Background: an optimization exercise with open tools, aiming at small area and a short achievable clock period. Do not read the settings as production practice. At most, simulation tests tie the RTL to the original design; equivalence was not proved. Not every run is shown, and edits may drop behaviour that the tests do not exercise. Only the layout flow was run in runs 4 to 7; the RTL was not checked for function there. Power and IR drop assume default switching activity.

### design/flow/config.mk
export PLATFORM = sky130hd
export DESIGN_NAME = KF6845
export DESIGN_NICKNAME = KF6845
export VERILOG_FILES = /design/flow/design.v
export SDC_FILE = /design/flow/constraint.sdc
export NUM_CORES = 4
export LEC_CHECK = 0
export CAP_MARGIN = 20
export CORE_MARGIN = 2
export CORE_UTILIZATION = 40
export SLEW_MARGIN = 20
### design/flow/constraint.sdc
create_clock -name core_clock -period 4.0 [get_ports {clock}]
set_input_delay 0.8000 -clock core_clock [delete_from_list [all_inputs] [get_ports {clock}]]
set_output_delay 0.8000 -clock core_clock [all_outputs]
set_load 0.01 [all_outputs]
### design/flow/design.v
module KF6845_Bus_Control_Logic (
    input   logic           clock,
    input   logic           reset,
    input   logic           CS_N,
    input   logic           RS,
    input   logic           ENABLE,
    input   logic           R_OR_W,
    input   logic   [7:0]   D_IN,
    output  logic   [7:0]   internal_data_bus,
    output  logic           write_horizontal_total_register,
    output  logic           write_horizontal_displayed_register,
    output  logic           write_horizontal_sync_position_register,
    output  logic           write_horizontal_sync_width_register,
    output  logic           write_vertical_total_register,
    output  logic           write_vertical_total_adjust_register,
    output  logic           write_vertical_displayed_register,
    output  logic           write_vertical_sync_position_register,
    output  logic           write_interlace_mode_register,
    output  logic           write_maximum_scan_line_register,
    output  logic           write_cursor_start_register,
    output  logic           write_cursor_end_register,
    output  logic           write_start_address_h_register,
    output  logic           write_start_address_l_register,
    output  logic           write_cursor_h_register,
    output  logic           write_cursor_l_register,
    output  logic           write_light_pen_h_register,
    output  logic           write_light_pen_l_register,
    output  logic           read_cursor_h_register,
    output  logic           read_cursor_l_register,
    output  logic           read_light_pen_h_register,
    output  logic           read_light_pen_l_register
);
    logic           latch_chip_select_n;
    logic           latch_r_or_s;
    logic           latch_read_or_write;
    logic   [7:0]   latch_data;
    always_ff @(posedge clock, posedge reset) begin
        if (reset) begin
            latch_chip_select_n <= 1'b1;
            latch_r_or_s        <= 1'b1;
            latch_read_or_write <= 1'b1;
            latch_data          <= 8'hFF;
        end
        else begin
            latch_chip_select_n <= CS_N;
            latch_r_or_s        <= RS;
            latch_read_or_write <= R_OR_W;
            latch_data          <= D_IN;
        end
    end
    logic           prev_enable;
    logic           strobe;
    always_ff @(posedge clock, posedge reset) begin
        if (reset)
            prev_enable         <= 1'b0;
        else
            prev_enable         <= ENABLE;
    end
    assign  strobe  = prev_enable & ~ENABLE;
    wire    write   = strobe      & ~latch_chip_select_n & ~latch_read_or_write;
    wire    read    = prev_enable & ~latch_chip_select_n &  latch_read_or_write;
    logic   [4:0]   address;
    always_ff @(posedge clock, posedge reset) begin
        if (reset)
            address             <= 5'h00;
        else if (write & ~latch_r_or_s)
            address             <= latch_data;
        else
            address             <= address;
    end
    assign  internal_data_bus   =  latch_data;
    wire    write_register  = write & latch_r_or_s;
    assign  write_horizontal_total_register         = (write_register & (address == 5'h00));
    assign  write_horizontal_displayed_register     = (write_register & (address == 5'h01));
    assign  write_horizontal_sync_position_register = (write_register & (address == 5'h02));
    assign  write_horizontal_sync_width_register    = (write_register & (address == 5'h03));
    assign  write_vertical_total_register           = (write_register & (address == 5'h04));
    assign  write_vertical_total_adjust_register    = (write_register & (address == 5'h05));
    assign  write_vertical_displayed_register       = (write_register & (address == 5'h06));
    assign  write_vertical_sync_position_register   = (write_register & (address == 5'h07));
    assign  write_interlace_mode_register           = (write_register & (address == 5'h08));
    assign  write_maximum_scan_line_register        = (write_register & (address == 5'h09));
    assign  write_cursor_start_register             = (write_register & (address == 5'h0A));
    assign  write_cursor_end_register               = (write_register & (address == 5'h0B));
    assign  write_start_address_h_register          = (write_register & (address == 5'h0C));
    assign  write_start_address_l_register          = (write_register & (address == 5'h0D));
    assign  write_cursor_h_register                 = (write_register & (address == 5'h0E));
    assign  write_cursor_l_register                 = (write_register & (address == 5'h0F));
    assign  write_light_pen_h_register              = (write_register & (address == 5'h10));
    assign  write_light_pen_l_register              = (write_register & (address == 5'h11));
    wire    read_register   = read & latch_r_or_s;
    assign  read_cursor_h_register                  = (read_register  & (address == 5'h0E));
    assign  read_cursor_l_register                  = (read_register  & (address == 5'h0F));
    assign  read_light_pen_h_register               = (read_register  & (address == 5'h10));
    assign  read_light_pen_l_register               = (read_register  & (address == 5'h11));
endmodule
module KF6845_Horizontal_Control (
    input   logic           clock,
    input   logic           video_clock_enable,
    input   logic           reset,
    input   logic   [7:0]   internal_data_bus,
    input   logic           write_horizontal_total_register,
    input   logic           write_horizontal_displayed_register,
    input   logic           write_horizontal_sync_position_register,
    input   logic           write_horizontal_sync_width_register,
    output  logic           Horizontal,
    output  logic           Horizontal_Half,
    output  logic           Horizontal_End,
    output  logic           H_Display,
    output  logic           HSYNC
);
    logic   [7:0]   horizontal_total;
    always_ff @(posedge clock, posedge reset) begin
        if (reset)
            horizontal_total                    <= 8'h00;
        else if (write_horizontal_total_register)
            horizontal_total                    <= internal_data_bus;
        else
            horizontal_total                    <= horizontal_total;
    end
    logic   [7:0]   horizontal_displayed;
    always_ff @(posedge clock, posedge reset) begin
        if (reset)
            horizontal_displayed                <= 8'h00;
        else if (write_horizontal_displayed_register)
            horizontal_displayed                <= internal_data_bus;
        else
            horizontal_displayed                <= horizontal_displayed;
    end
    logic   [7:0]   horizontal_sync_position;
    always_ff @(posedge clock, posedge reset) begin
        if (reset)
            horizontal_sync_position            <= 8'h00;
        else if (write_horizontal_sync_position_register)
            horizontal_sync_position            <= internal_data_bus;
        else
            horizontal_sync_position            <= horizontal_sync_position;
    end
    logic   [3:0]   horizontal_sync_width;
    always_ff @(posedge clock, posedge reset) begin
        if (reset)
            horizontal_sync_width               <= 4'h0;
        else if (write_horizontal_sync_width_register)
            horizontal_sync_width               <= internal_data_bus;
        else
            horizontal_sync_width               <= horizontal_sync_width;
    end
    logic   [7:0]   horizontal_counter;
    logic   [7:0]   next_horizontal_counter;
    always_comb begin
        if (Horizontal)
            next_horizontal_counter             = 8'h00;
        else
            next_horizontal_counter             = horizontal_counter + 8'h01;
    end
    always_ff @(posedge clock, posedge reset) begin
        if (reset)
            horizontal_counter                  <= 8'hFF;
        else if (video_clock_enable)
            horizontal_counter                  <= next_horizontal_counter;
        else
            horizontal_counter                  <= horizontal_counter;
    end
    logic   [3:0]   horizontal_sync_width_counter;
    logic   [3:0]   next_horizontal_sync_width_counter;
    logic           wire_reset_horizontal_sync_width;
    logic           reset_horizontal_sync_width;
    always_comb begin
        if (reset_horizontal_sync_width)
            next_horizontal_sync_width_counter  = 4'h0;
        else if (HSYNC)
            next_horizontal_sync_width_counter  = horizontal_sync_width_counter + 4'h1;
        else
            next_horizontal_sync_width_counter  = horizontal_sync_width_counter;
    end
    always_ff @(posedge clock, posedge reset) begin
        if (reset)
            horizontal_sync_width_counter       <= 4'h0;
        else if (video_clock_enable)
            horizontal_sync_width_counter       <= next_horizontal_sync_width_counter;
        else
            horizontal_sync_width_counter       <= horizontal_sync_width_counter;
    end
    assign  wire_reset_horizontal_sync_width = (next_horizontal_sync_width_counter == horizontal_sync_width);
    always_ff @(posedge clock, posedge reset) begin
        if (reset)
            reset_horizontal_sync_width         <= 1'b0;
        else if (video_clock_enable)
            reset_horizontal_sync_width         <= wire_reset_horizontal_sync_width;
        else
            reset_horizontal_sync_width         <= reset_horizontal_sync_width;
    end
    wire    wire_Horizontal         = (next_horizontal_counter == horizontal_total);
    wire    wire_Horizontal_Half    = (next_horizontal_counter == {1'b0, horizontal_total[7:1]});
    wire    wire_Horizontal_End     = (next_horizontal_counter == horizontal_displayed);
    always_ff @(posedge clock, posedge reset) begin
        if (reset)
            Horizontal      <= 1'b0;
        else if (video_clock_enable)
            Horizontal      <= wire_Horizontal;
        else
            Horizontal      <= Horizontal;
    end
    always_ff @(posedge clock, posedge reset) begin
        if (reset)
            Horizontal_Half <= 1'b0;
        else if (video_clock_enable)
            Horizontal_Half <= wire_Horizontal_Half;
        else
            Horizontal_Half <= Horizontal_Half;
    end
    always_ff @(posedge clock, posedge reset) begin
        if (reset)
            Horizontal_End  <= 1'b0;
        else if (video_clock_enable)
            Horizontal_End  <= wire_Horizontal_End;
        else
            Horizontal_End  <= Horizontal_End;
    end
    always_ff @(posedge clock, posedge reset) begin
        if (reset)
            H_Display       <= 1'b0;
        else if ((video_clock_enable) && (wire_Horizontal_End))
            H_Display       <= 1'b0;
        else if ((video_clock_enable) && (wire_Horizontal))
            H_Display       <= 1'b1;
        else
            H_Display       <= H_Display;
    end
    always_ff @(posedge clock, posedge reset) begin
        if (reset)
            HSYNC           <= 1'b0;
        else if ((video_clock_enable) && (wire_reset_horizontal_sync_width))
            HSYNC           <= 1'b0;
        else if ((video_clock_enable) && (next_horizontal_counter == horizontal_sync_position))
            HSYNC           <= 1'b1;
        else
            HSYNC           <= HSYNC;
    end
endmodule
module KF6845_Vertical_Control (
    input   logic           clock,
    input   logic           video_clock_enable,
    input   logic           reset,
    input   logic   [7:0]   internal_data_bus,
    input   logic           write_vertical_total_register,
    input   logic           write_vertical_total_adjust_register,
    input   logic           write_vertical_displayed_register,
    input   logic           write_vertical_sync_position_register,
    input   logic           write_interlace_mode_register,
    input   logic           write_maximum_scan_line_register,
    input   logic           Horizontal,
    input   logic           Horizontal_Half,
    output  logic   [1:0]   interlace,
    output  logic           V_total,
    output  logic           V_Display,
    output  logic           Scanline_End,
    output  logic   [4:0]   RA,
    output  logic           VSYNC
);
    logic   [6:0]   vertical_total;
    always_ff @(posedge clock, posedge reset) begin
        if (reset)
            vertical_total              <= 7'h00;
        else if (write_vertical_total_register)
            vertical_total              <= internal_data_bus[6:0];
        else
            vertical_total              <= vertical_total;
    end
    logic   [4:0]   vertical_total_adjust;
    always_ff @(posedge clock, posedge reset) begin
        if (reset)
            vertical_total_adjust       <= 5'h00;
        else if (write_vertical_total_adjust_register)
            vertical_total_adjust       <= internal_data_bus[4:0];
        else
            vertical_total_adjust       <= vertical_total_adjust;
    end
    logic   [6:0]   vertical_displayed;
    always_ff @(posedge clock, posedge reset) begin
        if (reset)
            vertical_displayed          <= 7'h00;
        else if (write_vertical_displayed_register)
            vertical_displayed          <= internal_data_bus[6:0];
        else
            vertical_displayed          <= vertical_displayed;
    end
    logic   [6:0]   vertical_sync_position;
    always_ff @(posedge clock, posedge reset) begin
        if (reset)
            vertical_sync_position      <= 7'h3F;
        else if (write_vertical_sync_position_register)
            vertical_sync_position      <= internal_data_bus[6:0];
        else
            vertical_sync_position      <= vertical_sync_position;
    end
    logic   [1:0]   interlace_mode;
    always_ff @(posedge clock, posedge reset) begin
        if (reset)
            interlace_mode              <= 2'b00;
        else if (write_interlace_mode_register)
            interlace_mode              <= internal_data_bus[1:0];
        else
            interlace_mode              <= interlace_mode;
    end
    logic   [4:0]   maximum_scan_line;
    always_ff @(posedge clock, posedge reset) begin
        if (reset)
            maximum_scan_line           <= 5'h00;
        else if (write_maximum_scan_line_register)
            maximum_scan_line           <= internal_data_bus[4:0];
        else
            maximum_scan_line           <= maximum_scan_line;
    end
    logic   [4:0]   scan_line_counter;
    always_ff @(posedge clock, posedge reset) begin
        if (reset)
            scan_line_counter           <= 5'h00;
        else if ((video_clock_enable) && (Horizontal))
            if (V_total || Scanline_End)
                scan_line_counter       <= 5'h00;
            else
                scan_line_counter       <= scan_line_counter + 5'h01;
        else
            scan_line_counter           <= scan_line_counter;
    end
    assign  Scanline_End    = video_clock_enable & Horizontal & (scan_line_counter == maximum_scan_line);
    logic   [6:0]   next_character_row_counter;
    logic   [6:0]   character_row_counter;
    always_comb begin
        if (V_total)
            next_character_row_counter  = 8'h00;
        else if (Scanline_End)
            next_character_row_counter  = character_row_counter + 8'h01;
        else
            next_character_row_counter  = character_row_counter;
    end
    always_ff @(posedge clock, posedge reset) begin
        if (reset)
            character_row_counter       <= 8'h00;
        else
            character_row_counter       <= next_character_row_counter;
    end
    logic           odd_or_even;
    always_ff @(posedge clock, posedge reset) begin
        if (reset) begin
            interlace                   <= 2'b00;
            odd_or_even                 <= 1'b1;
        end
        else if (V_total) begin
            interlace                   <= interlace_mode[1:0];
            if (~interlace_mode[0])
                odd_or_even             <= 1'b1;
            else
                odd_or_even             <= ~odd_or_even;
        end
        else begin
            interlace                   <= interlace;
            odd_or_even                 <= odd_or_even;
        end
    end
    logic   Vadjust;
    always_ff @(posedge clock, posedge reset) begin
        if (reset)
            Vadjust                     <= 1'b0;
        else if (V_total)
            Vadjust                     <= 1'b0;
        else if (Scanline_End && (character_row_counter == vertical_total))
            Vadjust                     <= 1'b1;
        else
            Vadjust                     <= Vadjust;
    end
    always_comb begin
        if (odd_or_even)     
            if (~|vertical_total_adjust)     
                V_total = (character_row_counter == vertical_total);
            else                             
                V_total = (Vadjust & scan_line_counter == (vertical_total_adjust-5'h01));
        else                 
            V_total = (Vadjust & (scan_line_counter == vertical_total_adjust));
        V_total = video_clock_enable & Horizontal & V_total;
    end
    wire wire_Vertical_End  = (next_character_row_counter == vertical_displayed);
    always_ff @(posedge clock, posedge reset) begin
        if (reset)
            V_Display                   <= 1'b0;
        else if (wire_Vertical_End)
            V_Display                   <= 1'b0;
        else if (V_total)
            V_Display                   <= 1'b1;
        else
            V_Display                   <= V_Display;
    end
    wire    update_ra_timing = video_clock_enable & Horizontal;
    always_ff @(posedge clock, posedge reset) begin
        if (reset)
            RA                          <= 5'h00;
        else if (V_total || Scanline_End)
            if (~interlace[0] || ~interlace[1] || ~odd_or_even)  
                RA                      <= 5'h00;
            else                                                 
                RA                      <= 5'h01;
        else if (update_ra_timing)
            if (~interlace[0] || ~interlace[1])                  
                RA                      <= RA + 5'h01;
            else                                                 
                RA                      <= RA + 5'h02;
        else
            RA                          <= RA;
    end
    logic   [4:0]   Vsync_counter;
    logic   [4:0]   increment_Vsync_counter;
    logic           Vsync_odd;
    logic           Vsync_even;
    assign  increment_Vsync_counter = Vsync_counter + 5'h1;
    always_ff @(posedge clock, posedge reset) begin
        if (reset) begin
            Vsync_odd                   <= 1'b0;
            Vsync_counter               <= 5'h0;
        end
        else if (update_ra_timing)
            if ((Scanline_End) && (next_character_row_counter == vertical_sync_position)) begin
                Vsync_odd               <= 1'b1;
                Vsync_counter           <= 5'h0;
            end
            else if (increment_Vsync_counter == 5'h10) begin
                Vsync_odd               <= 1'b0;
                Vsync_counter           <= 5'h0;
            end
            else begin
                Vsync_odd               <= Vsync_odd;
                Vsync_counter           <= increment_Vsync_counter;
            end
        else begin
            Vsync_odd                   <= Vsync_odd;
            Vsync_counter               <= Vsync_counter;
        end
    end
    always_ff @(posedge clock, posedge reset) begin
        if (reset)
            Vsync_even                  <= 1'b0;
        else if (video_clock_enable & Horizontal_Half)
            Vsync_even                  <= Vsync_odd;
        else
            Vsync_even                  <= Vsync_even;
    end
    assign  VSYNC   = (odd_or_even) ? Vsync_odd : Vsync_even;
endmodule
module KF6845_Linear_Address_Generator (
    input   logic           clock,
    input   logic           video_clock_enable,
    input   logic           reset,
    input   logic   [7:0]   internal_data_bus,
    input   logic           write_start_address_h_register,
    input   logic           write_start_address_l_register,
    input   logic           Horizontal,
    input   logic           Horizontal_End,
    input   logic           V_total,
    input   logic           Scanline_End,
    output  logic   [13:0]  MA
);
    logic   [13:0]  start_address;
    always_ff @(posedge clock, posedge reset) begin
        if (reset)
            start_address   <= 14'h0;
        else if (write_start_address_h_register)
            start_address   <= {internal_data_bus[5:0], start_address[7:0]};
        else if (write_start_address_l_register)
            start_address   <= {start_address[13:8],    internal_data_bus };
        else
            start_address   <= start_address;
    end
    wire    [13:0]  increment_ma = MA + 14'h1;
    logic   [13:0]  retrace_ma;
    logic   [13:0]  next_line_ma;
    always_ff @(posedge clock, posedge reset) begin
        if (reset)
            retrace_ma      <= 14'h0;
        else if (video_clock_enable)
            if (V_total)
                retrace_ma  <= start_address;
            else if (Scanline_End)
                retrace_ma  <= next_line_ma;
            else
                retrace_ma  <= retrace_ma;
        else
            retrace_ma      <= retrace_ma;
    end
    always_ff @(posedge clock, posedge reset) begin
        if (reset)
            next_line_ma    <= 14'h0;
        else if (video_clock_enable && Horizontal_End)
            next_line_ma    <= increment_ma;
        else
            next_line_ma    <= next_line_ma;
    end
    always_ff @(posedge clock, posedge reset) begin
        if (reset)
            MA              <= 14'h0;
        else if (video_clock_enable)
            if (V_total)
                MA          <= start_address;
            else if (Scanline_End)
                MA          <= next_line_ma;
            else if (Horizontal)
                MA          <= retrace_ma;
            else
                MA          <= increment_ma;
        else
            MA              <= MA;
    end
endmodule
module KF6845_Cursor (
    input   logic           clock,
    input   logic           video_clock_enable,
    input   logic           reset,
    input   logic   [7:0]   internal_data_bus_in,
    output  logic   [7:0]   internal_data_bus_out,
    input   logic           write_cursor_start_register,
    input   logic           write_cursor_end_register,
    input   logic           write_cursor_h_register,
    input   logic           write_cursor_l_register,
    input   logic           read_cursor_h_register,
    input   logic           read_cursor_l_register,
    input   logic           V_total,
    input   logic   [4:0]   RA,
    input   logic   [13:0]  MA,
    output  logic           CURSOR
);
    logic   [1:0]   blink_config;
    logic   [4:0]   cursor_start;
    always_ff @(posedge clock, posedge reset) begin
        if (reset) begin
            blink_config            <= 2'h1;
            cursor_start            <= 5'h0;
        end
        else if (write_cursor_start_register) begin
            blink_config            <= internal_data_bus_in[6:5];
            cursor_start            <= internal_data_bus_in[4:0];
        end
        else begin
            blink_config            <= blink_config;
            cursor_start            <= cursor_start;
        end
    end
    logic   [4:0]   cursor_end;
    always_ff @(posedge clock, posedge reset) begin
        if (reset)
            cursor_end              <= 5'h0;
        else if (write_cursor_end_register)
            cursor_end              <= internal_data_bus_in[4:0];
        else
            cursor_end              <= cursor_end;
    end
    logic   [13:0]  cursor_address;
    always_ff @(posedge clock, posedge reset) begin
        if (reset)
            cursor_address          <= 14'h0;
        else if (write_cursor_h_register)
            cursor_address          <= {internal_data_bus_in[5:0], cursor_address[7:0]};
        else if (write_cursor_l_register)
            cursor_address          <= {cursor_address[13:8], internal_data_bus_in};
        else
            cursor_address          <= cursor_address;
    end
    always_comb begin
        if (read_cursor_h_register)
            internal_data_bus_out   = {2'b00, cursor_address[13:8]};
        else if (read_cursor_l_register)
            internal_data_bus_out   = cursor_address[7:0];
        else
            internal_data_bus_out   = 8'hFF;
    end
    logic   [4:0]   field_rate_counter;
    logic           cursor_on;
    always_ff @(posedge clock, posedge reset) begin
        if (reset)
            field_rate_counter      <= 5'h0;
        else if (V_total)
            field_rate_counter      <= field_rate_counter + 5'h1;
        else
            field_rate_counter      <= field_rate_counter;
    end
    always_ff @(posedge clock, posedge reset) begin
        if (reset)
            cursor_on               <= 1'b0;
        else
            casez (blink_config)
                2'b00:  cursor_on   <= 1'b1;
                2'b01:  cursor_on   <= 1'b0;
                2'b10:  if (V_total)
                            cursor_on   <= (~|field_rate_counter[3:0]) ? ~cursor_on : cursor_on;
                        else
                            cursor_on   <= cursor_on;
                2'b11:  if (V_total)
                            cursor_on   <= (~|field_rate_counter[4:0]) ? ~cursor_on : cursor_on;
                        else
                            cursor_on   <= cursor_on;
            endcase
    end
    wire    cursor_character = (cursor_address == MA);
    wire    cursor_scanline  = (cursor_start <= RA) && (RA <= cursor_end);
    assign  CURSOR  = cursor_character & cursor_scanline & cursor_on;
endmodule
module KF6845_Light_Pen (
    input   logic           clock,
    input   logic           video_clock_enable,
    input   logic           reset,
    output  logic   [7:0]   internal_data_bus_out,
    input   logic           read_light_pen_h_register,
    input   logic           read_light_pen_l_register,
    input   logic   [13:0]  MA,
    input   logic           LPSTB
);
    logic   prev_lpstb;
    always_ff @(posedge clock, posedge reset) begin
        if (reset)
            prev_lpstb              <= 1'b1;
        else if (video_clock_enable)
            prev_lpstb              <= LPSTB;
        else
            prev_lpstb              <= prev_lpstb;
    end
    wire    lpstb_edge  = ~prev_lpstb & LPSTB;
    logic   [13:0]  light_pen;
    always_ff @(posedge clock, posedge reset) begin
        if (reset)
            light_pen               <= 14'h0;
        else if (video_clock_enable & lpstb_edge)
            light_pen               <= MA;
        else
            light_pen               <= light_pen;
    end
    always_comb begin
        if (read_light_pen_h_register)
            internal_data_bus_out   = {2'b00, light_pen[13:8]};
        else if (read_light_pen_l_register)
            internal_data_bus_out   = light_pen[7:0];
        else
            internal_data_bus_out   = 8'hFF;
    end
endmodule
module KF6845 (
    input   logic           clock,
    input   logic           video_clock_enable,
    input   logic           reset,
    input   logic           CS_N,
    input   logic           RS,
    input   logic           ENABLE,
    input   logic           R_OR_W,
    input   logic   [7:0]   D_IN,
    output  logic   [7:0]   D_OUT,
    input   logic           LPSTB,
    output  logic           CURSOR,
    output  logic           HSYNC,
    output  logic           VSYNC,
    output  logic   [4:0]   RA,
    output  logic   [13:0]  MA,
    output  logic           DE
);
    logic   [7:0]   internal_data_bus;
    logic   [7:0]   internal_data_bus_out_cursor;
    logic   [7:0]   internal_data_bus_out_light_pen;
    logic           write_horizontal_total_register;
    logic           write_horizontal_displayed_register;
    logic           write_horizontal_sync_position_register;
    logic           write_horizontal_sync_width_register;
    logic           write_vertical_total_register;
    logic           write_vertical_total_adjust_register;
    logic           write_vertical_displayed_register;
    logic           write_vertical_sync_position_register;
    logic           write_interlace_mode_register;
    logic           write_maximum_scan_line_register;
    logic           write_cursor_start_register;
    logic           write_cursor_end_register;
    logic           write_start_address_h_register;
    logic           write_start_address_l_register;
    logic           write_cursor_h_register;
    logic           write_cursor_l_register;
    logic           write_light_pen_h_register;
    logic           write_light_pen_l_register;
    logic           read_cursor_h_register;
    logic           read_cursor_l_register;
    logic           read_light_pen_h_register;
    logic           read_light_pen_l_register;
    logic           Horizontal;
    logic           Horizontal_Half;
    logic           Horizontal_End;
    logic           H_Display;
    logic           V_Display;
    logic   [1:0]   interlace;
    logic           V_total;
    logic           Scanline_End;
    logic           CURSOR_Buffer;
    logic           HSYNC_Buffer;
    logic           VSYNC_Buffer;
    logic   [4:0]   RA_Buffer;
    logic   [13:0]  MA_Buffer;
    logic           DE_Buffer;
    KF6845_Bus_Control_Logic u_Bus_Control_Logic (
        .clock                                      (clock),
        .reset                                      (reset),
        .CS_N                                       (CS_N),
        .RS                                         (RS),
        .ENABLE                                     (ENABLE),
        .R_OR_W                                     (R_OR_W),
        .D_IN                                       (D_IN),
        .internal_data_bus                          (internal_data_bus),
        .write_horizontal_total_register            (write_horizontal_total_register),
        .write_horizontal_displayed_register        (write_horizontal_displayed_register),
        .write_horizontal_sync_position_register    (write_horizontal_sync_position_register),
        .write_horizontal_sync_width_register       (write_horizontal_sync_width_register),
        .write_vertical_total_register              (write_vertical_total_register),
        .write_vertical_total_adjust_register       (write_vertical_total_adjust_register),
        .write_vertical_displayed_register          (write_vertical_displayed_register),
        .write_vertical_sync_position_register      (write_vertical_sync_position_register),
        .write_interlace_mode_register              (write_interlace_mode_register),
        .write_maximum_scan_line_register           (write_maximum_scan_line_register),
        .write_cursor_start_register                (write_cursor_start_register),
        .write_cursor_end_register                  (write_cursor_end_register),
        .write_start_address_h_register             (write_start_address_h_register),
        .write_start_address_l_register             (write_start_address_l_register),
        .write_cursor_h_register                    (write_cursor_h_register),
        .write_cursor_l_register                    (write_cursor_l_register),
        .write_light_pen_h_register                 (write_light_pen_h_register),
        .write_light_pen_l_register                 (write_light_pen_l_register),
        .read_cursor_h_register                     (read_cursor_h_register),
        .read_cursor_l_register                     (read_cursor_l_register),
        .read_light_pen_h_register                  (read_light_pen_h_register),
        .read_light_pen_l_register                  (read_light_pen_l_register)
    );
    KF6845_Horizontal_Control u_Horizontal_Control (
        .clock                                      (clock),
        .video_clock_enable                         (video_clock_enable),
        .reset                                      (reset),
        .internal_data_bus                          (internal_data_bus),
        .write_horizontal_total_register            (write_horizontal_total_register),
        .write_horizontal_displayed_register        (write_horizontal_displayed_register),
        .write_horizontal_sync_position_register    (write_horizontal_sync_position_register),
        .write_horizontal_sync_width_register       (write_horizontal_sync_width_register),
        .Horizontal                                 (Horizontal),
        .Horizontal_Half                            (Horizontal_Half),
        .Horizontal_End                             (Horizontal_End),
        .H_Display                                  (H_Display),
        .HSYNC                                      (HSYNC_Buffer)
    );
    KF6845_Vertical_Control u_Vertical_Control (
        .clock                                      (clock),
        .video_clock_enable                         (video_clock_enable),
        .reset                                      (reset),
        .internal_data_bus                          (internal_data_bus),
        .write_vertical_total_register              (write_vertical_total_register),
        .write_vertical_total_adjust_register       (write_vertical_total_adjust_register),
        .write_vertical_displayed_register          (write_vertical_displayed_register),
        .write_vertical_sync_position_register      (write_vertical_sync_position_register),
        .write_interlace_mode_register              (write_interlace_mode_register),
        .write_maximum_scan_line_register           (write_maximum_scan_line_register),
        .Horizontal                                 (Horizontal),
        .Horizontal_Half                            (Horizontal_Half),
        .interlace                                  (interlace),
        .V_total                                    (V_total),
        .V_Display                                  (V_Display),
        .Scanline_End                               (Scanline_End),
        .RA                                         (RA_Buffer),
        .VSYNC                                      (VSYNC_Buffer)
    );
    assign  DE_Buffer   = H_Display & V_Display;
    KF6845_Linear_Address_Generator u_Linear_Address_Generator (
        .clock                                      (clock),
        .video_clock_enable                         (video_clock_enable),
        .reset                                      (reset),
        .internal_data_bus                          (internal_data_bus),
        .write_start_address_h_register             (write_start_address_h_register),
        .write_start_address_l_register             (write_start_address_l_register),
        .Horizontal                                 (Horizontal),
        .Horizontal_End                             (Horizontal_End),
        .V_total                                    (V_total),
        .Scanline_End                               (Scanline_End),
        .MA                                         (MA_Buffer)
    );
    KF6845_Cursor u_Cursor (
        .clock                                      (clock),
        .video_clock_enable                         (video_clock_enable),
        .reset                                      (reset),
        .internal_data_bus_in                       (internal_data_bus),
        .internal_data_bus_out                      (internal_data_bus_out_cursor),
        .write_cursor_start_register                (write_cursor_start_register),
        .write_cursor_end_register                  (write_cursor_end_register),
        .write_cursor_h_register                    (write_cursor_h_register),
        .write_cursor_l_register                    (write_cursor_l_register),
        .read_cursor_h_register                     (read_cursor_h_register),
        .read_cursor_l_register                     (read_cursor_l_register),
        .V_total                                    (V_total),
        .RA                                         (RA_Buffer),
        .MA                                         (MA_Buffer),
        .CURSOR                                     (CURSOR_Buffer)
    );
    KF6845_Light_Pen u_Light_Pen (
        .clock                                      (clock),
        .video_clock_enable                         (video_clock_enable),
        .reset                                      (reset),
        .internal_data_bus_out                      (internal_data_bus_out_light_pen),
        .read_light_pen_h_register                  (read_light_pen_h_register),
        .read_light_pen_l_register                  (read_light_pen_l_register),
        .MA                                         (MA),
        .LPSTB                                      (LPSTB)
    );
    always_comb begin
        if (read_cursor_h_register)
            D_OUT   = internal_data_bus_out_cursor;
        else if (read_cursor_l_register)
            D_OUT   = internal_data_bus_out_cursor;
        else if (read_light_pen_h_register)
            D_OUT   = internal_data_bus_out_light_pen;
        else if (read_light_pen_l_register)
            D_OUT   = internal_data_bus_out_light_pen;
        else
            D_OUT   = 8'hFF;
    end
    always_ff @(posedge clock, posedge reset) begin
        if (reset) begin
            CURSOR  <= 1'b0;
            HSYNC   <= 1'b0;
            VSYNC   <= 1'b0;
            RA      <= 5'h0;
            MA      <= 14'h0;
            DE      <= 1'b0;
        end
        else begin
            CURSOR  <= CURSOR_Buffer;
            HSYNC   <= HSYNC_Buffer;
            VSYNC   <= VSYNC_Buffer;
            RA      <= RA_Buffer;
            MA      <= MA_Buffer;
            DE      <= DE_Buffer;
        end
    end
endmodule
### design/flow/run.sh
#!/bin/bash
# synth_recipe.tcl (not shown) runs the flow's synth.tcl, then flattens the netlist and writes it again
# the make line also repeats each setting of config.mk as NAME=value (left out here)
make -C /OpenROAD-flow-scripts/flow DESIGN_CONFIG=/design/flow/config.mk WORK_HOME=/design/flow/orfs CLKGATE_MAP_FILE= SYNTH_SCRIPT=/design/flow/synth_recipe.tcl finish
==> run_1/final_all.png <==
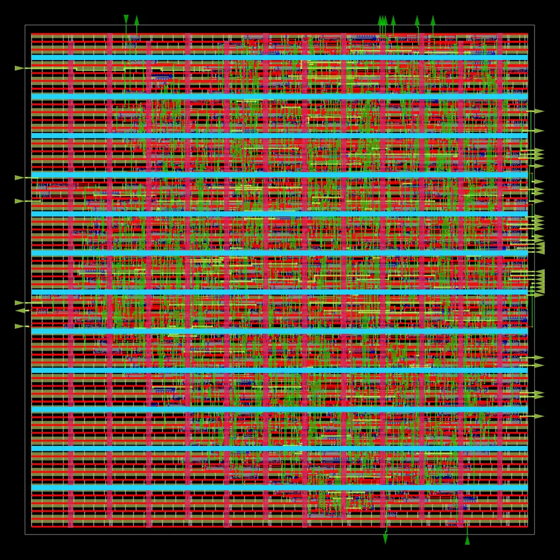
Final Util: 0.470
final WL: 28.3 mm
number of I/O pins: 47

==> run_1/cell_classes.png <==
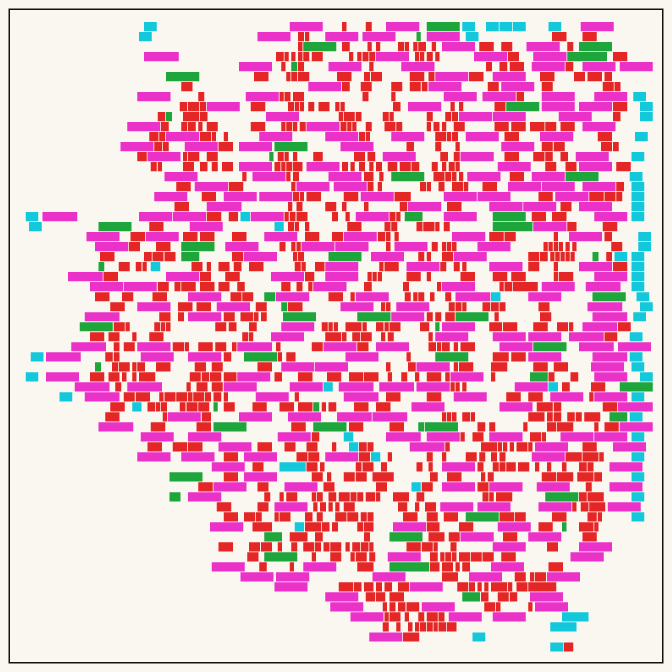
class	colour	cells	share of their area
all other logic	red	783	41%
flip-flops	magenta	251	47%
clock drivers and dummy loads	green	53	7.3%
other buffers and delay cells	cyan	61	4.6%
Seq area share: 0.455
Core ar.: 0.0296 mm²
post-route cell area: 0.0139 mm²
Rows: 63

==> impl_results.md, run 1 <==
- Via count: 8,233
- GRT Residual Overflow: 0
- Crit Path Class: register to output pin
- Max-slew headroom at the worst pin: 0.257
- Vias in the first global route: 8,086
- Number of buffers created by CTS: 29
- Largest net degree at the start of global routing: 173
- Clock latency at the later pin of the worst-skew pair: 550 ps
- Endpoint of the worst hold path: RA[3]
- CTS-repair resized insts: 0
- IO Port Bufs: 46
- First-pass GRT wire length: 45.3 mm
- Area leader, netlist: dfrtp_1
- Max Fclk: 273 MHz
- Register bit total from synthesis: 251
- Initial antenna violation count: 0
- Final critical-path share of the clock period: 0.915
- Clock Skew: 9.59 ps
- Worst hold start: u_Vertical_Control.RA[3]
- Outcome: finished clean
- Count of mapped cells out of synthesis: 1,080
- DR WL/cell: 18.4 µm
- Die Wd: 177 µm
- Share of cells above drive strength 1: 0.211
- Bufs on Longest Clock Path: 3
- Setup violations, final: 0
- Routed vias/inst: 5.35
- H-tree depth: 1
- Syn nets: 1,117
- Multiplexer area fraction after synthesis: 0.125
- Dominant synthesized flop cell: dfrtp_1
- HP Class: register to register
- Overall Global Routing Usage: 0.183
- Hold_buf cts: 0
- Yosys cell types: 64
- N_diodes: 0
- GPL Wtd Cong: 0.806
- Reg2reg start: u_Vertical_Control.scan_line_counter[1]
- DRT Pass-1 Iters: 5
- Synth async-reset ratio: 1.00
- DR DRC count: 0
- Die area: 0.0314 mm²
- Setup TNS: 0 ps
- Clock transition at the registers of the reported paths: 60 ps
- Synth Area per Inst: 11.1 µm²
- Largest family of logic cells by synthesized area: multiplexers
- Area post-placement: 0.0129 mm²
- Leak: 6.44 nW
- Worst hold stages: 0
- Post-synth EDFFs: 0
- Max_cap viols: 0
- Synth cell count leaders: 223 x dfrtp_1, 132 x mux2_2, 127 x nand2_1
- Post-Synth XOR/XNOR Area: 0.0795
- Area grow syn2layout: 15.7%
==> run_1/metal_stack.png <==
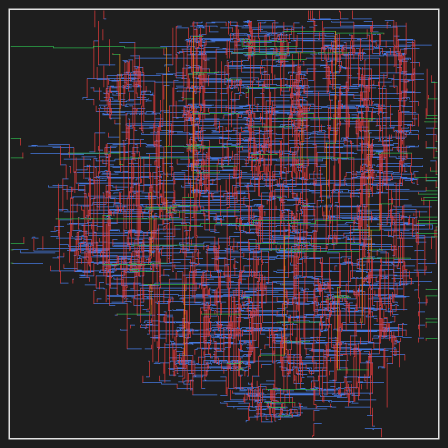
layer	colour	wire length
met2	red	13,100 µm
met4	orange	532 µm
met3	green	1,300 µm
met1	blue	13,400 µm

run 1: cells in the final DEF, fill, tap and decap left out, types with 8 or more instances in the layout:
cell type / instances
and3_1: 14
nand4_1: 15
clkinv_2: 8
nand2_1: 127
mux2_2: 132
clkbuf_16: 29
nor3_1: 9
xor2_1: 54
dfrtp_1: 223
clkdlybuf4s50_1: 46
inv_1: 36
xnor2_1: 55
o21ai_0: 59
a31oi_1: 10
ha_1: 21
dfstp_2: 28
nand3_1: 30
nor2_1: 50
a21oi_1: 45
a21o_1: 9
buf_4: 12
nor4_1: 9
run 1: metal layers:
layer	track usage	vias to the layer above	routed length, µm
met5	0	-	0
met4	0.0399	0	532
met3	0.0290	41	1300
met2	0.293	188	13100
met1	0.263	4123	13400
li1	-	3881	-
run 1: critical path, stage by stage, from the launching register on:
cell             delay (ps)
dfrtp_1                 470
nor4b_1                 520
nand2_1                 400
o221ai_1                270
o21ai_0                 130
clkdlybuf4s50_1         520
run 1: worst max-delay path by stage:
stage                             endpoint                            from  slack, ps  cells past startpoint
3_5_place_dp   u_Cursor.cursor_address[11]                          ENABLE        480                      7
5_1_grt                           D_OUT[4]  u_Bus_Control_Logic.address[3]         40                      5
6_report                          D_OUT[5]  u_Bus_Control_Logic.address[3]        340                      5
4_1_cts                           D_OUT[4]  u_Bus_Control_Logic.address[3]        280                      5
3_3_place_gp   u_Cursor.cursor_address[12]                          ENABLE        530                      7
2_1_floorplan                       CURSOR                           reset        -80                      1
run 1: logic make-up after synthesis:
family | after synthesis
AO/OA/AOI/OAI | 187
XOR/XNOR | 109
adder cells (fa/ha/maj) | 21
buffers and inverters | 83
flip-flops | 251
multiplexers | 133
AND/OR/NAND/NOR | 296
run 1: power breakdown:
part | total, mW | switching, mW | internal [mW]
Combinational | 2.33 | 1.18 | 1.14
Sequential | 3.76 | 0.606 | 3.15
Clock | 2.68 | 1.05 | 1.63
run 1: state kept, by name, summed over array words and instances (netlist names), 14 cells and up:
register / flops
MA: 14
u_Linear_Address_Generator.next_line_ma: 14
u_Linear_Address_Generator.start_address: 14
u_Cursor.cursor_address: 14
u_Linear_Address_Generator.MA: 14
u_Light_Pen.light_pen: 14
u_Linear_Address_Generator.retrace_ma: 14
run 1: final cells by class:
type | instances | area [µm²]
clock buffers | 40 | 827
clock inverters | 13 | 148
fillers | 2715 | 15700
inverters | 37 | 143
multi-input cells | 746 | 5350
flip-flops and latches | 251 | 6320
well taps | 390 | 488
repair buffers | 61 | 611
run 1: metrics by stage:
| stage | hold WS, ps | cells | setup WS (ps) | total power, mW |
|---|---|---|---|---|
| finish | 434 | 1538 | 338 | 8.77 |
| global route | 444 | 1538 | 36.9 | 9.31 |
| CTS | 436 | 1538 | 279 | 8.85 |
| detailed placement | 420 | 1485 | 485 | 6.14 |
| global placement | 419 | 1485 | 531 | 6.07 |
| floorplan | 380 | 1080 | -78.8 | 5.35 |
==> run_1/density.png <==
Bar = 50 µm. 18 x 18 tiles, from dark blue (low) to red (high), 0 to 100% covered.
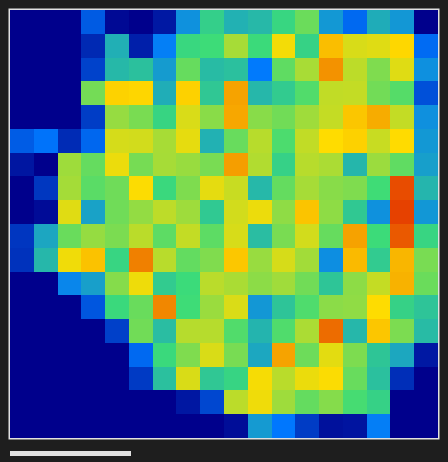

--- run 2 (diff from run 1) ---
--- a/design/flow/config.mk
+++ b/design/flow/config.mk
@@ -9,3 +9,4 @@
 export CORE_MARGIN = 2
-export CORE_UTILIZATION = 40
+export CORE_UTILIZATION = 60
+export SETUP_SLACK_MARGIN = 1.5
 export SLEW_MARGIN = 20
==> run_2/density.png <==
Bar = 50 µm. 15 x 15 tiles, from dark blue (low) to red (high), 0 to 100% covered.
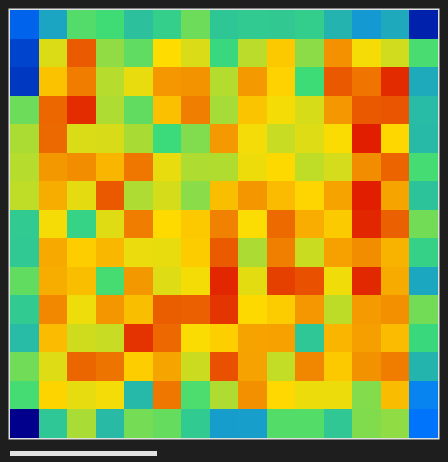
fullest tile	97%
nearly empty tiles	0.40%
mean over tiles	69%
Final Util: 0.760
Initial Utilization: 0.615
Core ar.: 0.0195 mm²

==> run_2/final_all.png <==
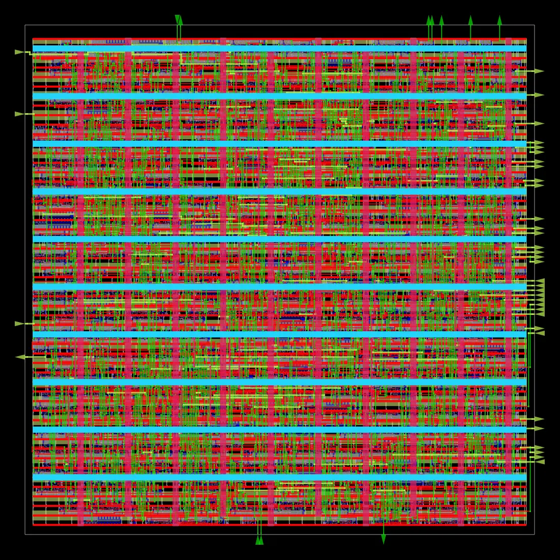
Rows: 51
die area: 0.0211 mm²
Die Ht: 145 µm
post-route cell area: 0.0148 mm²
Die Wd: 145 µm

==> run 2 against run 1 <==
Compared with the run above:
- sequential power increased by 1%
- sequential cell count is the same
- highest routed layer unchanged
- sequential share of layout area shrank 2.9 points
- die area decreased by 33%
- register-to-register slack better by 320 ps
- cell count shrank 5.5%
- core utilization increased by 29 points
- critical endpoint is now D_OUT[0]
==> impl_results.md, run 2 <==
- Sw Pwr: 3.01 mW
- Syn nets: 1,117
- Max_cap viols: 0
- Share of cells above drive strength 1: 0.323
- N_diodes: 0
- Final critical-path share of the clock period: 0.695
- HP Class: register to register
- Comb power frac: 0.287
- Max-slew headroom at the worst pin: 0.442
- Largest net degree at the start of global routing: 94
- Area grow syn2layout: 23.6%
- Leak: 6.79 nW
- # fillers: 1,328
- Post-synth EDFFs: 0
- Max Fclk: 360 MHz
- Sequential Power Share: 0.409
- DRT Pass-1 Iters: 5
- Synth async-reset ratio: 1.00
- IO Port Bufs: 46
- DR DRC count: 0
- Synth cell count leaders: 223 x dfrtp_1, 132 x mux2_2, 127 x nand2_1
- Vias in the first global route: 8,459
- Outcome: finished clean
- Bufs on Longest Clock Path: 3
- Via count: 8,576
- First-pass GRT wire length: 45.3 mm
- Dominant synthesized flop cell: dfrtp_1
- Commonest non-fill, non-tap cell in the layout: dfrtp_1
- Clock transition at the registers of the reported paths: 70 ps
- Total power: 9.30 mW
- P_int: 6.29 mW
- DR WL/cell: 19.7 µm
- Final WL: 28.6 mm
- Min Hold Slack: 437 ps
- Area leader, netlist: dfrtp_1
- H-tree depth: 1
- Routed vias/inst: 5.90
- Initial antenna violation count: 0
- GPL Wtd Cong: 0.852
- GRT Residual Overflow: 0
- Critical path, cell by cell: and4b_4, buf_6, nand2_8, o221ai_2, o21ai_1, buf_2
- Hold_buf cts: 0
- Number of I/O pins: 47
- Count of mapped cells out of synthesis: 1,080
- Most frequent cells in the layout: 216 x dfrtp_1, 115 x nand2_1, 110 x mux2_2, 52 x xnor2_1, 52 x xor2_1
- Max incr delay on CP: 530 ps
- Setup violations, final: 0
==> run_2/cell_classes.png <==
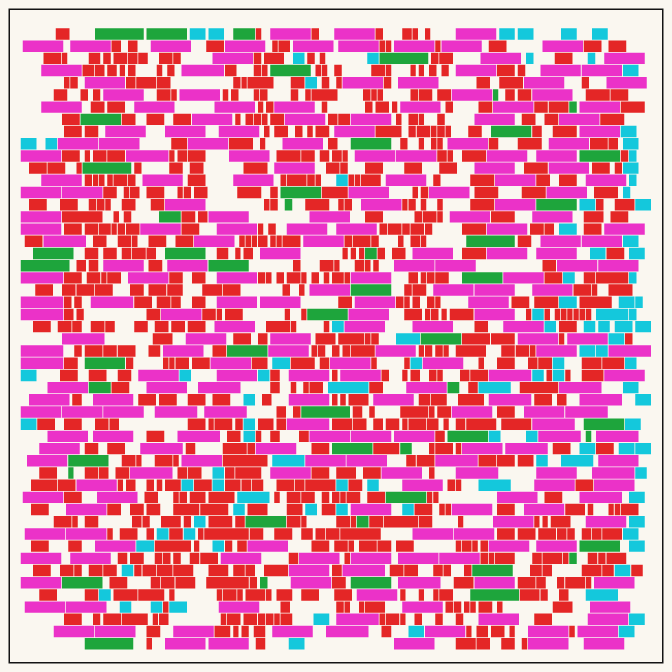
class	colour	cells	share of their area
other buffers and delay cells	cyan	104	6.8%
flip-flops	magenta	251	44%
clock drivers and dummy loads	green	49	7.0%
all other logic	red	784	43%
Seq area share: 0.426

==> run_2/clock_map.png <==
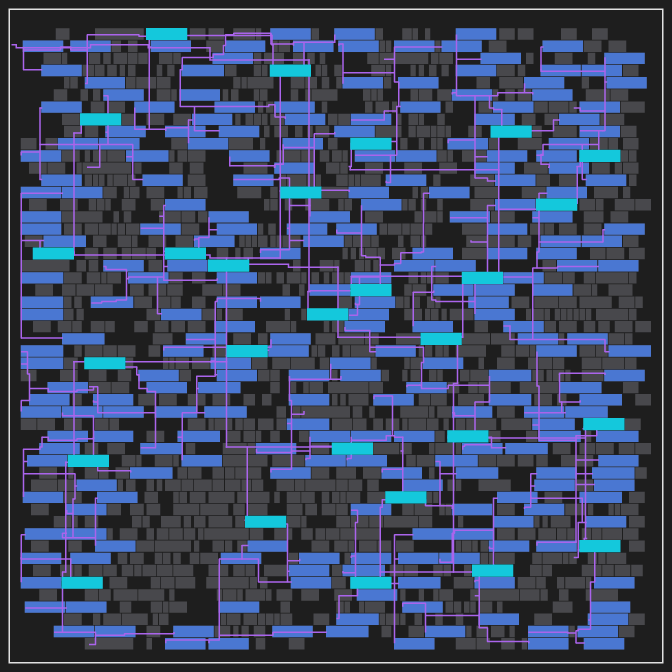
[cells driving clock nets] cyan | count: 27
[clock wires] purple | length: 3,010 µm
[flip-flops] blue | count: 251
routed clock nets	28
clock share of power: 0.304
clock latency at the later pin of the worst-skew pair: 530 ps
Clock net power: 2.83 mW
Clock Skew: 14.0 ps

[run 2: cell counts after synthesis]
No cell type changed its count.
[run 2: worst max-delay path: cells and delay by family, from the launching register on]
family                 cells  cell delay [ps]
AOI/OAI and AO/OA          2              220
and+or+nand+nor            2              390
buffers and inverters      2              300
DFF                        1              530
[run 2: area by class of cell]
type | count | area share
Clock inverter | 16 | 0.0196
Inverter | 37 | 0.00978
Clock buffer | 33 | 0.0491
Sequential cell | 251 | 0.426
Tap cell | 265 | 0.0224
Timing Repair Buffer | 104 | 0.0668
Multi-Input combinational cell | 747 | 0.406
[run 2: final timing paths]
path	slack, ps	from	depth (start not counted)	to
worst min-delay path	440	u_Vertical_Control.RA[3]	0	RA[3]
min in group asynchronous	630	reset	2	u_Cursor.cursor_end[1]
worst max register to register	1430	u_Vertical_Control.vertical_total_adjust[0]	12	u_Linear_Address_Generator.MA[4]
worst min register to register	440	u_Vertical_Control.RA[3]	0	RA[3]
worst max-delay path	1220	u_Bus_Control_Logic.latch_r_or_s	6	D_OUT[0]
max in group asynchronous	2520	reset	3	u_Horizontal_Control.horizontal_counter[1]
[run 2: cells by family (layout without fill, tap and decap cells)]
kind of cell | Yosys count | in the layout | synth area share
AOI/OAI and AO/OA | 187 | 187 | 0.0985
xor gates and xnor gates | 109 | 109 | 0.0795
adders and majority gates | 21 | 21 | 0.0219
buffers and inverters | 83 | 190 | 0.0284
DFF | 251 | 251 | 0.526
muxes | 133 | 133 | 0.125
and+or+nand+nor | 296 | 297 | 0.120
[run 2: through the flow]
step	instances	setup TNS, ps	util	setup WS (ps)	area, µm²
6_report	1453	0	0.760	1220	14800
5_1_grt	1453	0	0.760	1140	14800
4_1_cts	1429	0	0.730	1240	14200
3_5_place_dp	1359	0	0.662	607	12900
3_3_place_gp	1359	0	0.662	678	12900
2_1_floorplan	1080	-17580	-	-78.8	12200
[run 2: what timing repair did]
action	in CTS	in global routing
pin swaps	19	36
setup buffers	20	23
cloned	1	1
gates resized for setup	81	82
endpoints found under the setup margin	157	122
[run 2: routing by layer]
metal | vias up | track usage | part of all wire
met2 | 201 | 0.427 | 0.48
met5 | - | 0 | 0
met1 | 4365 | 0.387 | 0.45
met3 | 55 | 0.0335 | 0.046
met4 | 0 | 0.0686 | 0.023
li1 | 3955 | - | -
[run 2: power groups by stage]
stage | logic [mW] | clock network (mW) | registers (mW)
after global placement | 2.27 | 0 | 3.80
after floorplan | 1.78 | 0 | 3.61
after CTS | 2.48 | 2.86 | 3.77
after global routing | 2.95 | 2.98 | 3.90
after detailed placement | 2.32 | 0 | 3.81
final | 2.67 | 2.83 | 3.81
==> run_2/metal_stack.png <==
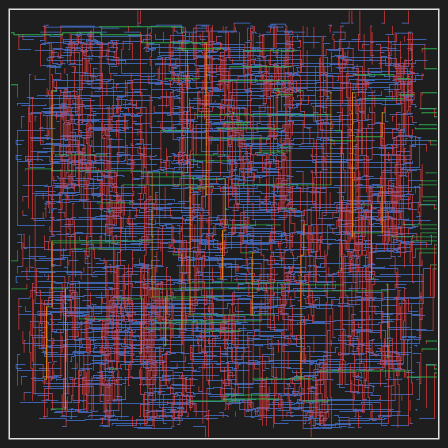

--- run 3 (diff from run 2) ---
--- a/design/flow/config.mk
+++ b/design/flow/config.mk
@@ -9,4 +9,4 @@
 export CORE_MARGIN = 2
-export CORE_UTILIZATION = 60
-export SETUP_SLACK_MARGIN = 1.5
+export CORE_UTILIZATION = 70
+export CTS_BUF_LIST = sky130_fd_sc_hd__clkbuf_8
 export SLEW_MARGIN = 20
==> run_3/metal_stack.png <==
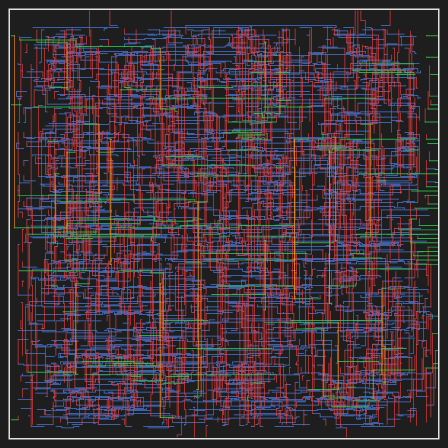
layer	colour	wire length
met3	green	1,600 µm
met1	blue	12,200 µm
met4	orange	726 µm
met2	red	13,100 µm
Overall Global Routing Usage: 0.319
final WL: 27.5 mm
via count: 8,571
DR WL/cell: 19.8 µm

==> run_3/final_all.png <==
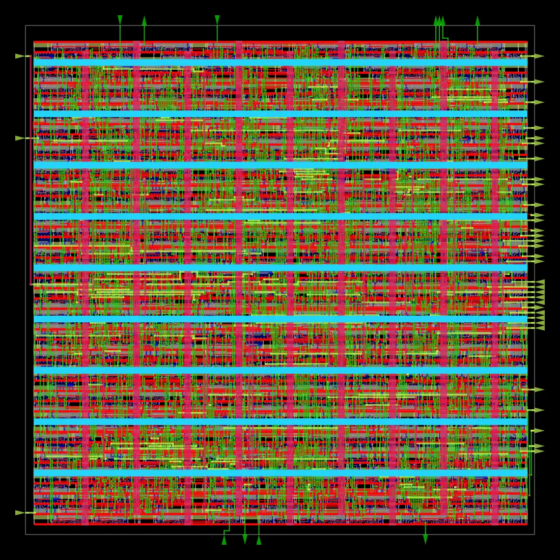
Rows: 47
Post-Layout Cell Count: 1,391
Die Ht: 135 µm

==> run 3 against run 2 <==
Compared with the run above:
- fmax fell by 23%
- still clean on timing, DRC and antenna
- sequential power barely moved
- sequential cell count stayed put
- critical path depth decreased by 1
- synthesized cell count unchanged
- core utilization increased by 5.0 points
- largest power group unchanged
- routed wire length down 3.8%
- die area decreased by 14%
==> impl_results.md, run 3 <==
- Top Family by Delay on Critical Path: simple AND/OR/NAND/NOR gates
- Register bit total from synthesis: 251
- GRT Residual Overflow: 0
- HP Class: register to register
- Clock transition at the registers of the reported paths: 60 ps
- Most frequent cells in the layout: 223 x dfrtp_1, 132 x mux2_2, 127 x nand2_1, 59 x o21ai_0, 55 x xnor2_1
- Leak: 6.44 nW
- Post-synth EDFFs: 0
- Endpoint of the worst hold path: RA[3]
- Worst VDD drop: 0.519 mV
- R2R depth: 9
- Final critical-path share of the clock period: 0.907
- Setup violations, final: 0
- Area leader, netlist: dfrtp_1
- Routed vias/inst: 6.16
- Post-route minimum period: 3630 ps
- DP Wirelength: 18.0 mm
- Worst Path Max Fanout: 12
- Initial DRC Count: 567
- CTS tree: yes
- Worst hold start: u_Vertical_Control.RA[3]
- Worst hold stages: 0
- Critical path, cell by cell: nor4b_2, nand2_1, o221ai_1, o21ai_0, clkdlybuf4s50_1
- Clk sinks: 251
- DR DRC count: 0
- # nets final: 1,176
- Area grow syn2layout: 12.7%
- IO Port Bufs: 46
- CP max stage cell: dfrtp_1
- Sequential cell area: 0.00632 mm²
- Number of buffers created by CTS: 41
- Crit Path Class: register to output pin
- Slew Limit Fails: 0
- Final Hold Fails: 0
- Unrepaired setup endpoints after global routing: no
- Hold_buf cts: 0
- DRT Pass-1 Iters: 5
- Top-count cell post-synth: dfrtp_1
- Count of mapped cells out of synthesis: 1,080
- Clock Skew: 22.0 ps
- Share of cells above drive strength 1: 0.219
- Synth cell count leaders: 223 x dfrtp_1, 132 x mux2_2, 127 x nand2_1
- Clock root cell: clkbuf_8
- Synth Area per Inst: 11.1 µm²
- Largest net degree at the start of global routing: 61
- Post-Syn Area: 0.0120 mm²
- Die area: 0.0182 mm²
- Reg2reg start: u_Vertical_Control.scan_line_counter[2]
- Critical path buffers and inverters: 1
- Bufs on Longest Clock Path: 3
- Clock latency at the later pin of the worst-skew pair: 550 ps
- Synth top area share: 0.465
- Routed Antenna Nets: 0
- Multi-input gate area: 0.00536 mm²
- First-pass GRT wire length: 45.2 mm
- H-tree depth: 2
- Number of I/O pins: 47
- GPL Wtd Cong: 0.889
- CP required: 3200 ps
- Outcome: finished clean
- # fillers: 1,060
- Worst Tran Pin Value: 901 ps
- Dominant synthesized flop cell: dfrtp_1
- Number of synthesis warnings: 7
- Synth top area cells: dfrtp_1 46%, mux2_2 12%, dfstp_2 6.1%, xnor2_1 4.0%, nand2_1 4.0%
- Reg2Reg Setup Slack: 1140 ps
- Max-slew headroom at the worst pin: 0.398
- Max incr delay on CP: 530 ps
- Synth async-reset ratio: 1.00
- Commonest non-fill, non-tap cell in the layout: dfrtp_1
- Sequential fraction of the synthesis area: 0.526
- Power per Cell Area: 615 mW/mm²
- Max Fclk: 276 MHz
- CP endpoint kind: output pin
- Syn nets: 1,117
- Worst R2R End: u_Vertical_Control.Vsync_counter[3]
- Initial antenna violation count: 0
- Min Hold Slack: 430 ps
- Placed cell count: 1,316
- N_diodes: 0
- Vias in the first global route: 8,611
- Startpoint types: register
- Worst EP arrival: 2830 ps
- Setup Fix Bufs, Post-CTS: 0
- Yosys cell types: 64
- Max_cap viols: 0
- Die Wd: 135 µm
- Total power: 8.32 mW
==> run_3/density.png <==
Bar = 50 µm. 13 x 13 tiles, from dark blue (low) to red (high), 0 to 100% covered.
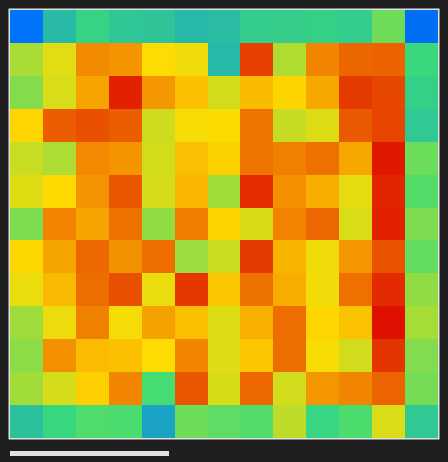
fullest tile	98%
mean over tiles	73%
tiles over 75% full	52%
Core ar.: 0.0167 mm²
Final Util: 0.810
Initial Utilization: 0.719

==> run_3/cell_classes.png <==
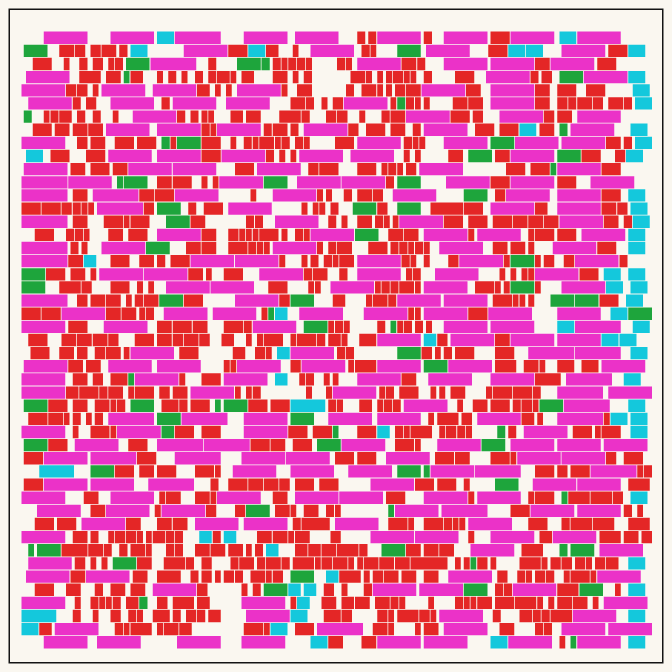
class	colour	cells	share of their area
other buffers and delay cells	cyan	62	4.7%
flip-flops	magenta	251	48%
all other logic	red	783	41%
clock drivers and dummy loads	green	75	6.2%
Seq area share: 0.467
post-route cell area: 0.0135 mm²

-- run 3: cell counts after synthesis --
Identical to the previous run, type by type.
-- run 3: how the worst max path moves through the flow --
stage / start / depth (start not counted) / slack (ps) / to
global route: u_Bus_Control_Logic.address[1] / 5 / 190 / D_OUT[0]
floorplan: reset / 1 / -80 / CURSOR
global placement: ENABLE / 7 / 520 / u_Cursor.cursor_address[2]
finish: u_Bus_Control_Logic.address[1] / 5 / 370 / D_OUT[0]
CTS: u_Bus_Control_Logic.address[1] / 5 / 240 / D_OUT[0]
detailed placement: ENABLE / 7 / 470 / u_Cursor.cursor_address[5]
-- run 3: cells by family after synthesis --
| logic type | count (synthesis) | synth area share |
|---|---|---|
| AND/OR/NAND/NOR | 296 | 0.120 |
| flip-flops | 251 | 0.526 |
| AO/OA/AOI/OAI | 187 | 0.0985 |
| multiplexers | 133 | 0.125 |
| XOR/XNOR | 109 | 0.0795 |
| buffers and inverters | 83 | 0.0284 |
| adder cells (fa/ha/maj) | 21 | 0.0219 |
-- run 3: metal layers --
metal / up-vias / GRT usage / share of wire / routed length, µm
met5: - / 0 / 0 / 0
met4: 0 / 0.117 / 0.026 / 725
met3: 58 / 0.0499 / 0.058 / 1600
met2: 294 / 0.501 / 0.47 / 13100
met1: 4291 / 0.457 / 0.44 / 12200
li1: 3928 / - / - / -
-- run 3: where the power goes --
| group | internal, mW | switching [mW] | total [mW] |
|---|---|---|---|
| registers | 3.15 | 0.634 | 3.79 |
| clock network | 1.17 | 1.01 | 2.18 |
| logic | 1.15 | 1.20 | 2.34 |
-- run 3: cell type report --
class	instances	share of cell area
sequential	251	0.467
multi-input combinational	746	0.396
clock buffer	52	0.0529
timing repair buffer	62	0.0457
tap	220	0.0204
inverter	37	0.0105
clock inverter	23	0.00740
-- run 3: through the flow --
stage	area, µm²	utilization	setup TNS, ps	worst slack [ps]
2_1_floorplan	12000	-	-17580	-78.8
3_3_place_gp	12700	0.760	0	524
3_5_place_dp	12700	0.760	0	472
4_1_cts	13500	0.809	0	235
5_1_grt	13500	0.810	0	189
6_report	13500	0.810	0	374
-- run 3: what timing repair did --
item / CTS / global route
hold endpoints to repair: 0 / 0
gates resized for setup: 0 / 1
endpoints found under the setup margin: 0 / 2
==> run_3/clock_map.png <==
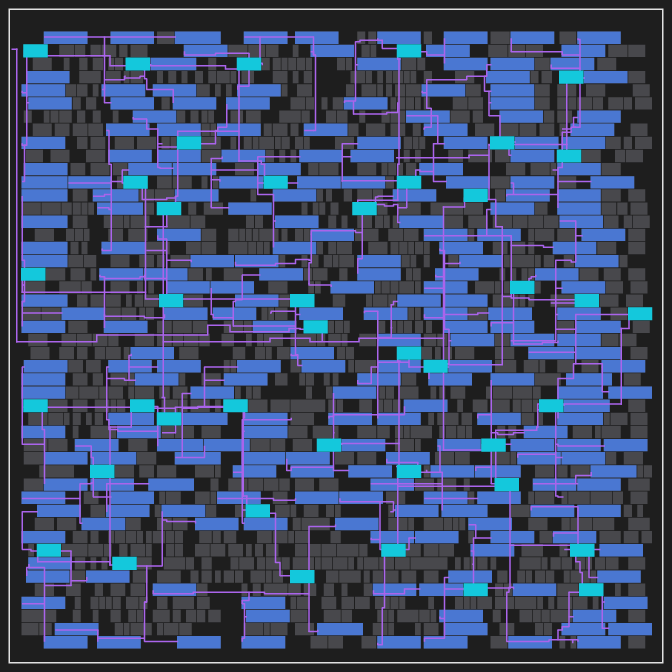

## Run 4: files that changed since run 3, shown whole
==> design/flow/design.v <==
module KF6845_Bus_Control_Logic (
    input   logic           clock,
    input   logic           reset,
    input   logic           CS_N,
    input   logic           RS,
    input   logic           ENABLE,
    input   logic           R_OR_W,
    input   logic   [7:0]   D_IN,
    output  logic   [7:0]   internal_data_bus,
    output  logic   [15:0]  write_register,
    output  logic           read_next,
    output  logic   [4:0]   address
);
    logic   [7:0]   latch_data;
    always_ff @(posedge clock) begin
        latch_data  <= D_IN;
    end
    assign  internal_data_bus   = latch_data;
    logic           wr_addr_arm;
    logic           wr_reg_arm;
    wire    sel_wr  = ENABLE & ~CS_N & ~R_OR_W;
    assign  read_next   = ENABLE & ~CS_N &  R_OR_W & RS;
    always_ff @(posedge clock, posedge reset) begin
        if (reset) begin
            wr_addr_arm     <= 1'b0;
            wr_reg_arm      <= 1'b0;
        end
        else begin
            wr_addr_arm     <= sel_wr & ~RS;
            wr_reg_arm      <= sel_wr &  RS;
        end
    end
    always_ff @(posedge clock, posedge reset) begin
        if (reset)
            address             <= 5'h00;
        else if (wr_addr_arm & ~ENABLE)
            address             <= latch_data[4:0];
    end
    wire    write_reg   = wr_reg_arm & ~ENABLE;
    genvar i;
    generate
        for (i = 0; i < 16; i = i + 1) begin : g_we
            assign  write_register[i]   = write_reg & (address == i);
        end
    endgenerate
endmodule
module KF6845_Horizontal_Control (
    input   logic           clock,
    input   logic           video_clock_enable,
    input   logic           reset,
    input   logic   [7:0]   internal_data_bus,
    input   logic           write_horizontal_total_register,
    input   logic           write_horizontal_displayed_register,
    input   logic           write_horizontal_sync_position_register,
    input   logic           write_horizontal_sync_width_register,
    output  logic           Horizontal,
    output  logic           Horizontal_Half,
    output  logic           Horizontal_End,
    output  logic           H_Display,
    output  logic           HSYNC
);
    logic   [7:0]   horizontal_total;
    logic   [7:0]   horizontal_displayed;
    logic   [7:0]   horizontal_sync_position;
    logic   [3:0]   horizontal_sync_width;
    always_ff @(posedge clock, posedge reset) begin
        if (reset) begin
            horizontal_total            <= 8'h00;
            horizontal_displayed        <= 8'h00;
            horizontal_sync_position    <= 8'h00;
            horizontal_sync_width       <= 4'h0;
        end
        else begin
            if (write_horizontal_total_register)
                horizontal_total            <= internal_data_bus;
            if (write_horizontal_displayed_register)
                horizontal_displayed        <= internal_data_bus;
            if (write_horizontal_sync_position_register)
                horizontal_sync_position    <= internal_data_bus;
            if (write_horizontal_sync_width_register)
                horizontal_sync_width       <= internal_data_bus[3:0];
        end
    end
    logic   [7:0]   counter_plus_one;
    wire    [7:0]   next_horizontal_counter = Horizontal ? 8'h00 : counter_plus_one;
    always_ff @(posedge clock, posedge reset) begin
        if (reset)
            counter_plus_one    <= 8'h00;
        else if (video_clock_enable)
            counter_plus_one    <= next_horizontal_counter + 8'h01;
    end
    wire    wire_Horizontal         = (next_horizontal_counter == horizontal_total);
    wire    wire_Horizontal_Half    = (next_horizontal_counter == {1'b0, horizontal_total[7:1]});
    wire    wire_Horizontal_End     = (next_horizontal_counter == horizontal_displayed);
    wire    wire_Sync_Start         = (next_horizontal_counter == horizontal_sync_position);
    logic   [3:0]   horizontal_sync_width_counter;
    logic           reset_horizontal_sync_width;
    wire    [3:0]   next_horizontal_sync_width_counter =
                        reset_horizontal_sync_width ? 4'h0 :
                        HSYNC ? horizontal_sync_width_counter + 4'h1 : horizontal_sync_width_counter;
    wire    wire_reset_horizontal_sync_width = (next_horizontal_sync_width_counter == horizontal_sync_width);
    always_ff @(posedge clock, posedge reset) begin
        if (reset) begin
            horizontal_sync_width_counter   <= 4'h0;
            reset_horizontal_sync_width     <= 1'b0;
            Horizontal                      <= 1'b0;
            Horizontal_Half                 <= 1'b0;
            Horizontal_End                  <= 1'b0;
            H_Display                       <= 1'b0;
            HSYNC                           <= 1'b0;
        end
        else if (video_clock_enable) begin
            horizontal_sync_width_counter   <= next_horizontal_sync_width_counter;
            reset_horizontal_sync_width     <= wire_reset_horizontal_sync_width;
            Horizontal                      <= wire_Horizontal;
            Horizontal_Half                 <= wire_Horizontal_Half;
            Horizontal_End                  <= wire_Horizontal_End;
            H_Display                       <= ~wire_Horizontal_End & (wire_Horizontal | H_Display);
            HSYNC                           <= ~wire_reset_horizontal_sync_width & (wire_Sync_Start | HSYNC);
        end
    end
endmodule
module KF6845_Vertical_Control (
    input   logic           clock,
    input   logic           video_clock_enable,
    input   logic           reset,
    input   logic   [7:0]   internal_data_bus,
    input   logic           write_vertical_total_register,
    input   logic           write_vertical_total_adjust_register,
    input   logic           write_vertical_displayed_register,
    input   logic           write_vertical_sync_position_register,
    input   logic           write_interlace_mode_register,
    input   logic           write_maximum_scan_line_register,
    input   logic           Horizontal,
    input   logic           Horizontal_Half,
    output  logic           V_total_at,
    output  logic           Scanline_End_at,
    output  logic           V_Display,
    output  logic   [4:0]   RA,
    output  logic           VSYNC
);
    function automatic logic inc_eq7(input logic [6:0] a, input logic [6:0] b);
        logic [6:0] carry;
        integer i;
        begin
            carry[0] = 1'b1;
            for (i = 1; i < 7; i = i + 1)
                carry[i] = carry[i-1] & a[i-1];
            inc_eq7 = ((a ^ carry) == b);
        end
    endfunction
    function automatic logic inc_eq5(input logic [4:0] a, input logic [4:0] b);
        logic [4:0] carry;
        integer i;
        begin
            carry[0] = 1'b1;
            for (i = 1; i < 5; i = i + 1)
                carry[i] = carry[i-1] & a[i-1];
            inc_eq5 = ((a ^ carry) == b);
        end
    endfunction
    logic   [6:0]   vertical_total;
    logic   [4:0]   vertical_total_adjust;
    logic   [6:0]   vertical_displayed;
    logic   [6:0]   vertical_sync_position;
    logic   [1:0]   interlace_mode;
    logic   [4:0]   maximum_scan_line;
    always_ff @(posedge clock, posedge reset) begin
        if (reset) begin
            vertical_total              <= 7'h00;
            vertical_total_adjust       <= 5'h00;
            vertical_displayed          <= 7'h00;
            vertical_sync_position      <= 7'h3F;
            interlace_mode              <= 2'b00;
            maximum_scan_line           <= 5'h00;
        end
        else begin
            if (write_vertical_total_register)
                vertical_total          <= internal_data_bus[6:0];
            if (write_vertical_total_adjust_register)
                vertical_total_adjust   <= internal_data_bus[4:0];
            if (write_vertical_displayed_register)
                vertical_displayed      <= internal_data_bus[6:0];
            if (write_vertical_sync_position_register)
                vertical_sync_position  <= internal_data_bus[6:0];
            if (write_interlace_mode_register)
                interlace_mode          <= internal_data_bus[1:0];
            if (write_maximum_scan_line_register)
                maximum_scan_line       <= internal_data_bus[4:0];
        end
    end
    logic   [4:0]   scan_line_counter;
    logic   [6:0]   character_row_counter;
    logic   [1:0]   interlace;
    logic           odd_or_even;
    logic           Vadjust;
    logic   [3:0]   Vsync_counter;
    logic           Vsync_odd;
    logic           Vsync_even;
    wire    scan_line_match = (scan_line_counter == maximum_scan_line);
    wire    row_match       = (character_row_counter == vertical_total);
    wire    adjust_zero     = ~|vertical_total_adjust;
    wire    adjust_match    = (scan_line_counter == vertical_total_adjust);
    wire    adjust_match_m1 = inc_eq5(scan_line_counter, vertical_total_adjust);
    wire    v_total_match   = odd_or_even ? (adjust_zero ? row_match : (Vadjust & adjust_match_m1))
                                          : (Vadjust & adjust_match);
    assign  Scanline_End_at = Horizontal & scan_line_match;
    assign  V_total_at      = Horizontal & v_total_match;
    wire    vdisp_zero  = ~|vertical_displayed;
    wire    vdisp_inc   = inc_eq7(character_row_counter, vertical_displayed);
    wire    vdisp_hold  = (character_row_counter == vertical_displayed);
    wire    vsp_zero    = ~|vertical_sync_position;
    wire    vsp_inc     = inc_eq7(character_row_counter, vertical_sync_position);
    wire    v_display_hold  = ~vdisp_hold & V_Display;
    wire    v_display_event = V_total_at      ? ~vdisp_zero :
                              Scanline_End_at ? (~vdisp_inc & V_Display) : v_display_hold;
    wire    vsync_start     = Scanline_End_at & (V_total_at ? vsp_zero : vsp_inc);
    always_ff @(posedge clock, posedge reset) begin
        if (reset) begin
            scan_line_counter       <= 5'h00;
            character_row_counter   <= 7'h00;
            interlace               <= 2'b00;
            odd_or_even             <= 1'b1;
            Vadjust                 <= 1'b0;
            V_Display               <= 1'b0;
            RA                      <= 5'h00;
            Vsync_counter           <= 4'h0;
            Vsync_odd               <= 1'b0;
            Vsync_even              <= 1'b0;
        end
        else begin
            V_Display               <= video_clock_enable ? v_display_event : v_display_hold;
            if (video_clock_enable) begin
                if (V_total_at)
                    character_row_counter   <= 7'h00;
                else if (Scanline_End_at)
                    character_row_counter   <= character_row_counter + 7'h01;
                if (V_total_at) begin
                    interlace           <= interlace_mode;
                    odd_or_even         <= ~interlace_mode[0] | ~odd_or_even;
                end
                if (V_total_at)
                    Vadjust             <= 1'b0;
                else if (Scanline_End_at & row_match)
                    Vadjust             <= 1'b1;
                if (Horizontal) begin
                    if (v_total_match | scan_line_match) begin
                        scan_line_counter   <= 5'h00;
                        RA                  <= {4'h0, (&interlace) & odd_or_even};
                    end
                    else begin
                        scan_line_counter   <= scan_line_counter + 5'h01;
                        RA                  <= RA + {3'h0, &interlace, ~&interlace};
                    end
                    if (vsync_start) begin
                        Vsync_odd           <= 1'b1;
                        Vsync_counter       <= 4'h0;
                    end
                    else begin
                        if (&Vsync_counter)
                            Vsync_odd       <= 1'b0;
                        Vsync_counter       <= Vsync_counter + 4'h1;
                    end
                end
                if (Horizontal_Half)
                    Vsync_even          <= Vsync_odd;
            end
        end
    end
    assign  VSYNC   = odd_or_even ? Vsync_odd : Vsync_even;
endmodule
module KF6845_Linear_Address_Generator (
    input   logic           clock,
    input   logic           video_clock_enable,
    input   logic           reset,
    input   logic   [7:0]   internal_data_bus,
    input   logic           write_start_address_h_register,
    input   logic           write_start_address_l_register,
    input   logic           Horizontal,
    input   logic           Horizontal_End,
    input   logic           V_total_at,
    input   logic           Scanline_End_at,
    output  logic   [13:0]  MA
);
    logic   [13:0]  start_address;
    always_ff @(posedge clock, posedge reset) begin
        if (reset)
            start_address   <= 14'h0;
        else begin
            if (write_start_address_h_register)
                start_address[13:8] <= internal_data_bus[5:0];
            if (write_start_address_l_register)
                start_address[7:0]  <= internal_data_bus;
        end
    end
    wire    [13:0]  increment_ma = MA + 14'h1;
    logic   [13:0]  retrace_ma;
    logic   [13:0]  next_line_ma;
    wire    [13:0]  line_ma = V_total_at ? start_address :
                              Scanline_End_at ? next_line_ma : retrace_ma;
    always_ff @(posedge clock, posedge reset) begin
        if (reset) begin
            retrace_ma      <= 14'h0;
            next_line_ma    <= 14'h0;
            MA              <= 14'h0;
        end
        else if (video_clock_enable) begin
            if (Horizontal)
                retrace_ma  <= line_ma;
            if (Horizontal_End)
                next_line_ma    <= increment_ma;
            MA              <= Horizontal ? line_ma : increment_ma;
        end
    end
endmodule
module KF6845_Cursor (
    input   logic           clock,
    input   logic           video_clock_enable,
    input   logic           reset,
    input   logic   [7:0]   internal_data_bus_in,
    input   logic           write_cursor_start_register,
    input   logic           write_cursor_end_register,
    input   logic           write_cursor_h_register,
    input   logic           write_cursor_l_register,
    output  logic   [13:0]  cursor_address,
    input   logic           V_total_at,
    input   logic   [4:0]   RA,
    input   logic   [13:0]  MA,
    output  logic           CURSOR
);
    logic   [1:0]   blink_config;
    logic   [4:0]   cursor_start;
    logic   [4:0]   cursor_end;
    always_ff @(posedge clock, posedge reset) begin
        if (reset) begin
            blink_config            <= 2'h1;
            cursor_start            <= 5'h0;
            cursor_end              <= 5'h0;
            cursor_address          <= 14'h0;
        end
        else begin
            if (write_cursor_start_register) begin
                blink_config        <= internal_data_bus_in[6:5];
                cursor_start        <= internal_data_bus_in[4:0];
            end
            if (write_cursor_end_register)
                cursor_end          <= internal_data_bus_in[4:0];
            if (write_cursor_h_register)
                cursor_address[13:8] <= internal_data_bus_in[5:0];
            if (write_cursor_l_register)
                cursor_address[7:0] <= internal_data_bus_in;
        end
    end
    logic   [4:0]   field_rate_counter;
    logic           cursor_on;
    wire    V_total = video_clock_enable & V_total_at;
    always_ff @(posedge clock, posedge reset) begin
        if (reset) begin
            field_rate_counter      <= 5'h0;
            cursor_on               <= 1'b0;
        end
        else begin
            if (V_total)
                field_rate_counter  <= field_rate_counter + 5'h1;
            if (~blink_config[1])
                cursor_on           <= ~blink_config[0];
            else if (V_total & ~|field_rate_counter[3:0] & (~blink_config[0] | ~field_rate_counter[4]))
                cursor_on           <= ~cursor_on;
        end
    end
    wire    cursor_character = (cursor_address == MA);
    wire    cursor_scanline  = (cursor_start <= RA) && (RA <= cursor_end);
    assign  CURSOR  = cursor_character & cursor_scanline & cursor_on;
endmodule
module KF6845_Light_Pen (
    input   logic           clock,
    input   logic           video_clock_enable,
    input   logic           reset,
    output  logic   [13:0]  light_pen,
    output  logic   [13:0]  next_light_pen,
    input   logic   [13:0]  MA,
    input   logic           LPSTB
);
    logic   prev_lpstb;
    always_ff @(posedge clock, posedge reset) begin
        if (reset)
            prev_lpstb      <= 1'b1;
        else if (video_clock_enable)
            prev_lpstb      <= LPSTB;
    end
    assign  next_light_pen  = (video_clock_enable & ~prev_lpstb & LPSTB) ? MA : light_pen;
    always_ff @(posedge clock, posedge reset) begin
        if (reset)
            light_pen       <= 14'h0;
        else
            light_pen       <= next_light_pen;
    end
endmodule
module KF6845 (
    input   logic           clock,
    input   logic           video_clock_enable,
    input   logic           reset,
    input   logic           CS_N,
    input   logic           RS,
    input   logic           ENABLE,
    input   logic           R_OR_W,
    input   logic   [7:0]   D_IN,
    output  logic   [7:0]   D_OUT,
    input   logic           LPSTB,
    output  logic           CURSOR,
    output  logic           HSYNC,
    output  logic           VSYNC,
    output  logic   [4:0]   RA,
    output  logic   [13:0]  MA,
    output  logic           DE
);
    logic   [7:0]   internal_data_bus;
    logic   [15:0]  write_register;
    logic           read_next;
    logic   [4:0]   address;
    logic   [13:0]  next_light_pen;
    logic           Horizontal;
    logic           Horizontal_Half;
    logic           Horizontal_End;
    logic           H_Display;
    logic           V_Display;
    logic           V_total_at;
    logic           Scanline_End_at;
    logic           CURSOR_Buffer;
    logic           HSYNC_Buffer;
    logic           VSYNC_Buffer;
    logic   [4:0]   RA_Buffer;
    logic   [13:0]  MA_Buffer;
    logic   [13:0]  cursor_address;
    logic   [13:0]  light_pen;
    KF6845_Bus_Control_Logic u_Bus_Control_Logic (
        .clock                                      (clock),
        .reset                                      (reset),
        .CS_N                                       (CS_N),
        .RS                                         (RS),
        .ENABLE                                     (ENABLE),
        .R_OR_W                                     (R_OR_W),
        .D_IN                                       (D_IN),
        .internal_data_bus                          (internal_data_bus),
        .write_register                             (write_register),
        .read_next                                  (read_next),
        .address                                    (address)
    );
    KF6845_Horizontal_Control u_Horizontal_Control (
        .clock                                      (clock),
        .video_clock_enable                         (video_clock_enable),
        .reset                                      (reset),
        .internal_data_bus                          (internal_data_bus),
        .write_horizontal_total_register            (write_register[0]),
        .write_horizontal_displayed_register        (write_register[1]),
        .write_horizontal_sync_position_register    (write_register[2]),
        .write_horizontal_sync_width_register       (write_register[3]),
        .Horizontal                                 (Horizontal),
        .Horizontal_Half                            (Horizontal_Half),
        .Horizontal_End                             (Horizontal_End),
        .H_Display                                  (H_Display),
        .HSYNC                                      (HSYNC_Buffer)
    );
    KF6845_Vertical_Control u_Vertical_Control (
        .clock                                      (clock),
        .video_clock_enable                         (video_clock_enable),
        .reset                                      (reset),
        .internal_data_bus                          (internal_data_bus),
        .write_vertical_total_register              (write_register[4]),
        .write_vertical_total_adjust_register       (write_register[5]),
        .write_vertical_displayed_register          (write_register[6]),
        .write_vertical_sync_position_register      (write_register[7]),
        .write_interlace_mode_register              (write_register[8]),
        .write_maximum_scan_line_register           (write_register[9]),
        .Horizontal                                 (Horizontal),
        .Horizontal_Half                            (Horizontal_Half),
        .V_total_at                                 (V_total_at),
        .V_Display                                  (V_Display),
        .Scanline_End_at                            (Scanline_End_at),
        .RA                                         (RA_Buffer),
        .VSYNC                                      (VSYNC_Buffer)
    );
    KF6845_Linear_Address_Generator u_Linear_Address_Generator (
        .clock                                      (clock),
        .video_clock_enable                         (video_clock_enable),
        .reset                                      (reset),
        .internal_data_bus                          (internal_data_bus),
        .write_start_address_h_register             (write_register[12]),
        .write_start_address_l_register             (write_register[13]),
        .Horizontal                                 (Horizontal),
        .Horizontal_End                             (Horizontal_End),
        .V_total_at                                 (V_total_at),
        .Scanline_End_at                            (Scanline_End_at),
        .MA                                         (MA_Buffer)
    );
    KF6845_Cursor u_Cursor (
        .clock                                      (clock),
        .video_clock_enable                         (video_clock_enable),
        .reset                                      (reset),
        .internal_data_bus_in                       (internal_data_bus),
        .write_cursor_start_register                (write_register[10]),
        .write_cursor_end_register                  (write_register[11]),
        .write_cursor_h_register                    (write_register[14]),
        .write_cursor_l_register                    (write_register[15]),
        .cursor_address                             (cursor_address),
        .V_total_at                                 (V_total_at),
        .RA                                         (RA_Buffer),
        .MA                                         (MA_Buffer),
        .CURSOR                                     (CURSOR_Buffer)
    );
    KF6845_Light_Pen u_Light_Pen (
        .clock                                      (clock),
        .video_clock_enable                         (video_clock_enable),
        .reset                                      (reset),
        .light_pen                                  (light_pen),
        .next_light_pen                             (next_light_pen),
        .MA                                         (MA),
        .LPSTB                                      (LPSTB)
    );
    logic   [7:0]   read_data;
    always_comb begin
        case (address)
            5'h0E:   read_data  = {2'b00, cursor_address[13:8]};
            5'h0F:   read_data  = cursor_address[7:0];
            5'h10:   read_data  = {2'b00, next_light_pen[13:8]};
            5'h11:   read_data  = next_light_pen[7:0];
            default: read_data  = 8'hFF;
        endcase
    end
    always_ff @(posedge clock, posedge reset) begin
        if (reset)
            D_OUT   <= 8'hFF;
        else
            D_OUT   <= read_next ? read_data : 8'hFF;
    end
    always_ff @(posedge clock, posedge reset) begin
        if (reset) begin
            CURSOR  <= 1'b0;
            HSYNC   <= 1'b0;
            VSYNC   <= 1'b0;
            RA      <= 5'h0;
            MA      <= 14'h0;
            DE      <= 1'b0;
        end
        else begin
            CURSOR  <= CURSOR_Buffer;
            HSYNC   <= HSYNC_Buffer;
            VSYNC   <= VSYNC_Buffer;
            RA      <= RA_Buffer;
            MA      <= MA_Buffer;
            DE      <= H_Display & V_Display;
        end
    end
endmodule
==> design/flow/config.mk <==
export PLATFORM = sky130hd
export DESIGN_NAME = KF6845
export DESIGN_NICKNAME = KF6845
export VERILOG_FILES = /design/flow/design.v
export SDC_FILE = /design/flow/constraint.sdc
export NUM_CORES = 4
export LEC_CHECK = 0
export CAP_MARGIN = 20
export CORE_MARGIN = 2
export CORE_UTILIZATION = 60
export SETUP_SLACK_MARGIN = 2.2
export SLEW_MARGIN = 20
==> run_4/clock_map.png <==
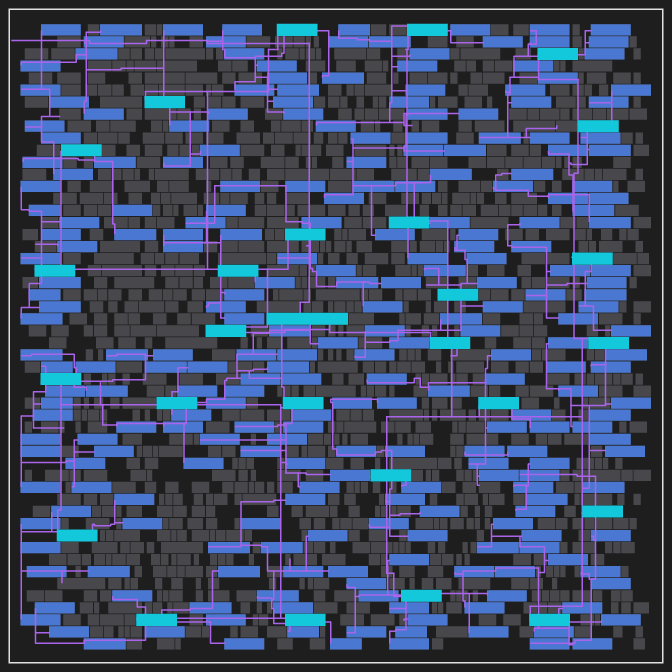
[clock wires] purple | length: 3,130 µm
[flip-flops] blue | count: 256
[cells driving clock nets] cyan | count: 28
routed clock nets	29
clock latency at the later pin of the worst-skew pair: 550 ps
Clock Skew: 8.53 ps
Clock net power: 2.75 mW

==> run_4/cell_classes.png <==
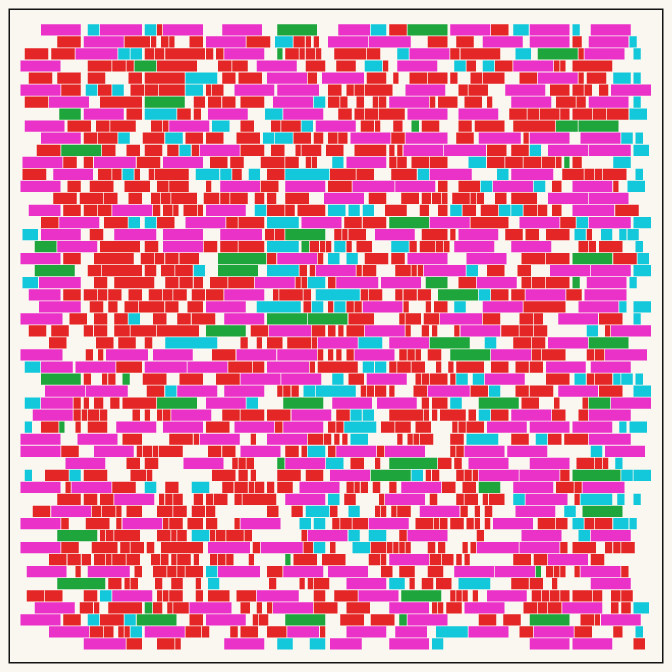
class	colour	cells	share of their area
other buffers and delay cells	cyan	168	10%
clock drivers and dummy loads	green	52	6.3%
flip-flops	magenta	256	40%
all other logic	red	801	43%
Seq area share: 0.396
Final Util: 0.804
Core ar.: 0.0202 mm²
Rows: 52

==> run_4/density.png <==
Bar = 50 µm. 15 x 15 tiles, from dark blue (low) to red (high), 0 to 100% covered.
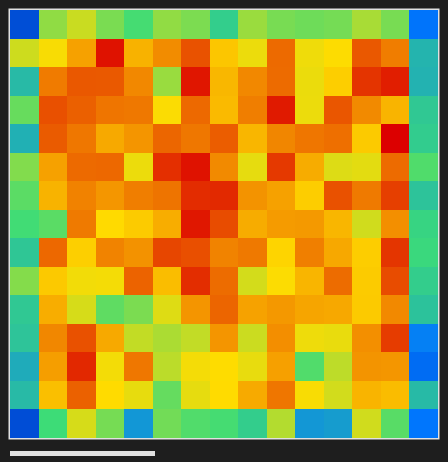
tiles over 75% full	57%
mean over tiles	73%
fullest tile	100%
densest ninth of the die	centre
Initial Utilization: 0.611

==> run_4/final_all.png <==
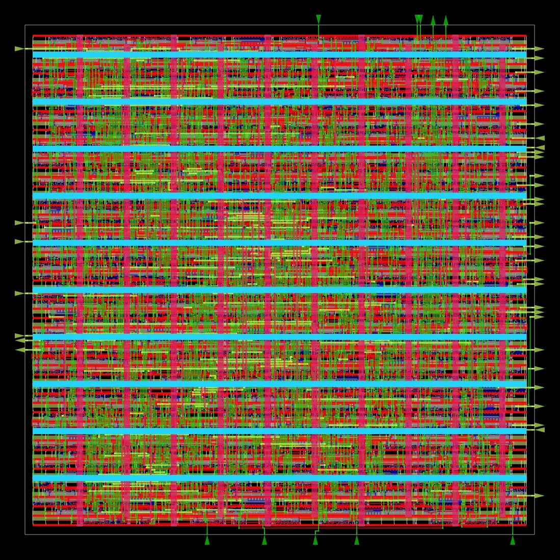
Die Ht: 147 µm
die area: 0.0217 mm²
final WL: 33.9 mm

==> run 4 against run 3 <==
Compared with the run above:
- still clean on timing, DRC and antenna
- global-route usage down 0.26 points
- clock power up 26%
- critical path depth up 4
- clock skew down 13 ps
- critical endpoint is now u_Linear_Address_Generator.MA[13]
- total power up 9.0%
==> impl_results.md, run 4 <==
- Outcome: finished clean
- Clk sinks: 256
- Post-route minimum period: 2680 ps
- Clock root cell: clkbuf_16
- Register bit total from synthesis: 256
- Synth async-reset ratio: 0.969
- Reg2Reg Setup Slack: 1320 ps
- Setup violations, final: 0
- Number of buffers created by CTS: 28
- Hold_buf cts: 0
- Worst VDD drop: 0.389 mV
- Setup TNS: 0 ps
- Share of cells above drive strength 1: 0.406
- Total power: 9.06 mW
- Max-slew headroom at the worst pin: 0.261
- Worst R2R End: u_Linear_Address_Generator.MA[13]
- Routed Antenna Nets: 0
- Power per Cell Area: 559 mW/mm²
- # nets final: 1,298
- GRT Residual Overflow: 0
- Final critical-path share of the clock period: 0.671
- R2R depth: 9
- CP endpoint kind: register
- Top Family by Delay on Critical Path: simple AND/OR/NAND/NOR gates
- Max Fclk: 373 MHz
- CTS tree: yes
- Number of I/O pins: 47
- Post-Syn Area: 0.0123 mm²
- Syn nets: 1,163
- DRT Pass-1 Iters: 5
- Critical path, cell by cell: or4_4, o2111ai_4, nor3_4, nor3_4, clkbuf_16, buf_8, nand3_4, o211ai_1, o311ai_1
- Critical path buffers and inverters: 2
- Die Wd: 147 µm
- Via count: 9,526
- H-tree depth: 1
- N_diodes: 0
- Worst Tran Pin Value: 1110 ps
- Endpoint of the worst hold path: u_Linear_Address_Generator.retrace_ma[13]
- IO Port Bufs: 46
- Max_cap viols: 0
- Area grow syn2layout: 31.6%
- Multi-input gate area: 0.00673 mm²
- Dominant synthesized flop cell: dfrtp_1
- Reg2reg start: u_Vertical_Control.vertical_total_adjust[0]
- Top-count cell post-synth: dfrtp_1
- Leak: 7.23 nW
==> run 4: cell count changes after synthesis, sizes merged, moves of 14 or more <==
cell    before  now
o21ai       62   35
nand2      127   96
nand3       30   55
nor3        10   24
clkbuf      31   52
xor2        54   32
==> run 4: cells by family after synthesis <==
logic type	Yosys count	share of synthesized area
adders and majority gates	27	0.0280
AOI/OAI and AO/OA	168	0.0921
DFF	256	0.518
muxes	136	0.123
buffers and inverters	98	0.0316
and+or+nand+nor	341	0.140
xor gates and xnor gates	94	0.0668
==> run 4: worst max-delay path by stage <==
stage | startpoint | endpoint | cells after the start
after global routing | u_Vertical_Control.scan_line_counter[0] | u_Cursor.cursor_on | 11
after detailed placement | video_clock_enable | D_OUT[4] | 6
after floorplan | reset | CURSOR | 1
after CTS | u_Vertical_Control.scan_line_counter[0] | u_Cursor.cursor_on | 11
final | u_Vertical_Control.vertical_total_adjust[0] | u_Linear_Address_Generator.MA[13] | 9
after global placement | video_clock_enable | D_OUT[5] | 6
==> run 4: through the flow <==
| stage | utilization | cell area [µm²] | cells | setup WS, ps |
|---|---|---|---|---|
| after global placement | 0.679 | 13700 | 1394 | 938 |
| after CTS | 0.773 | 15600 | 1514 | 1360 |
| after detailed placement | 0.679 | 13700 | 1394 | 906 |
| after floorplan | - | 13000 | 1120 | -45.8 |
| final | 0.804 | 16200 | 1547 | 1320 |
| after global routing | 0.804 | 16200 | 1547 | 1260 |
==> run 4: final cells by class <==
class	instances	area share
timing repair buffer	168	0.0983
tap	270	0.0208
inverter	35	0.00879
clock inverter	11	0.00957
sequential	256	0.396
clock buffer	41	0.0518
multi-input combinational	766	0.415
==> run 4: timing repair <==
item,in CTS,in global routing
endpoints found under the setup margin,245,171
setup buffers,63,33
pin swaps,35,39
resized for setup,236,80
gates cloned,5,0
==> run 4: worst min-delay path: cells and delay by family, from the launching register on <==
family	cells	cell delay (ps)
flip-flops	1	340
AND/OR/NAND/NOR	2	100
==> run 4: power breakdown <==
group / switching, mW / total (mW) / leakage [nW] / internal, mW
Combinational: 1.32 / 2.68 / 3.54 / 1.35
Clock: 1.05 / 2.75 / 0.498 / 1.71
Sequential: 0.575 / 3.63 / 3.19 / 3.06
==> run 4: routing by layer <==
layer / share of wire / track usage / wire, µm
met1: 0.42 / 0.438 / 14300
met4: 0.038 / 0.120 / 1290
met2: 0.48 / 0.513 / 16300
met5: 0 / 0 / 0
met3: 0.060 / 0.0441 / 2020
==> run_4/metal_stack.png <==
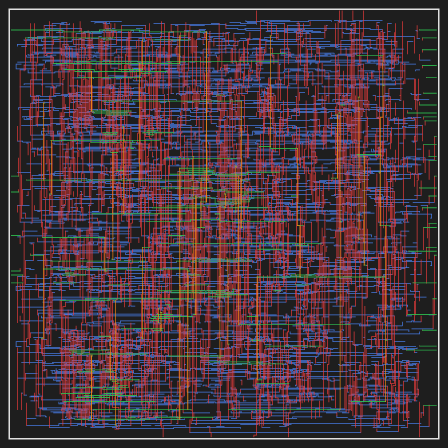

--- run 5 (diff from run 4) ---
--- a/design/flow/design.v
+++ b/design/flow/design.v
@@ -161,2 +161,15 @@
     endfunction
+    function automatic logic inc_eq4(input logic [3:0] a, input logic [3:0] b);
+        logic [3:0] carry;
+        integer i;
+        begin
+            carry[0] = 1'b1;
+            for (i = 1; i < 4; i = i + 1)
+                carry[i] = carry[i-1] & a[i-1];
+            inc_eq4 = ((a ^ carry) == b);
+        end
+    endfunction
+    function automatic logic inc2_eq5(input logic [4:0] a, input logic [4:0] b);
+        inc2_eq5 = (a[0] == b[0]) & inc_eq4(a[4:1], b[4:1]);
+    endfunction
     logic   [6:0]   vertical_total;
@@ -199,9 +212,57 @@
     logic           Vsync_even;
-    wire    scan_line_match = (scan_line_counter == maximum_scan_line);
-    wire    row_match       = (character_row_counter == vertical_total);
+    logic           scan_line_match;
+    logic           adjust_match;
+    logic           adjust_match_m1;
+    logic           row_match;
     wire    adjust_zero     = ~|vertical_total_adjust;
-    wire    adjust_match    = (scan_line_counter == vertical_total_adjust);
-    wire    adjust_match_m1 = inc_eq5(scan_line_counter, vertical_total_adjust);
     wire    v_total_match   = odd_or_even ? (adjust_zero ? row_match : (Vadjust & adjust_match_m1))
                                           : (Vadjust & adjust_match);
+    wire    [4:0]   bus5    = internal_data_bus[4:0];
+    wire    [6:0]   bus7    = internal_data_bus[6:0];
+    wire    sl_eq_bus       = (scan_line_counter == bus5);
+    wire    sl1_eq_bus      = inc_eq5(scan_line_counter, bus5);
+    wire    sl2_eq_bus      = inc2_eq5(scan_line_counter, bus5);
+    wire    sl1_eq_msl      = inc_eq5(scan_line_counter, maximum_scan_line);
+    wire    sl2_eq_adj      = inc2_eq5(scan_line_counter, vertical_total_adjust);
+    wire    bus5_zero       = (bus5 == 5'd0);
+    wire    bus5_one        = (bus5 == 5'd1);
+    wire    msl_zero        = ~|maximum_scan_line;
+    wire    adj_one         = (vertical_total_adjust == 5'd1);
+    wire    row_eq_bus      = (character_row_counter == bus7);
+    wire    row1_eq_bus     = inc_eq7(character_row_counter, bus7);
+    wire    row1_eq_vt      = inc_eq7(character_row_counter, vertical_total);
+    wire    bus7_zero       = (bus7 == 7'd0);
+    wire    vt_zero         = ~|vertical_total;
+    wire    we_msl          = write_maximum_scan_line_register;
+    wire    we_adj          = write_vertical_total_adjust_register;
+    wire    we_vt           = write_vertical_total_register;
+    always_ff @(posedge clock, posedge reset) begin
+        if (reset) begin
+            scan_line_match     <= 1'b1;
+            adjust_match        <= 1'b1;
+            adjust_match_m1     <= 1'b0;
+            row_match           <= 1'b1;
+        end
+        else if (video_clock_enable & Horizontal & (v_total_match | scan_line_match)) begin
+            scan_line_match     <= we_msl ? bus5_zero : msl_zero;
+            adjust_match        <= we_adj ? bus5_zero : adjust_zero;
+            adjust_match_m1     <= we_adj ? bus5_one  : adj_one;
+            if (v_total_match)
+                row_match       <= we_vt ? bus7_zero : vt_zero;
+            else
+                row_match       <= we_vt ? row1_eq_bus : row1_eq_vt;
+        end
+        else if (video_clock_enable & Horizontal) begin
+            scan_line_match     <= we_msl ? sl1_eq_bus : sl1_eq_msl;
+            adjust_match        <= we_adj ? sl1_eq_bus : adjust_match_m1;
+            adjust_match_m1     <= we_adj ? sl2_eq_bus : sl2_eq_adj;
+            row_match           <= we_vt  ? row_eq_bus : row_match;
+        end
+        else begin
+            scan_line_match     <= we_msl ? sl_eq_bus  : scan_line_match;
+            adjust_match        <= we_adj ? sl_eq_bus  : adjust_match;
+            adjust_match_m1     <= we_adj ? sl1_eq_bus : adjust_match_m1;
+            row_match           <= we_vt  ? row_eq_bus : row_match;
+        end
+    end
     assign  Scanline_End_at = Horizontal & scan_line_match;
==> run_5/metal_stack.png <==
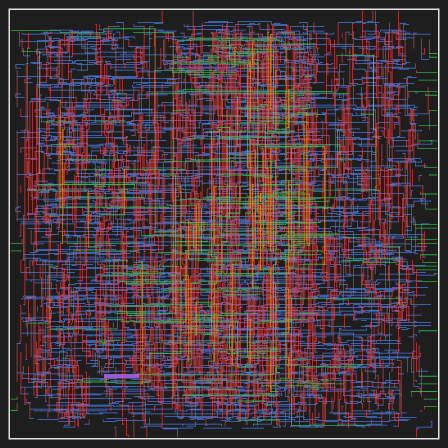
layer	colour	wire length
met5	purple	11.0 µm
met3	green	3,490 µm
met1	blue	16,400 µm
met2	red	18,700 µm
met4	orange	2,320 µm

==> run_5/density.png <==
Bar = 50 µm. 15 x 15 tiles, from dark blue (low) to red (high), 0 to 100% covered.
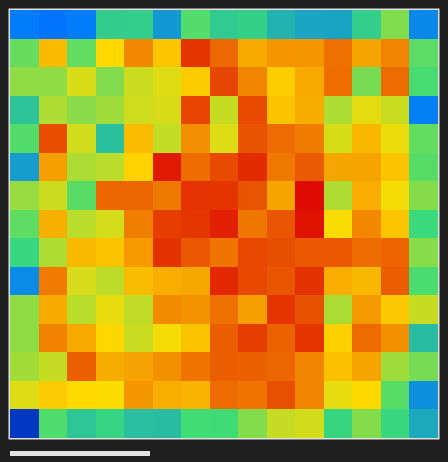
fullest tile	99%
densest ninth of the die	centre
mean over tiles	72%
tiles over 75% full	55%

==> run 5 against run 4 <==
Compared with the run above:
- still clean on timing, DRC and antenna
- global-route usage grew 0.51 points
- clock power is 5% lower
- critical path depth is the same
- non-clock buffer count increased by 25
- cell count rose by 10%
- core utilization down 1.0 points
- count of clock-buffer cells in the layout is 4 higher
- clock skew rose by 5.6 ps
- worst setup slack improved by 190 ps
- die area grew 8.3%
- largest cell class unchanged
==> impl_results.md, run 5 <==
- Vias in the first global route: 10,600
- Synth Area per Inst: 10.6 µm²
- DRT Pass-1 Iters: 5
- Setup violations, final: 0
- Crit Path Class: register to register
- Clock Skew: 14.1 ps
- Commonest non-fill, non-tap cell in the layout: dfrtp_1
- Routed vias/inst: 6.54
- Max_cap viols: 0
- N_diodes: 0
- Share of cells above drive strength 1: 0.364
- Final Hold Fails: 0
- Clock share of power: 0.341
- # nets final: 1,451
- Clock root cell: clkbuf_16
- Area grow syn2layout: 29.6%
- Synth async-reset ratio: 0.969
- CTS tree: yes
- # fillers: 1,295
- Syn nets: 1,308
- Bufs on Longest Clock Path: 3
- Slew Limit Fails: 0
- Min Hold Slack: 416 ps
- P_int: 5.26 mW
- IO Port Bufs: 46
- GRT Residual Overflow: 0
- Top-count cell post-synth: dfrtp_1
- Largest net degree at the start of global routing: 80
- Clock transition at the registers of the reported paths: 70 ps
- Final critical-path share of the clock period: 0.624
- Power per Cell Area: 440 mW/mm²
- Number of synthesis warnings: 7
- DP Wirelength: 22.3 mm
- Area post-placement: 0.0145 mm²
- CP required: 4500 ps
- Max-slew headroom at the worst pin: 0.434
- Worst EP arrival: 2990 ps
- Core ar.: 0.0218 mm²
- Die area: 0.0235 mm²
- Number of buffers created by CTS: 28
- Comb power frac: 0.210
- Synth top area share: 0.434
- CP endpoint kind: register
- Clock latency at the later pin of the worst-skew pair: 560 ps
- Hold_buf cts: 0
- Overall Global Routing Usage: 0.321
- Startpoint types: register
- Count of mapped cells out of synthesis: 1,263
- DR WL/cell: 24.0 µm
- Sequential fraction of the synthesis area: 0.486
- Worst Tran Pin Value: 848 ps
- H-tree depth: 1
- Routed Antenna Nets: 0
- Register bit total from synthesis: 260
- Total power: 7.62 mW
- Dominant synthesized flop cell: dfrtp_1
- Initial Utilization: 0.613
- Initial DRC Count: 1,195
- Post-Layout Cell Count: 1,707
- First-pass GRT wire length: 59.9 mm
- Synth cell count leaders: 232 x dfrtp_1, 111 x mux2_2, 97 x nand2_1
- Sw Pwr: 2.36 mW
- GPL Wtd Cong: 0.861
- Yosys cell types: 78
- Via count: 11,200
- Post-Syn Area: 0.0134 mm²
- Post-synth EDFFs: 0
- Most frequent cells in the layout: 207 x dfrtp_1, 82 x nand2_1, 80 x buf_4, 71 x xnor2_1, 64 x mux2_2
- Worst Path Max Fanout: 3
- Number of I/O pins: 47
- Sw Share: 0.310
- Synth top area cells: dfrtp_1 43%, mux2_2 9.4%, xnor2_1 5.0%, dfstp_2 3.9%, nand2_1 2.7%
- HP Class: register to register
- Sequential Power Share: 0.449
- Max Fclk: 400 MHz
- DR DRC count: 0
- Worst VDD drop: 0.495 mV
- Clk sinks: 260
- Area leader, netlist: dfrtp_1
- Outcome: finished clean
- Post-route minimum period: 2500 ps
- Unrepaired setup endpoints after global routing: yes
- Leak: 7.68 nW
- Setup TNS: 0 ps
- Initial antenna violation count: 1
- Placed cell count: 1,532
==> run_5/clock_map.png <==
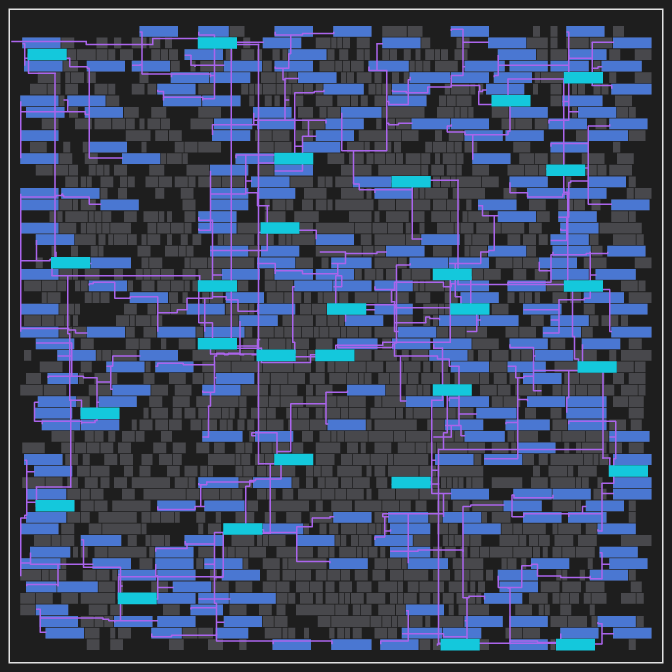
[flip-flops] blue | count: 260
[clock wires] purple | length: 3,390 µm
[cells driving clock nets] cyan | count: 28
flops lie	spread over the die

==> run_5/final_all.png <==
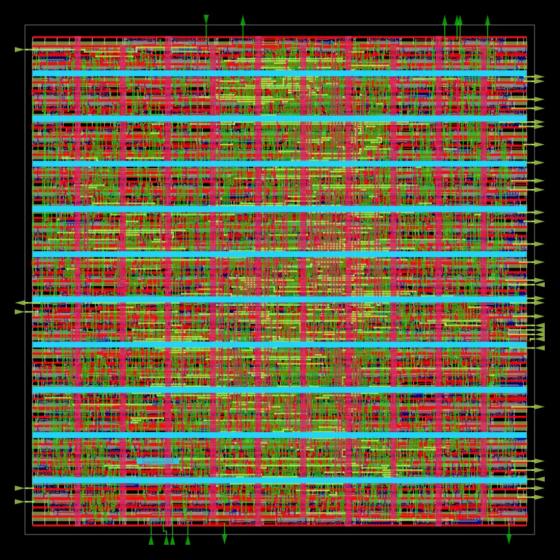
Final Util: 0.794
post-route cell area: 0.0173 mm²
final WL: 40.9 mm
Rows: 54
Die Wd: 153 µm

run 5: changes by cell type after synthesis, sizes merged, moves of 10 or more:
| cell | before | now |
|---|---|---|
| a21oi | 38 | 58 |
| clkbuf | 52 | 62 |
| o21ai | 35 | 66 |
| mux2i | 9 | 35 |
| xnor2 | 62 | 76 |
| mux2 | 127 | 111 |
| and3 | 7 | 17 |
| nand3 | 55 | 35 |
| buf | 11 | 21 |
run 5: worst paths after layout:
path | from | to | slack (ps) | depth (start not counted)
max in group asynchronous | reset | u_Vertical_Control.vertical_sync_position[5] | 2610 | 3
setup reg to reg | u_Vertical_Control.character_row_counter[1] | u_Vertical_Control.row_match | 1500 | 9
setup / recovery | u_Vertical_Control.character_row_counter[1] | u_Vertical_Control.row_match | 1500 | 9
hold reg to reg | u_Vertical_Control.RA[4] | RA[4] | 420 | 0
min in group asynchronous | reset | u_Cursor.cursor_start[2] | 570 | 2
hold / removal | u_Vertical_Control.RA[4] | RA[4] | 420 | 0
run 5: worst max-delay path, cell delays in order, from the launching register on:
cell       delay, ps
dfrtp_2          440
ha_4             180
ha_4             160
ha_4             160
ha_4             160
ha_4             230
xor2_1           150
or4_4            500
a2111oi_4        310
a21o_1           150
run 5: kinds of logic (layout without fill, tap and decap cells):
group                      count (synthesis)  in the layout  share of synthesized area
buffers and inverters                    120            281                     0.0351
adders and majority gates                 29             29                     0.0277
muxes                                    146            146                      0.120
and+or+nand+nor                          356            358                      0.141
DFF                                      260            260                      0.486
xor gates and xnor gates                 114            114                     0.0747
AOI/OAI and AO/OA                        238            239                      0.116
run 5: area by class of cell:
type | instances | area [µm²] | share of cell area
clock buffer | 45 | 816 | 0.0471
clock inverter | 6 | 83.8 | 0.00484
inverter | 37 | 151 | 0.00874
multi-input combinational | 886 | 7490 | 0.433
sequential | 260 | 6530 | 0.377
tap | 280 | 350 | 0.0202
timing repair buffer | 193 | 1890 | 0.109
run 5: what timing repair did:
| action | 4_1_cts | 5_1_grt |
|---|---|---|
| cloned | 7 | 2 |
| pin swaps | 40 | 45 |
| setup endpoints to repair | 237 | 186 |
| resized for setup | 265 | 127 |
| setup buffers | 78 | 37 |
run 5: power groups by stage:
stage	clock [mW]	combinational, mW	sequential, mW
after floorplan	0	1.16	3.18
after global placement	0	1.28	3.44
after detailed placement	0	1.31	3.45
after CTS	2.59	1.45	3.39
after global routing	2.71	1.74	3.47
final	2.60	1.60	3.43
run 5: stage by stage:
stage | util | setup WS, ps
after floorplan | - | -99.3
after global placement | 0.665 | 958
after detailed placement | 0.665 | 906
after CTS | 0.760 | 1520
after global routing | 0.794 | 1450
final | 0.794 | 1500
run 5: routing by layer:
metal | track usage | share of wire | wire (µm) | vias up
met1 | 0.441 | 0.40 | 16400 | 5493
met2 | 0.494 | 0.46 | 18700 | 650
met4 | 0.146 | 0.057 | 2320 | 2
met3 | 0.0680 | 0.085 | 3490 | 196
li1 | - | - | - | 4825
met5 | 0 | 0.00027 | 11 | -
==> run_5/cell_classes.png <==
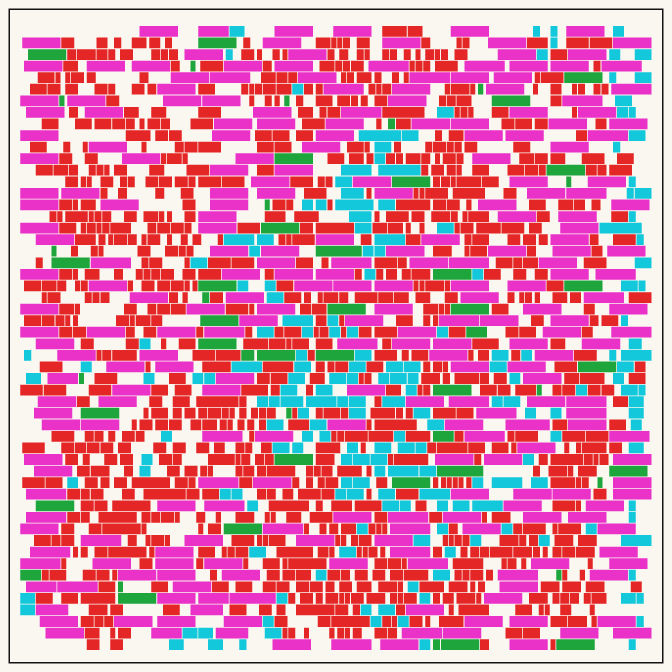

--- run 6 (diff from run 5) ---
--- a/design/flow/config.mk
+++ b/design/flow/config.mk
@@ -9,4 +9,4 @@
 export CORE_MARGIN = 2
-export CORE_UTILIZATION = 60
-export SETUP_SLACK_MARGIN = 2.2
+export CORE_UTILIZATION = 65
+export SETUP_SLACK_MARGIN = 2.5
 export SLEW_MARGIN = 20
==> run_6/cell_classes.png <==
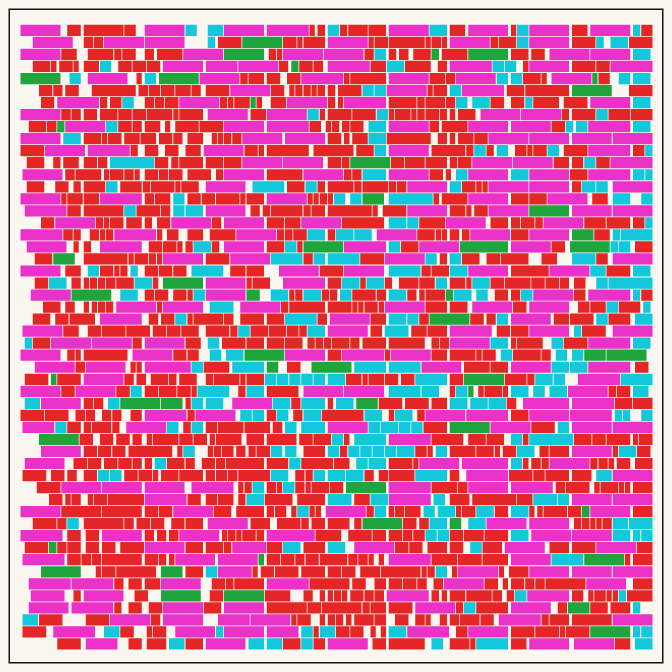
class	colour	cells	share of their area
all other logic	red	926	46%
clock drivers and dummy loads	green	50	4.8%
flip-flops	magenta	260	35%
other buffers and delay cells	cyan	269	14%

==> run_6/density.png <==
Bar = 50 µm. 15 x 15 tiles, from dark blue (low) to red (high), 0 to 100% covered.
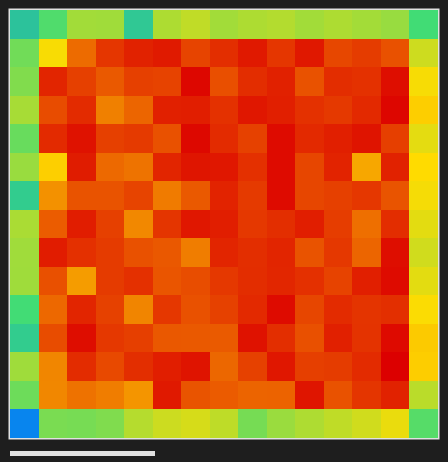
fullest tile	100%
mean over tiles	86%
tiles over 75% full	76%

==> run_6/metal_stack.png <==
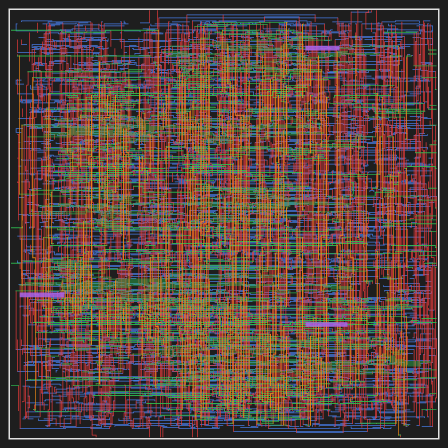
layer	colour	wire length
met3	green	9,110 µm
met5	purple	36.8 µm
met2	red	25.5 mm
met1	blue	18,900 µm
met4	orange	6,960 µm

==> run_6/final_all.png <==
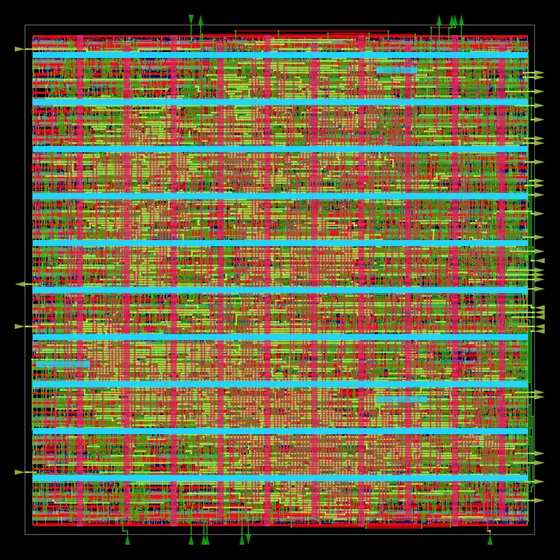
Final Util: 0.935
Post-Layout Cell Count: 1,776

==> run 6 against run 5 <==
Compared with the run above:
- via count increased by 23%
- clock skew increased by 28 ps
- clock power about the same
- combinational power increased by 55%
- largest power group unchanged
- synthesized cell count unchanged
- worst setup slack got worse by 82 ps
- non-clock buffer count increased by 76
- total power increased by 12%
- sequential cell count unchanged
==> impl_results.md, run 6 <==
- Outcome: finished clean
- Multiplexer area fraction after synthesis: 0.120
- Routed vias/inst: 7.76
- Area post-placement: 0.0147 mm²
- Via count: 13,800
- First-pass GRT wire length: 70.1 mm
- Bufs on Longest Clock Path: 3
- DRT Pass-1 Iters: 10
- HP Class: register to register
- Commonest non-fill, non-tap cell in the layout: dfrtp_1
- Synth Area in Compound Gates: 0.115
- CP endpoint kind: register
- # fillers: 574
- Clock latency at the later pin of the worst-skew pair: 580 ps
- Rows: 52
- Share of cells above drive strength 1: 0.477
- Max-slew headroom at the worst pin: 0.289
- CTS tree: yes
- Clock transition at the registers of the reported paths: 70 ps
- DP Wirelength: 22.0 mm
- Unrepaired setup endpoints after global routing: yes
- Post-Synth XOR/XNOR Area: 0.0747
- Synth top area share: 0.434
- Die Wd: 147 µm
- Startpoint types: register
- Slew Limit Fails: 0
- Count of mapped cells out of synthesis: 1,263
- Synth Area in Adders: 0.0277
- GRT Residual Overflow: 0
- Area grow syn2layout: 41.5%
- Worst Path Max Fanout: 3
- # nets final: 1,529
- Clock root cell: clkbuf_16
- Syn nets: 1,308
- Synth Area per Inst: 10.6 µm²
- Initial antenna violation count: 2
- Number of buffers created by CTS: 27
- Die Ht: 147 µm
- CP required: 4490 ps
- Area leader, netlist: dfrtp_1
- H-tree depth: 1
- Final critical-path share of the clock period: 0.645
- Post-synth EDFFs: 0
- Yosys cell types: 78
- Overall Global Routing Usage: 0.420
- Post-Syn Area: 0.0134 mm²
- Number of synthesis warnings: 7
- Max Fclk: 388 MHz
[run 6: cell counts after synthesis]
No cell type changed its count.
[run 6: cell families after synthesis]
| kind of cell | after synthesis |
|---|---|
| simple gates | 356 |
| flops | 260 |
| compound gates | 238 |
| mux | 146 |
| buf+inv | 120 |
| xor+xnor | 114 |
| fa+ha+maj | 29 |
[run 6: through the flow]
stage,std cells,worst slack (ps),hold slack (ps)
floorplan,1263,-99.3,352
global placement,1513,952,403
detailed placement,1513,916,402
CTS,1731,1520,420
global route,1775,1400,462
finish,1776,1420,456
[run 6: final timing paths]
kind,startpoint,endpoint,cells after the start
max reg2reg,u_Vertical_Control.character_row_counter[1],u_Vertical_Control.row_match,9
min reg2reg,u_Vertical_Control.RA[4],RA[4],0
min in group asynchronous,reset,u_Cursor.cursor_end[0],2
max in group asynchronous,reset,u_Horizontal_Control.HSYNC,3
max,u_Vertical_Control.character_row_counter[1],u_Vertical_Control.row_match,9
min,u_Vertical_Control.RA[4],RA[4],0
[run 6: worst max-delay path, stage by stage, from the launching register on]
cell and delay [ps]:
dfrtp_2 450, ha_4 180, ha_4 170, ha_4 160, ha_4 150, ha_4 230, xor2_1 150, or4_4 510
a2111oi_4 340, a21o_1 170
[run 6: layout make-up]
cell class              instances  area, µm²  share of cell area
multi-input cells             888       8310               0.440
flip-flops and latches        260       6550               0.346
repair buffers                269       2650               0.140
clock buffers                  40        805              0.0425
well taps                     270        338              0.0179
inverters                      37        165             0.00873
clock inverters                10       83.8             0.00443
repair inverters                1       5.00            0.000265
diodes                          1       2.50            0.000132
[run 6: power breakdown]
part / switching [mW] / internal, mW
combinational: 1.31 / 1.17
sequential: 0.516 / 2.95
clock: 1.15 / 1.46
[run 6: timing repair]
action                                  4_1_cts  5_1_grt
cloned                                       10        1
pin swaps                                    87       65
gates resized for setup                     383      135
buffers inserted                            158       43
hold buffers                                  0        0
endpoints found under the setup margin      478      229
hold endpoints to repair                      0        0
[run 6: routing by layer]
metal	track usage	vias up	routed length (µm)
met3	0.0904	726	9110
li1	-	4991	-
met2	0.668	1647	25500
met1	0.539	6408	18900
met5	0	-	36
met4	0.241	6	6960
==> run_6/clock_map.png <==
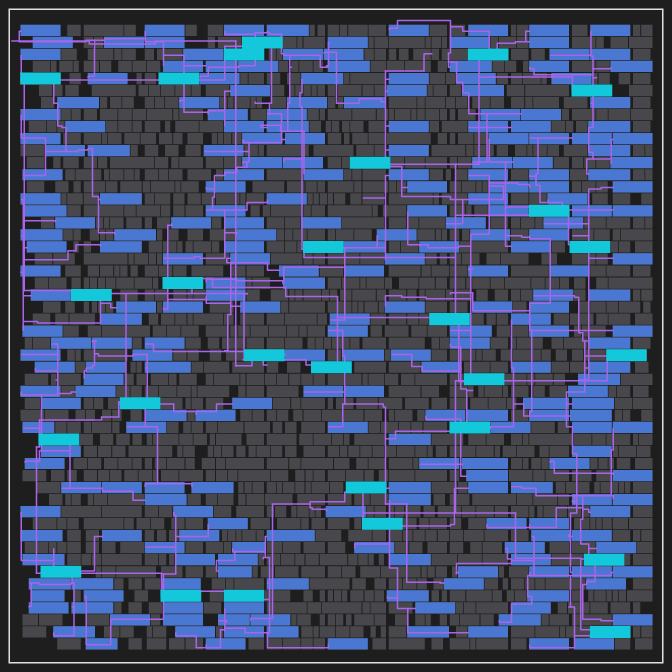

--- run 7 (diff from run 6) ---
--- a/design/flow/design.v
+++ b/design/flow/design.v
@@ -142,9 +142,10 @@
     function automatic logic inc_eq7(input logic [6:0] a, input logic [6:0] b);
-        logic [6:0] carry;
+        logic [6:0] diff;
+        logic [6:0] ones_below;
         integer i;
         begin
-            carry[0] = 1'b1;
-            for (i = 1; i < 7; i = i + 1)
-                carry[i] = carry[i-1] & a[i-1];
-            inc_eq7 = ((a ^ carry) == b);
+            diff = a ^ b;
+            for (i = 0; i < 7; i = i + 1)
+                ones_below[i] = ~|(~a & ((7'd1 << i) - 7'd1));
+            inc_eq7 = (diff == ones_below);
         end
@@ -152,9 +153,10 @@
     function automatic logic inc_eq5(input logic [4:0] a, input logic [4:0] b);
-        logic [4:0] carry;
+        logic [4:0] diff;
+        logic [4:0] ones_below;
         integer i;
         begin
-            carry[0] = 1'b1;
-            for (i = 1; i < 5; i = i + 1)
-                carry[i] = carry[i-1] & a[i-1];
-            inc_eq5 = ((a ^ carry) == b);
+            diff = a ^ b;
+            for (i = 0; i < 5; i = i + 1)
+                ones_below[i] = ~|(~a & ((5'd1 << i) - 5'd1));
+            inc_eq5 = (diff == ones_below);
         end
@@ -162,9 +164,10 @@
     function automatic logic inc_eq4(input logic [3:0] a, input logic [3:0] b);
-        logic [3:0] carry;
+        logic [3:0] diff;
+        logic [3:0] ones_below;
         integer i;
         begin
-            carry[0] = 1'b1;
-            for (i = 1; i < 4; i = i + 1)
-                carry[i] = carry[i-1] & a[i-1];
-            inc_eq4 = ((a ^ carry) == b);
+            diff = a ^ b;
+            for (i = 0; i < 4; i = i + 1)
+                ones_below[i] = ~|(~a & ((4'd1 << i) - 4'd1));
+            inc_eq4 = (diff == ones_below);
         end
--- a/design/flow/config.mk
+++ b/design/flow/config.mk
@@ -9,4 +9,4 @@
 export CORE_MARGIN = 2
-export CORE_UTILIZATION = 65
-export SETUP_SLACK_MARGIN = 2.5
+export CORE_UTILIZATION = 60
+export SETUP_SLACK_MARGIN = 1.8
 export SLEW_MARGIN = 20
==> run_7/clock_map.png <==
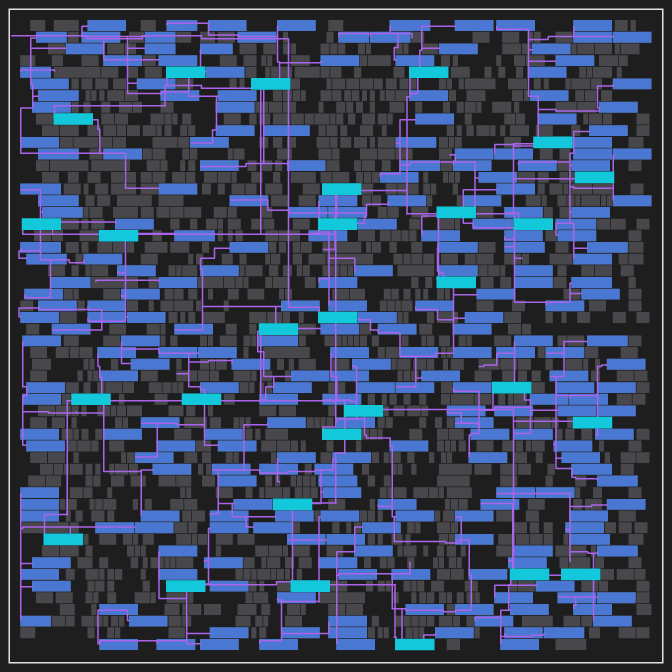
[flip-flops] blue | count: 260
[clock wires] purple | length: 3,150 µm
[cells driving clock nets] cyan | count: 28
flops lie	spread over the die
routed clock nets	29
clock latency at the later pin of the worst-skew pair: 540 ps
Clock net power: 2.91 mW
Clock Skew: 11.3 ps
clock share of power: 0.346

==> run_7/cell_classes.png <==
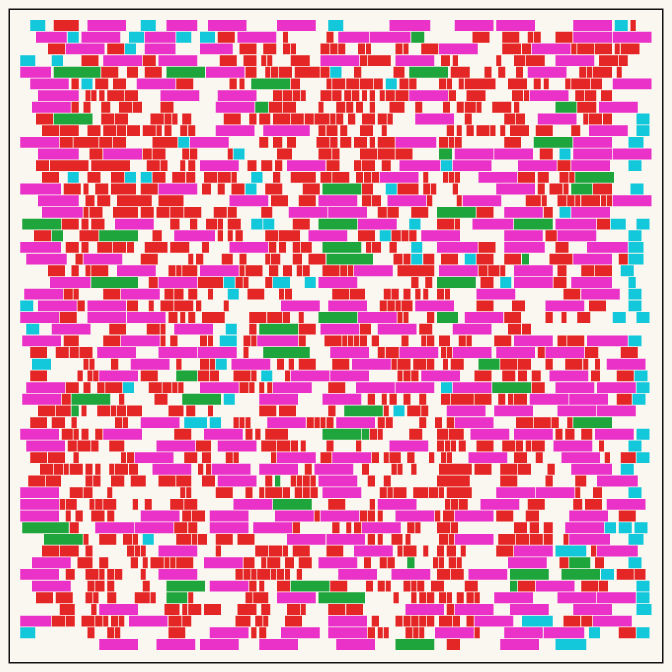
class	colour	cells	share of their area
flip-flops	magenta	260	44%
other buffers and delay cells	cyan	91	5.4%
all other logic	red	942	44%
clock drivers and dummy loads	green	52	7.1%
post-route cell area: 0.0153 mm²
Seq area share: 0.425
Core ar.: 0.0216 mm²

==> run_7/final_all.png <==
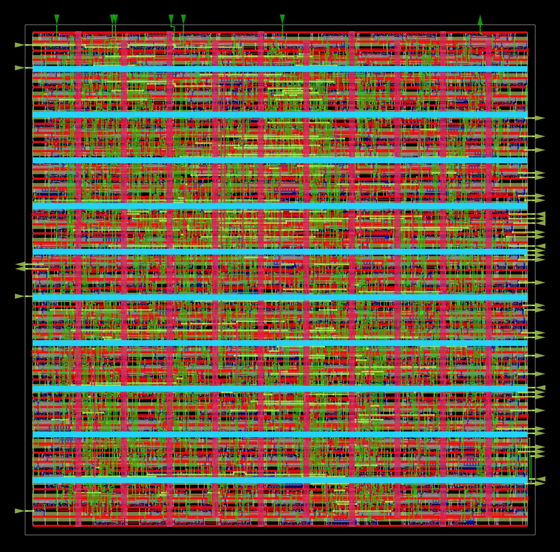
Die Ht: 152 µm
Die Wd: 152 µm
final WL: 31.6 mm

==> run_7/metal_stack.png <==
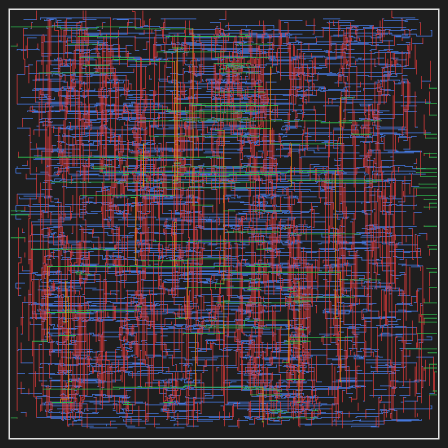
layer	colour	wire length
met3	green	2,030 µm
met1	blue	14,200 µm
met4	orange	616 µm
met2	red	14,800 µm
via count: 9,853
Overall Global Routing Usage: 0.272
DR WL/cell: 19.5 µm

==> run 7 against run 6 <==
Compared with the run above:
- still clean on timing, DRC and antenna
- sequential power rose by 7.2%
- cell area fell by 19%
- clock skew fell by 31 ps
- hold slack improved by 4.9 ps
- first-iteration DRC count fell by 72%
- global-route usage fell by 15 points
- sequential share of layout area rose by 7.9 points
- register-to-register slack improved by 180 ps
- fmax rose by 7.6%
- synthesized area fell by 1.9%
- synthesized cell count rose by 1.3%
- cell count fell by 8.5%
- critical path type unchanged
- critical endpoint unchanged
==> impl_results.md, run 7 <==
- Max Fclk: 417 MHz
- Number of buffers created by CTS: 28
- Max-slew headroom at the worst pin: 0.430
- Register bit total from synthesis: 260
- GRT Residual Overflow: 0
- Share of cells above drive strength 1: 0.222
- Max incr delay on CP: 590 ps
- Clock root cell: clkbuf_16
- Post-synth EDFFs: 0
- Synth async-reset ratio: 0.969
- Final critical-path share of the clock period: 0.600
- CTS tree: yes
- Number of I/O pins: 47
- Final Hold Fails: 0
- Die area: 0.0231 mm²
- CP max stage cell: or4b_4
- Commonest non-fill, non-tap cell in the layout: dfrtp_1
- GPL Wtd Cong: 0.845
- Hold_buf cts: 0
- IO Port Bufs: 46
- Outcome: finished clean
- Largest net degree at the start of global routing: 82
- # nets final: 1,363
- HP Class: register to register
- DR DRC count: 0
- Bufs on Longest Clock Path: 3
- Post-Syn Area: 0.0131 mm²
- Vias in the first global route: 9,533
- Sequential fraction of the synthesis area: 0.495
- Total power: 8.41 mW
- CP required: 4450 ps
- Worst VDD drop: 0.537 mV
- Final Util: 0.708
- First-pass GRT wire length: 51.0 mm
- Most frequent cells in the layout: 225 x dfrtp_1, 143 x nand2_1, 122 x mux2_2, 97 x o21ai_0
- Setup TNS: 0 ps
- Count of mapped cells out of synthesis: 1,279
- Min Hold Slack: 460 ps
- Pre-CTS setup slack: 462 ps
- N_diodes: 0
- Critical path, cell by cell: or4b_4, or3_4, mux2_2, xor2_1, nand4_1, o31ai_2
- Area leader, netlist: dfrtp_1
- Area grow syn2layout: 16.7%
- Yosys cell types: 67
- Initial Utilization: 0.607
-- run 7: cell count changes in the layout (fill, tap and decap cells not counted), moves of 28 or more --
cell           change
buf_4             -89
o21ai_0           +84
nand2_1           +79
mux2_2            +74
buf_6             -73
mux2_4            -61
nand3_1           +37
dlygate4sd2_1     +29
dfrtp_1           +28
-- run 7: layout make-up --
cell class | instances | area, µm²
Sequential cell | 260 | 6500
Timing Repair Buffer | 91 | 811
Fill cell | 1660 | 6320
Inverter | 33 | 131
Clock buffer | 37 | 826
Tap cell | 280 | 350
Multi-Input combinational cell | 909 | 6440
Clock inverter | 15 | 239
-- run 7: worst paths after layout --
kind / endpoint / slack (ps) / from
max: u_Vertical_Control.row_match / 1600 / u_Bus_Control_Logic.address[1]
min reg2reg: u_Vertical_Control.interlace[1] / 460 / u_Vertical_Control.interlace_mode[1]
min: u_Vertical_Control.interlace[1] / 460 / u_Vertical_Control.interlace_mode[1]
max reg2reg: u_Vertical_Control.row_match / 1600 / u_Bus_Control_Logic.address[1]
max in group asynchronous: u_Bus_Control_Logic.address[0] / 2560 / reset
min in group asynchronous: HSYNC / 580 / reset
-- run 7: metal layers --
layer / share of wire / GRT usage / up-vias
met4: 0.019 / 0.0748 / 0
met1: 0.45 / 0.396 / 4892
met2: 0.47 / 0.431 / 288
met3: 0.064 / 0.0402 / 50
met5: 0 / 0 / -
li1: - / - / 4623
-- run 7: worst max-delay path: cells and delay by family (launching register included) --
kind             cells  cell delay [ps]
AO/OA/AOI/OAI        1              260
AND/OR/NAND/NOR      3             1160
multiplexers         1              310
flip-flops           1              440
XOR/XNOR             1              150
-- run 7: timing repair --
| action | CTS | global route |
|---|---|---|
| resized for setup | 56 | 38 |
| cloned | 0 | 1 |
| pin swaps | 9 | 11 |
| setup buffers | 8 | 8 |
| setup endpoints to repair | 94 | 53 |
-- run 7: logic make-up (layout without fill, tap and decap cells) --
| family | after synthesis | after routing | share of synthesized area |
|---|---|---|---|
| buffers and inverters | 111 | 176 | 0.0323 |
| multiplexers | 134 | 134 | 0.114 |
| AO/OA/AOI/OAI | 243 | 243 | 0.114 |
| XOR/XNOR | 102 | 102 | 0.0697 |
| AND/OR/NAND/NOR | 405 | 406 | 0.152 |
| adder cells (fa/ha/maj) | 24 | 24 | 0.0235 |
| flip-flops | 260 | 260 | 0.495 |
-- run 7: where the power goes --
group / switching, mW / leakage, nW / internal [mW]
clock: 1.07 / 0.526 / 1.84
sequential: 0.614 / 3.29 / 3.09
combinational: 0.914 / 3.02 / 0.877

## re-timing with driven ports
In the flow no input, the clock included, has a driving cell. The finished layouts below were timed again as built, in two steps. Step 1, drivers: a clkbuf_16 drives clock and a buf_2 each remaining input, both assumed. Step 2 times the ports against the registers' clock, not the clock port: input delays grow and output delays shrink by t, the midpoint of the rising clock arrivals with the driver on. Slacks: ideal / step 1 / step 2; pairs: ideal / step 1.
run | t, ns | setup WS [ns] | worst setup path after step 2
run 1 | 0.589 | 0.338 / 0.290 / 0.470 | input to register
run 2 | 0.571 | 1.221 / 1.174 / 1.001 | input to register
run 3 | 0.575 | 0.374 / 0.335 / 0.458 | input to register
run 4 | 0.589 | 1.316 / 1.316 / 1.316 | register to register
run 5 | 0.603 | 1.503 / 1.503 / 1.340 | input to register
run 6 | 0.609 | 1.420 / 1.420 / 1.043 | input to register
run 7 | 0.581 | 1.602 / 1.602 / 1.060 | input to register
After both steps every run listed still meets setup and hold. The setup slack of run 7, which loses most, moves by 0.000 ns with the drivers and by -0.542 ns with both steps.
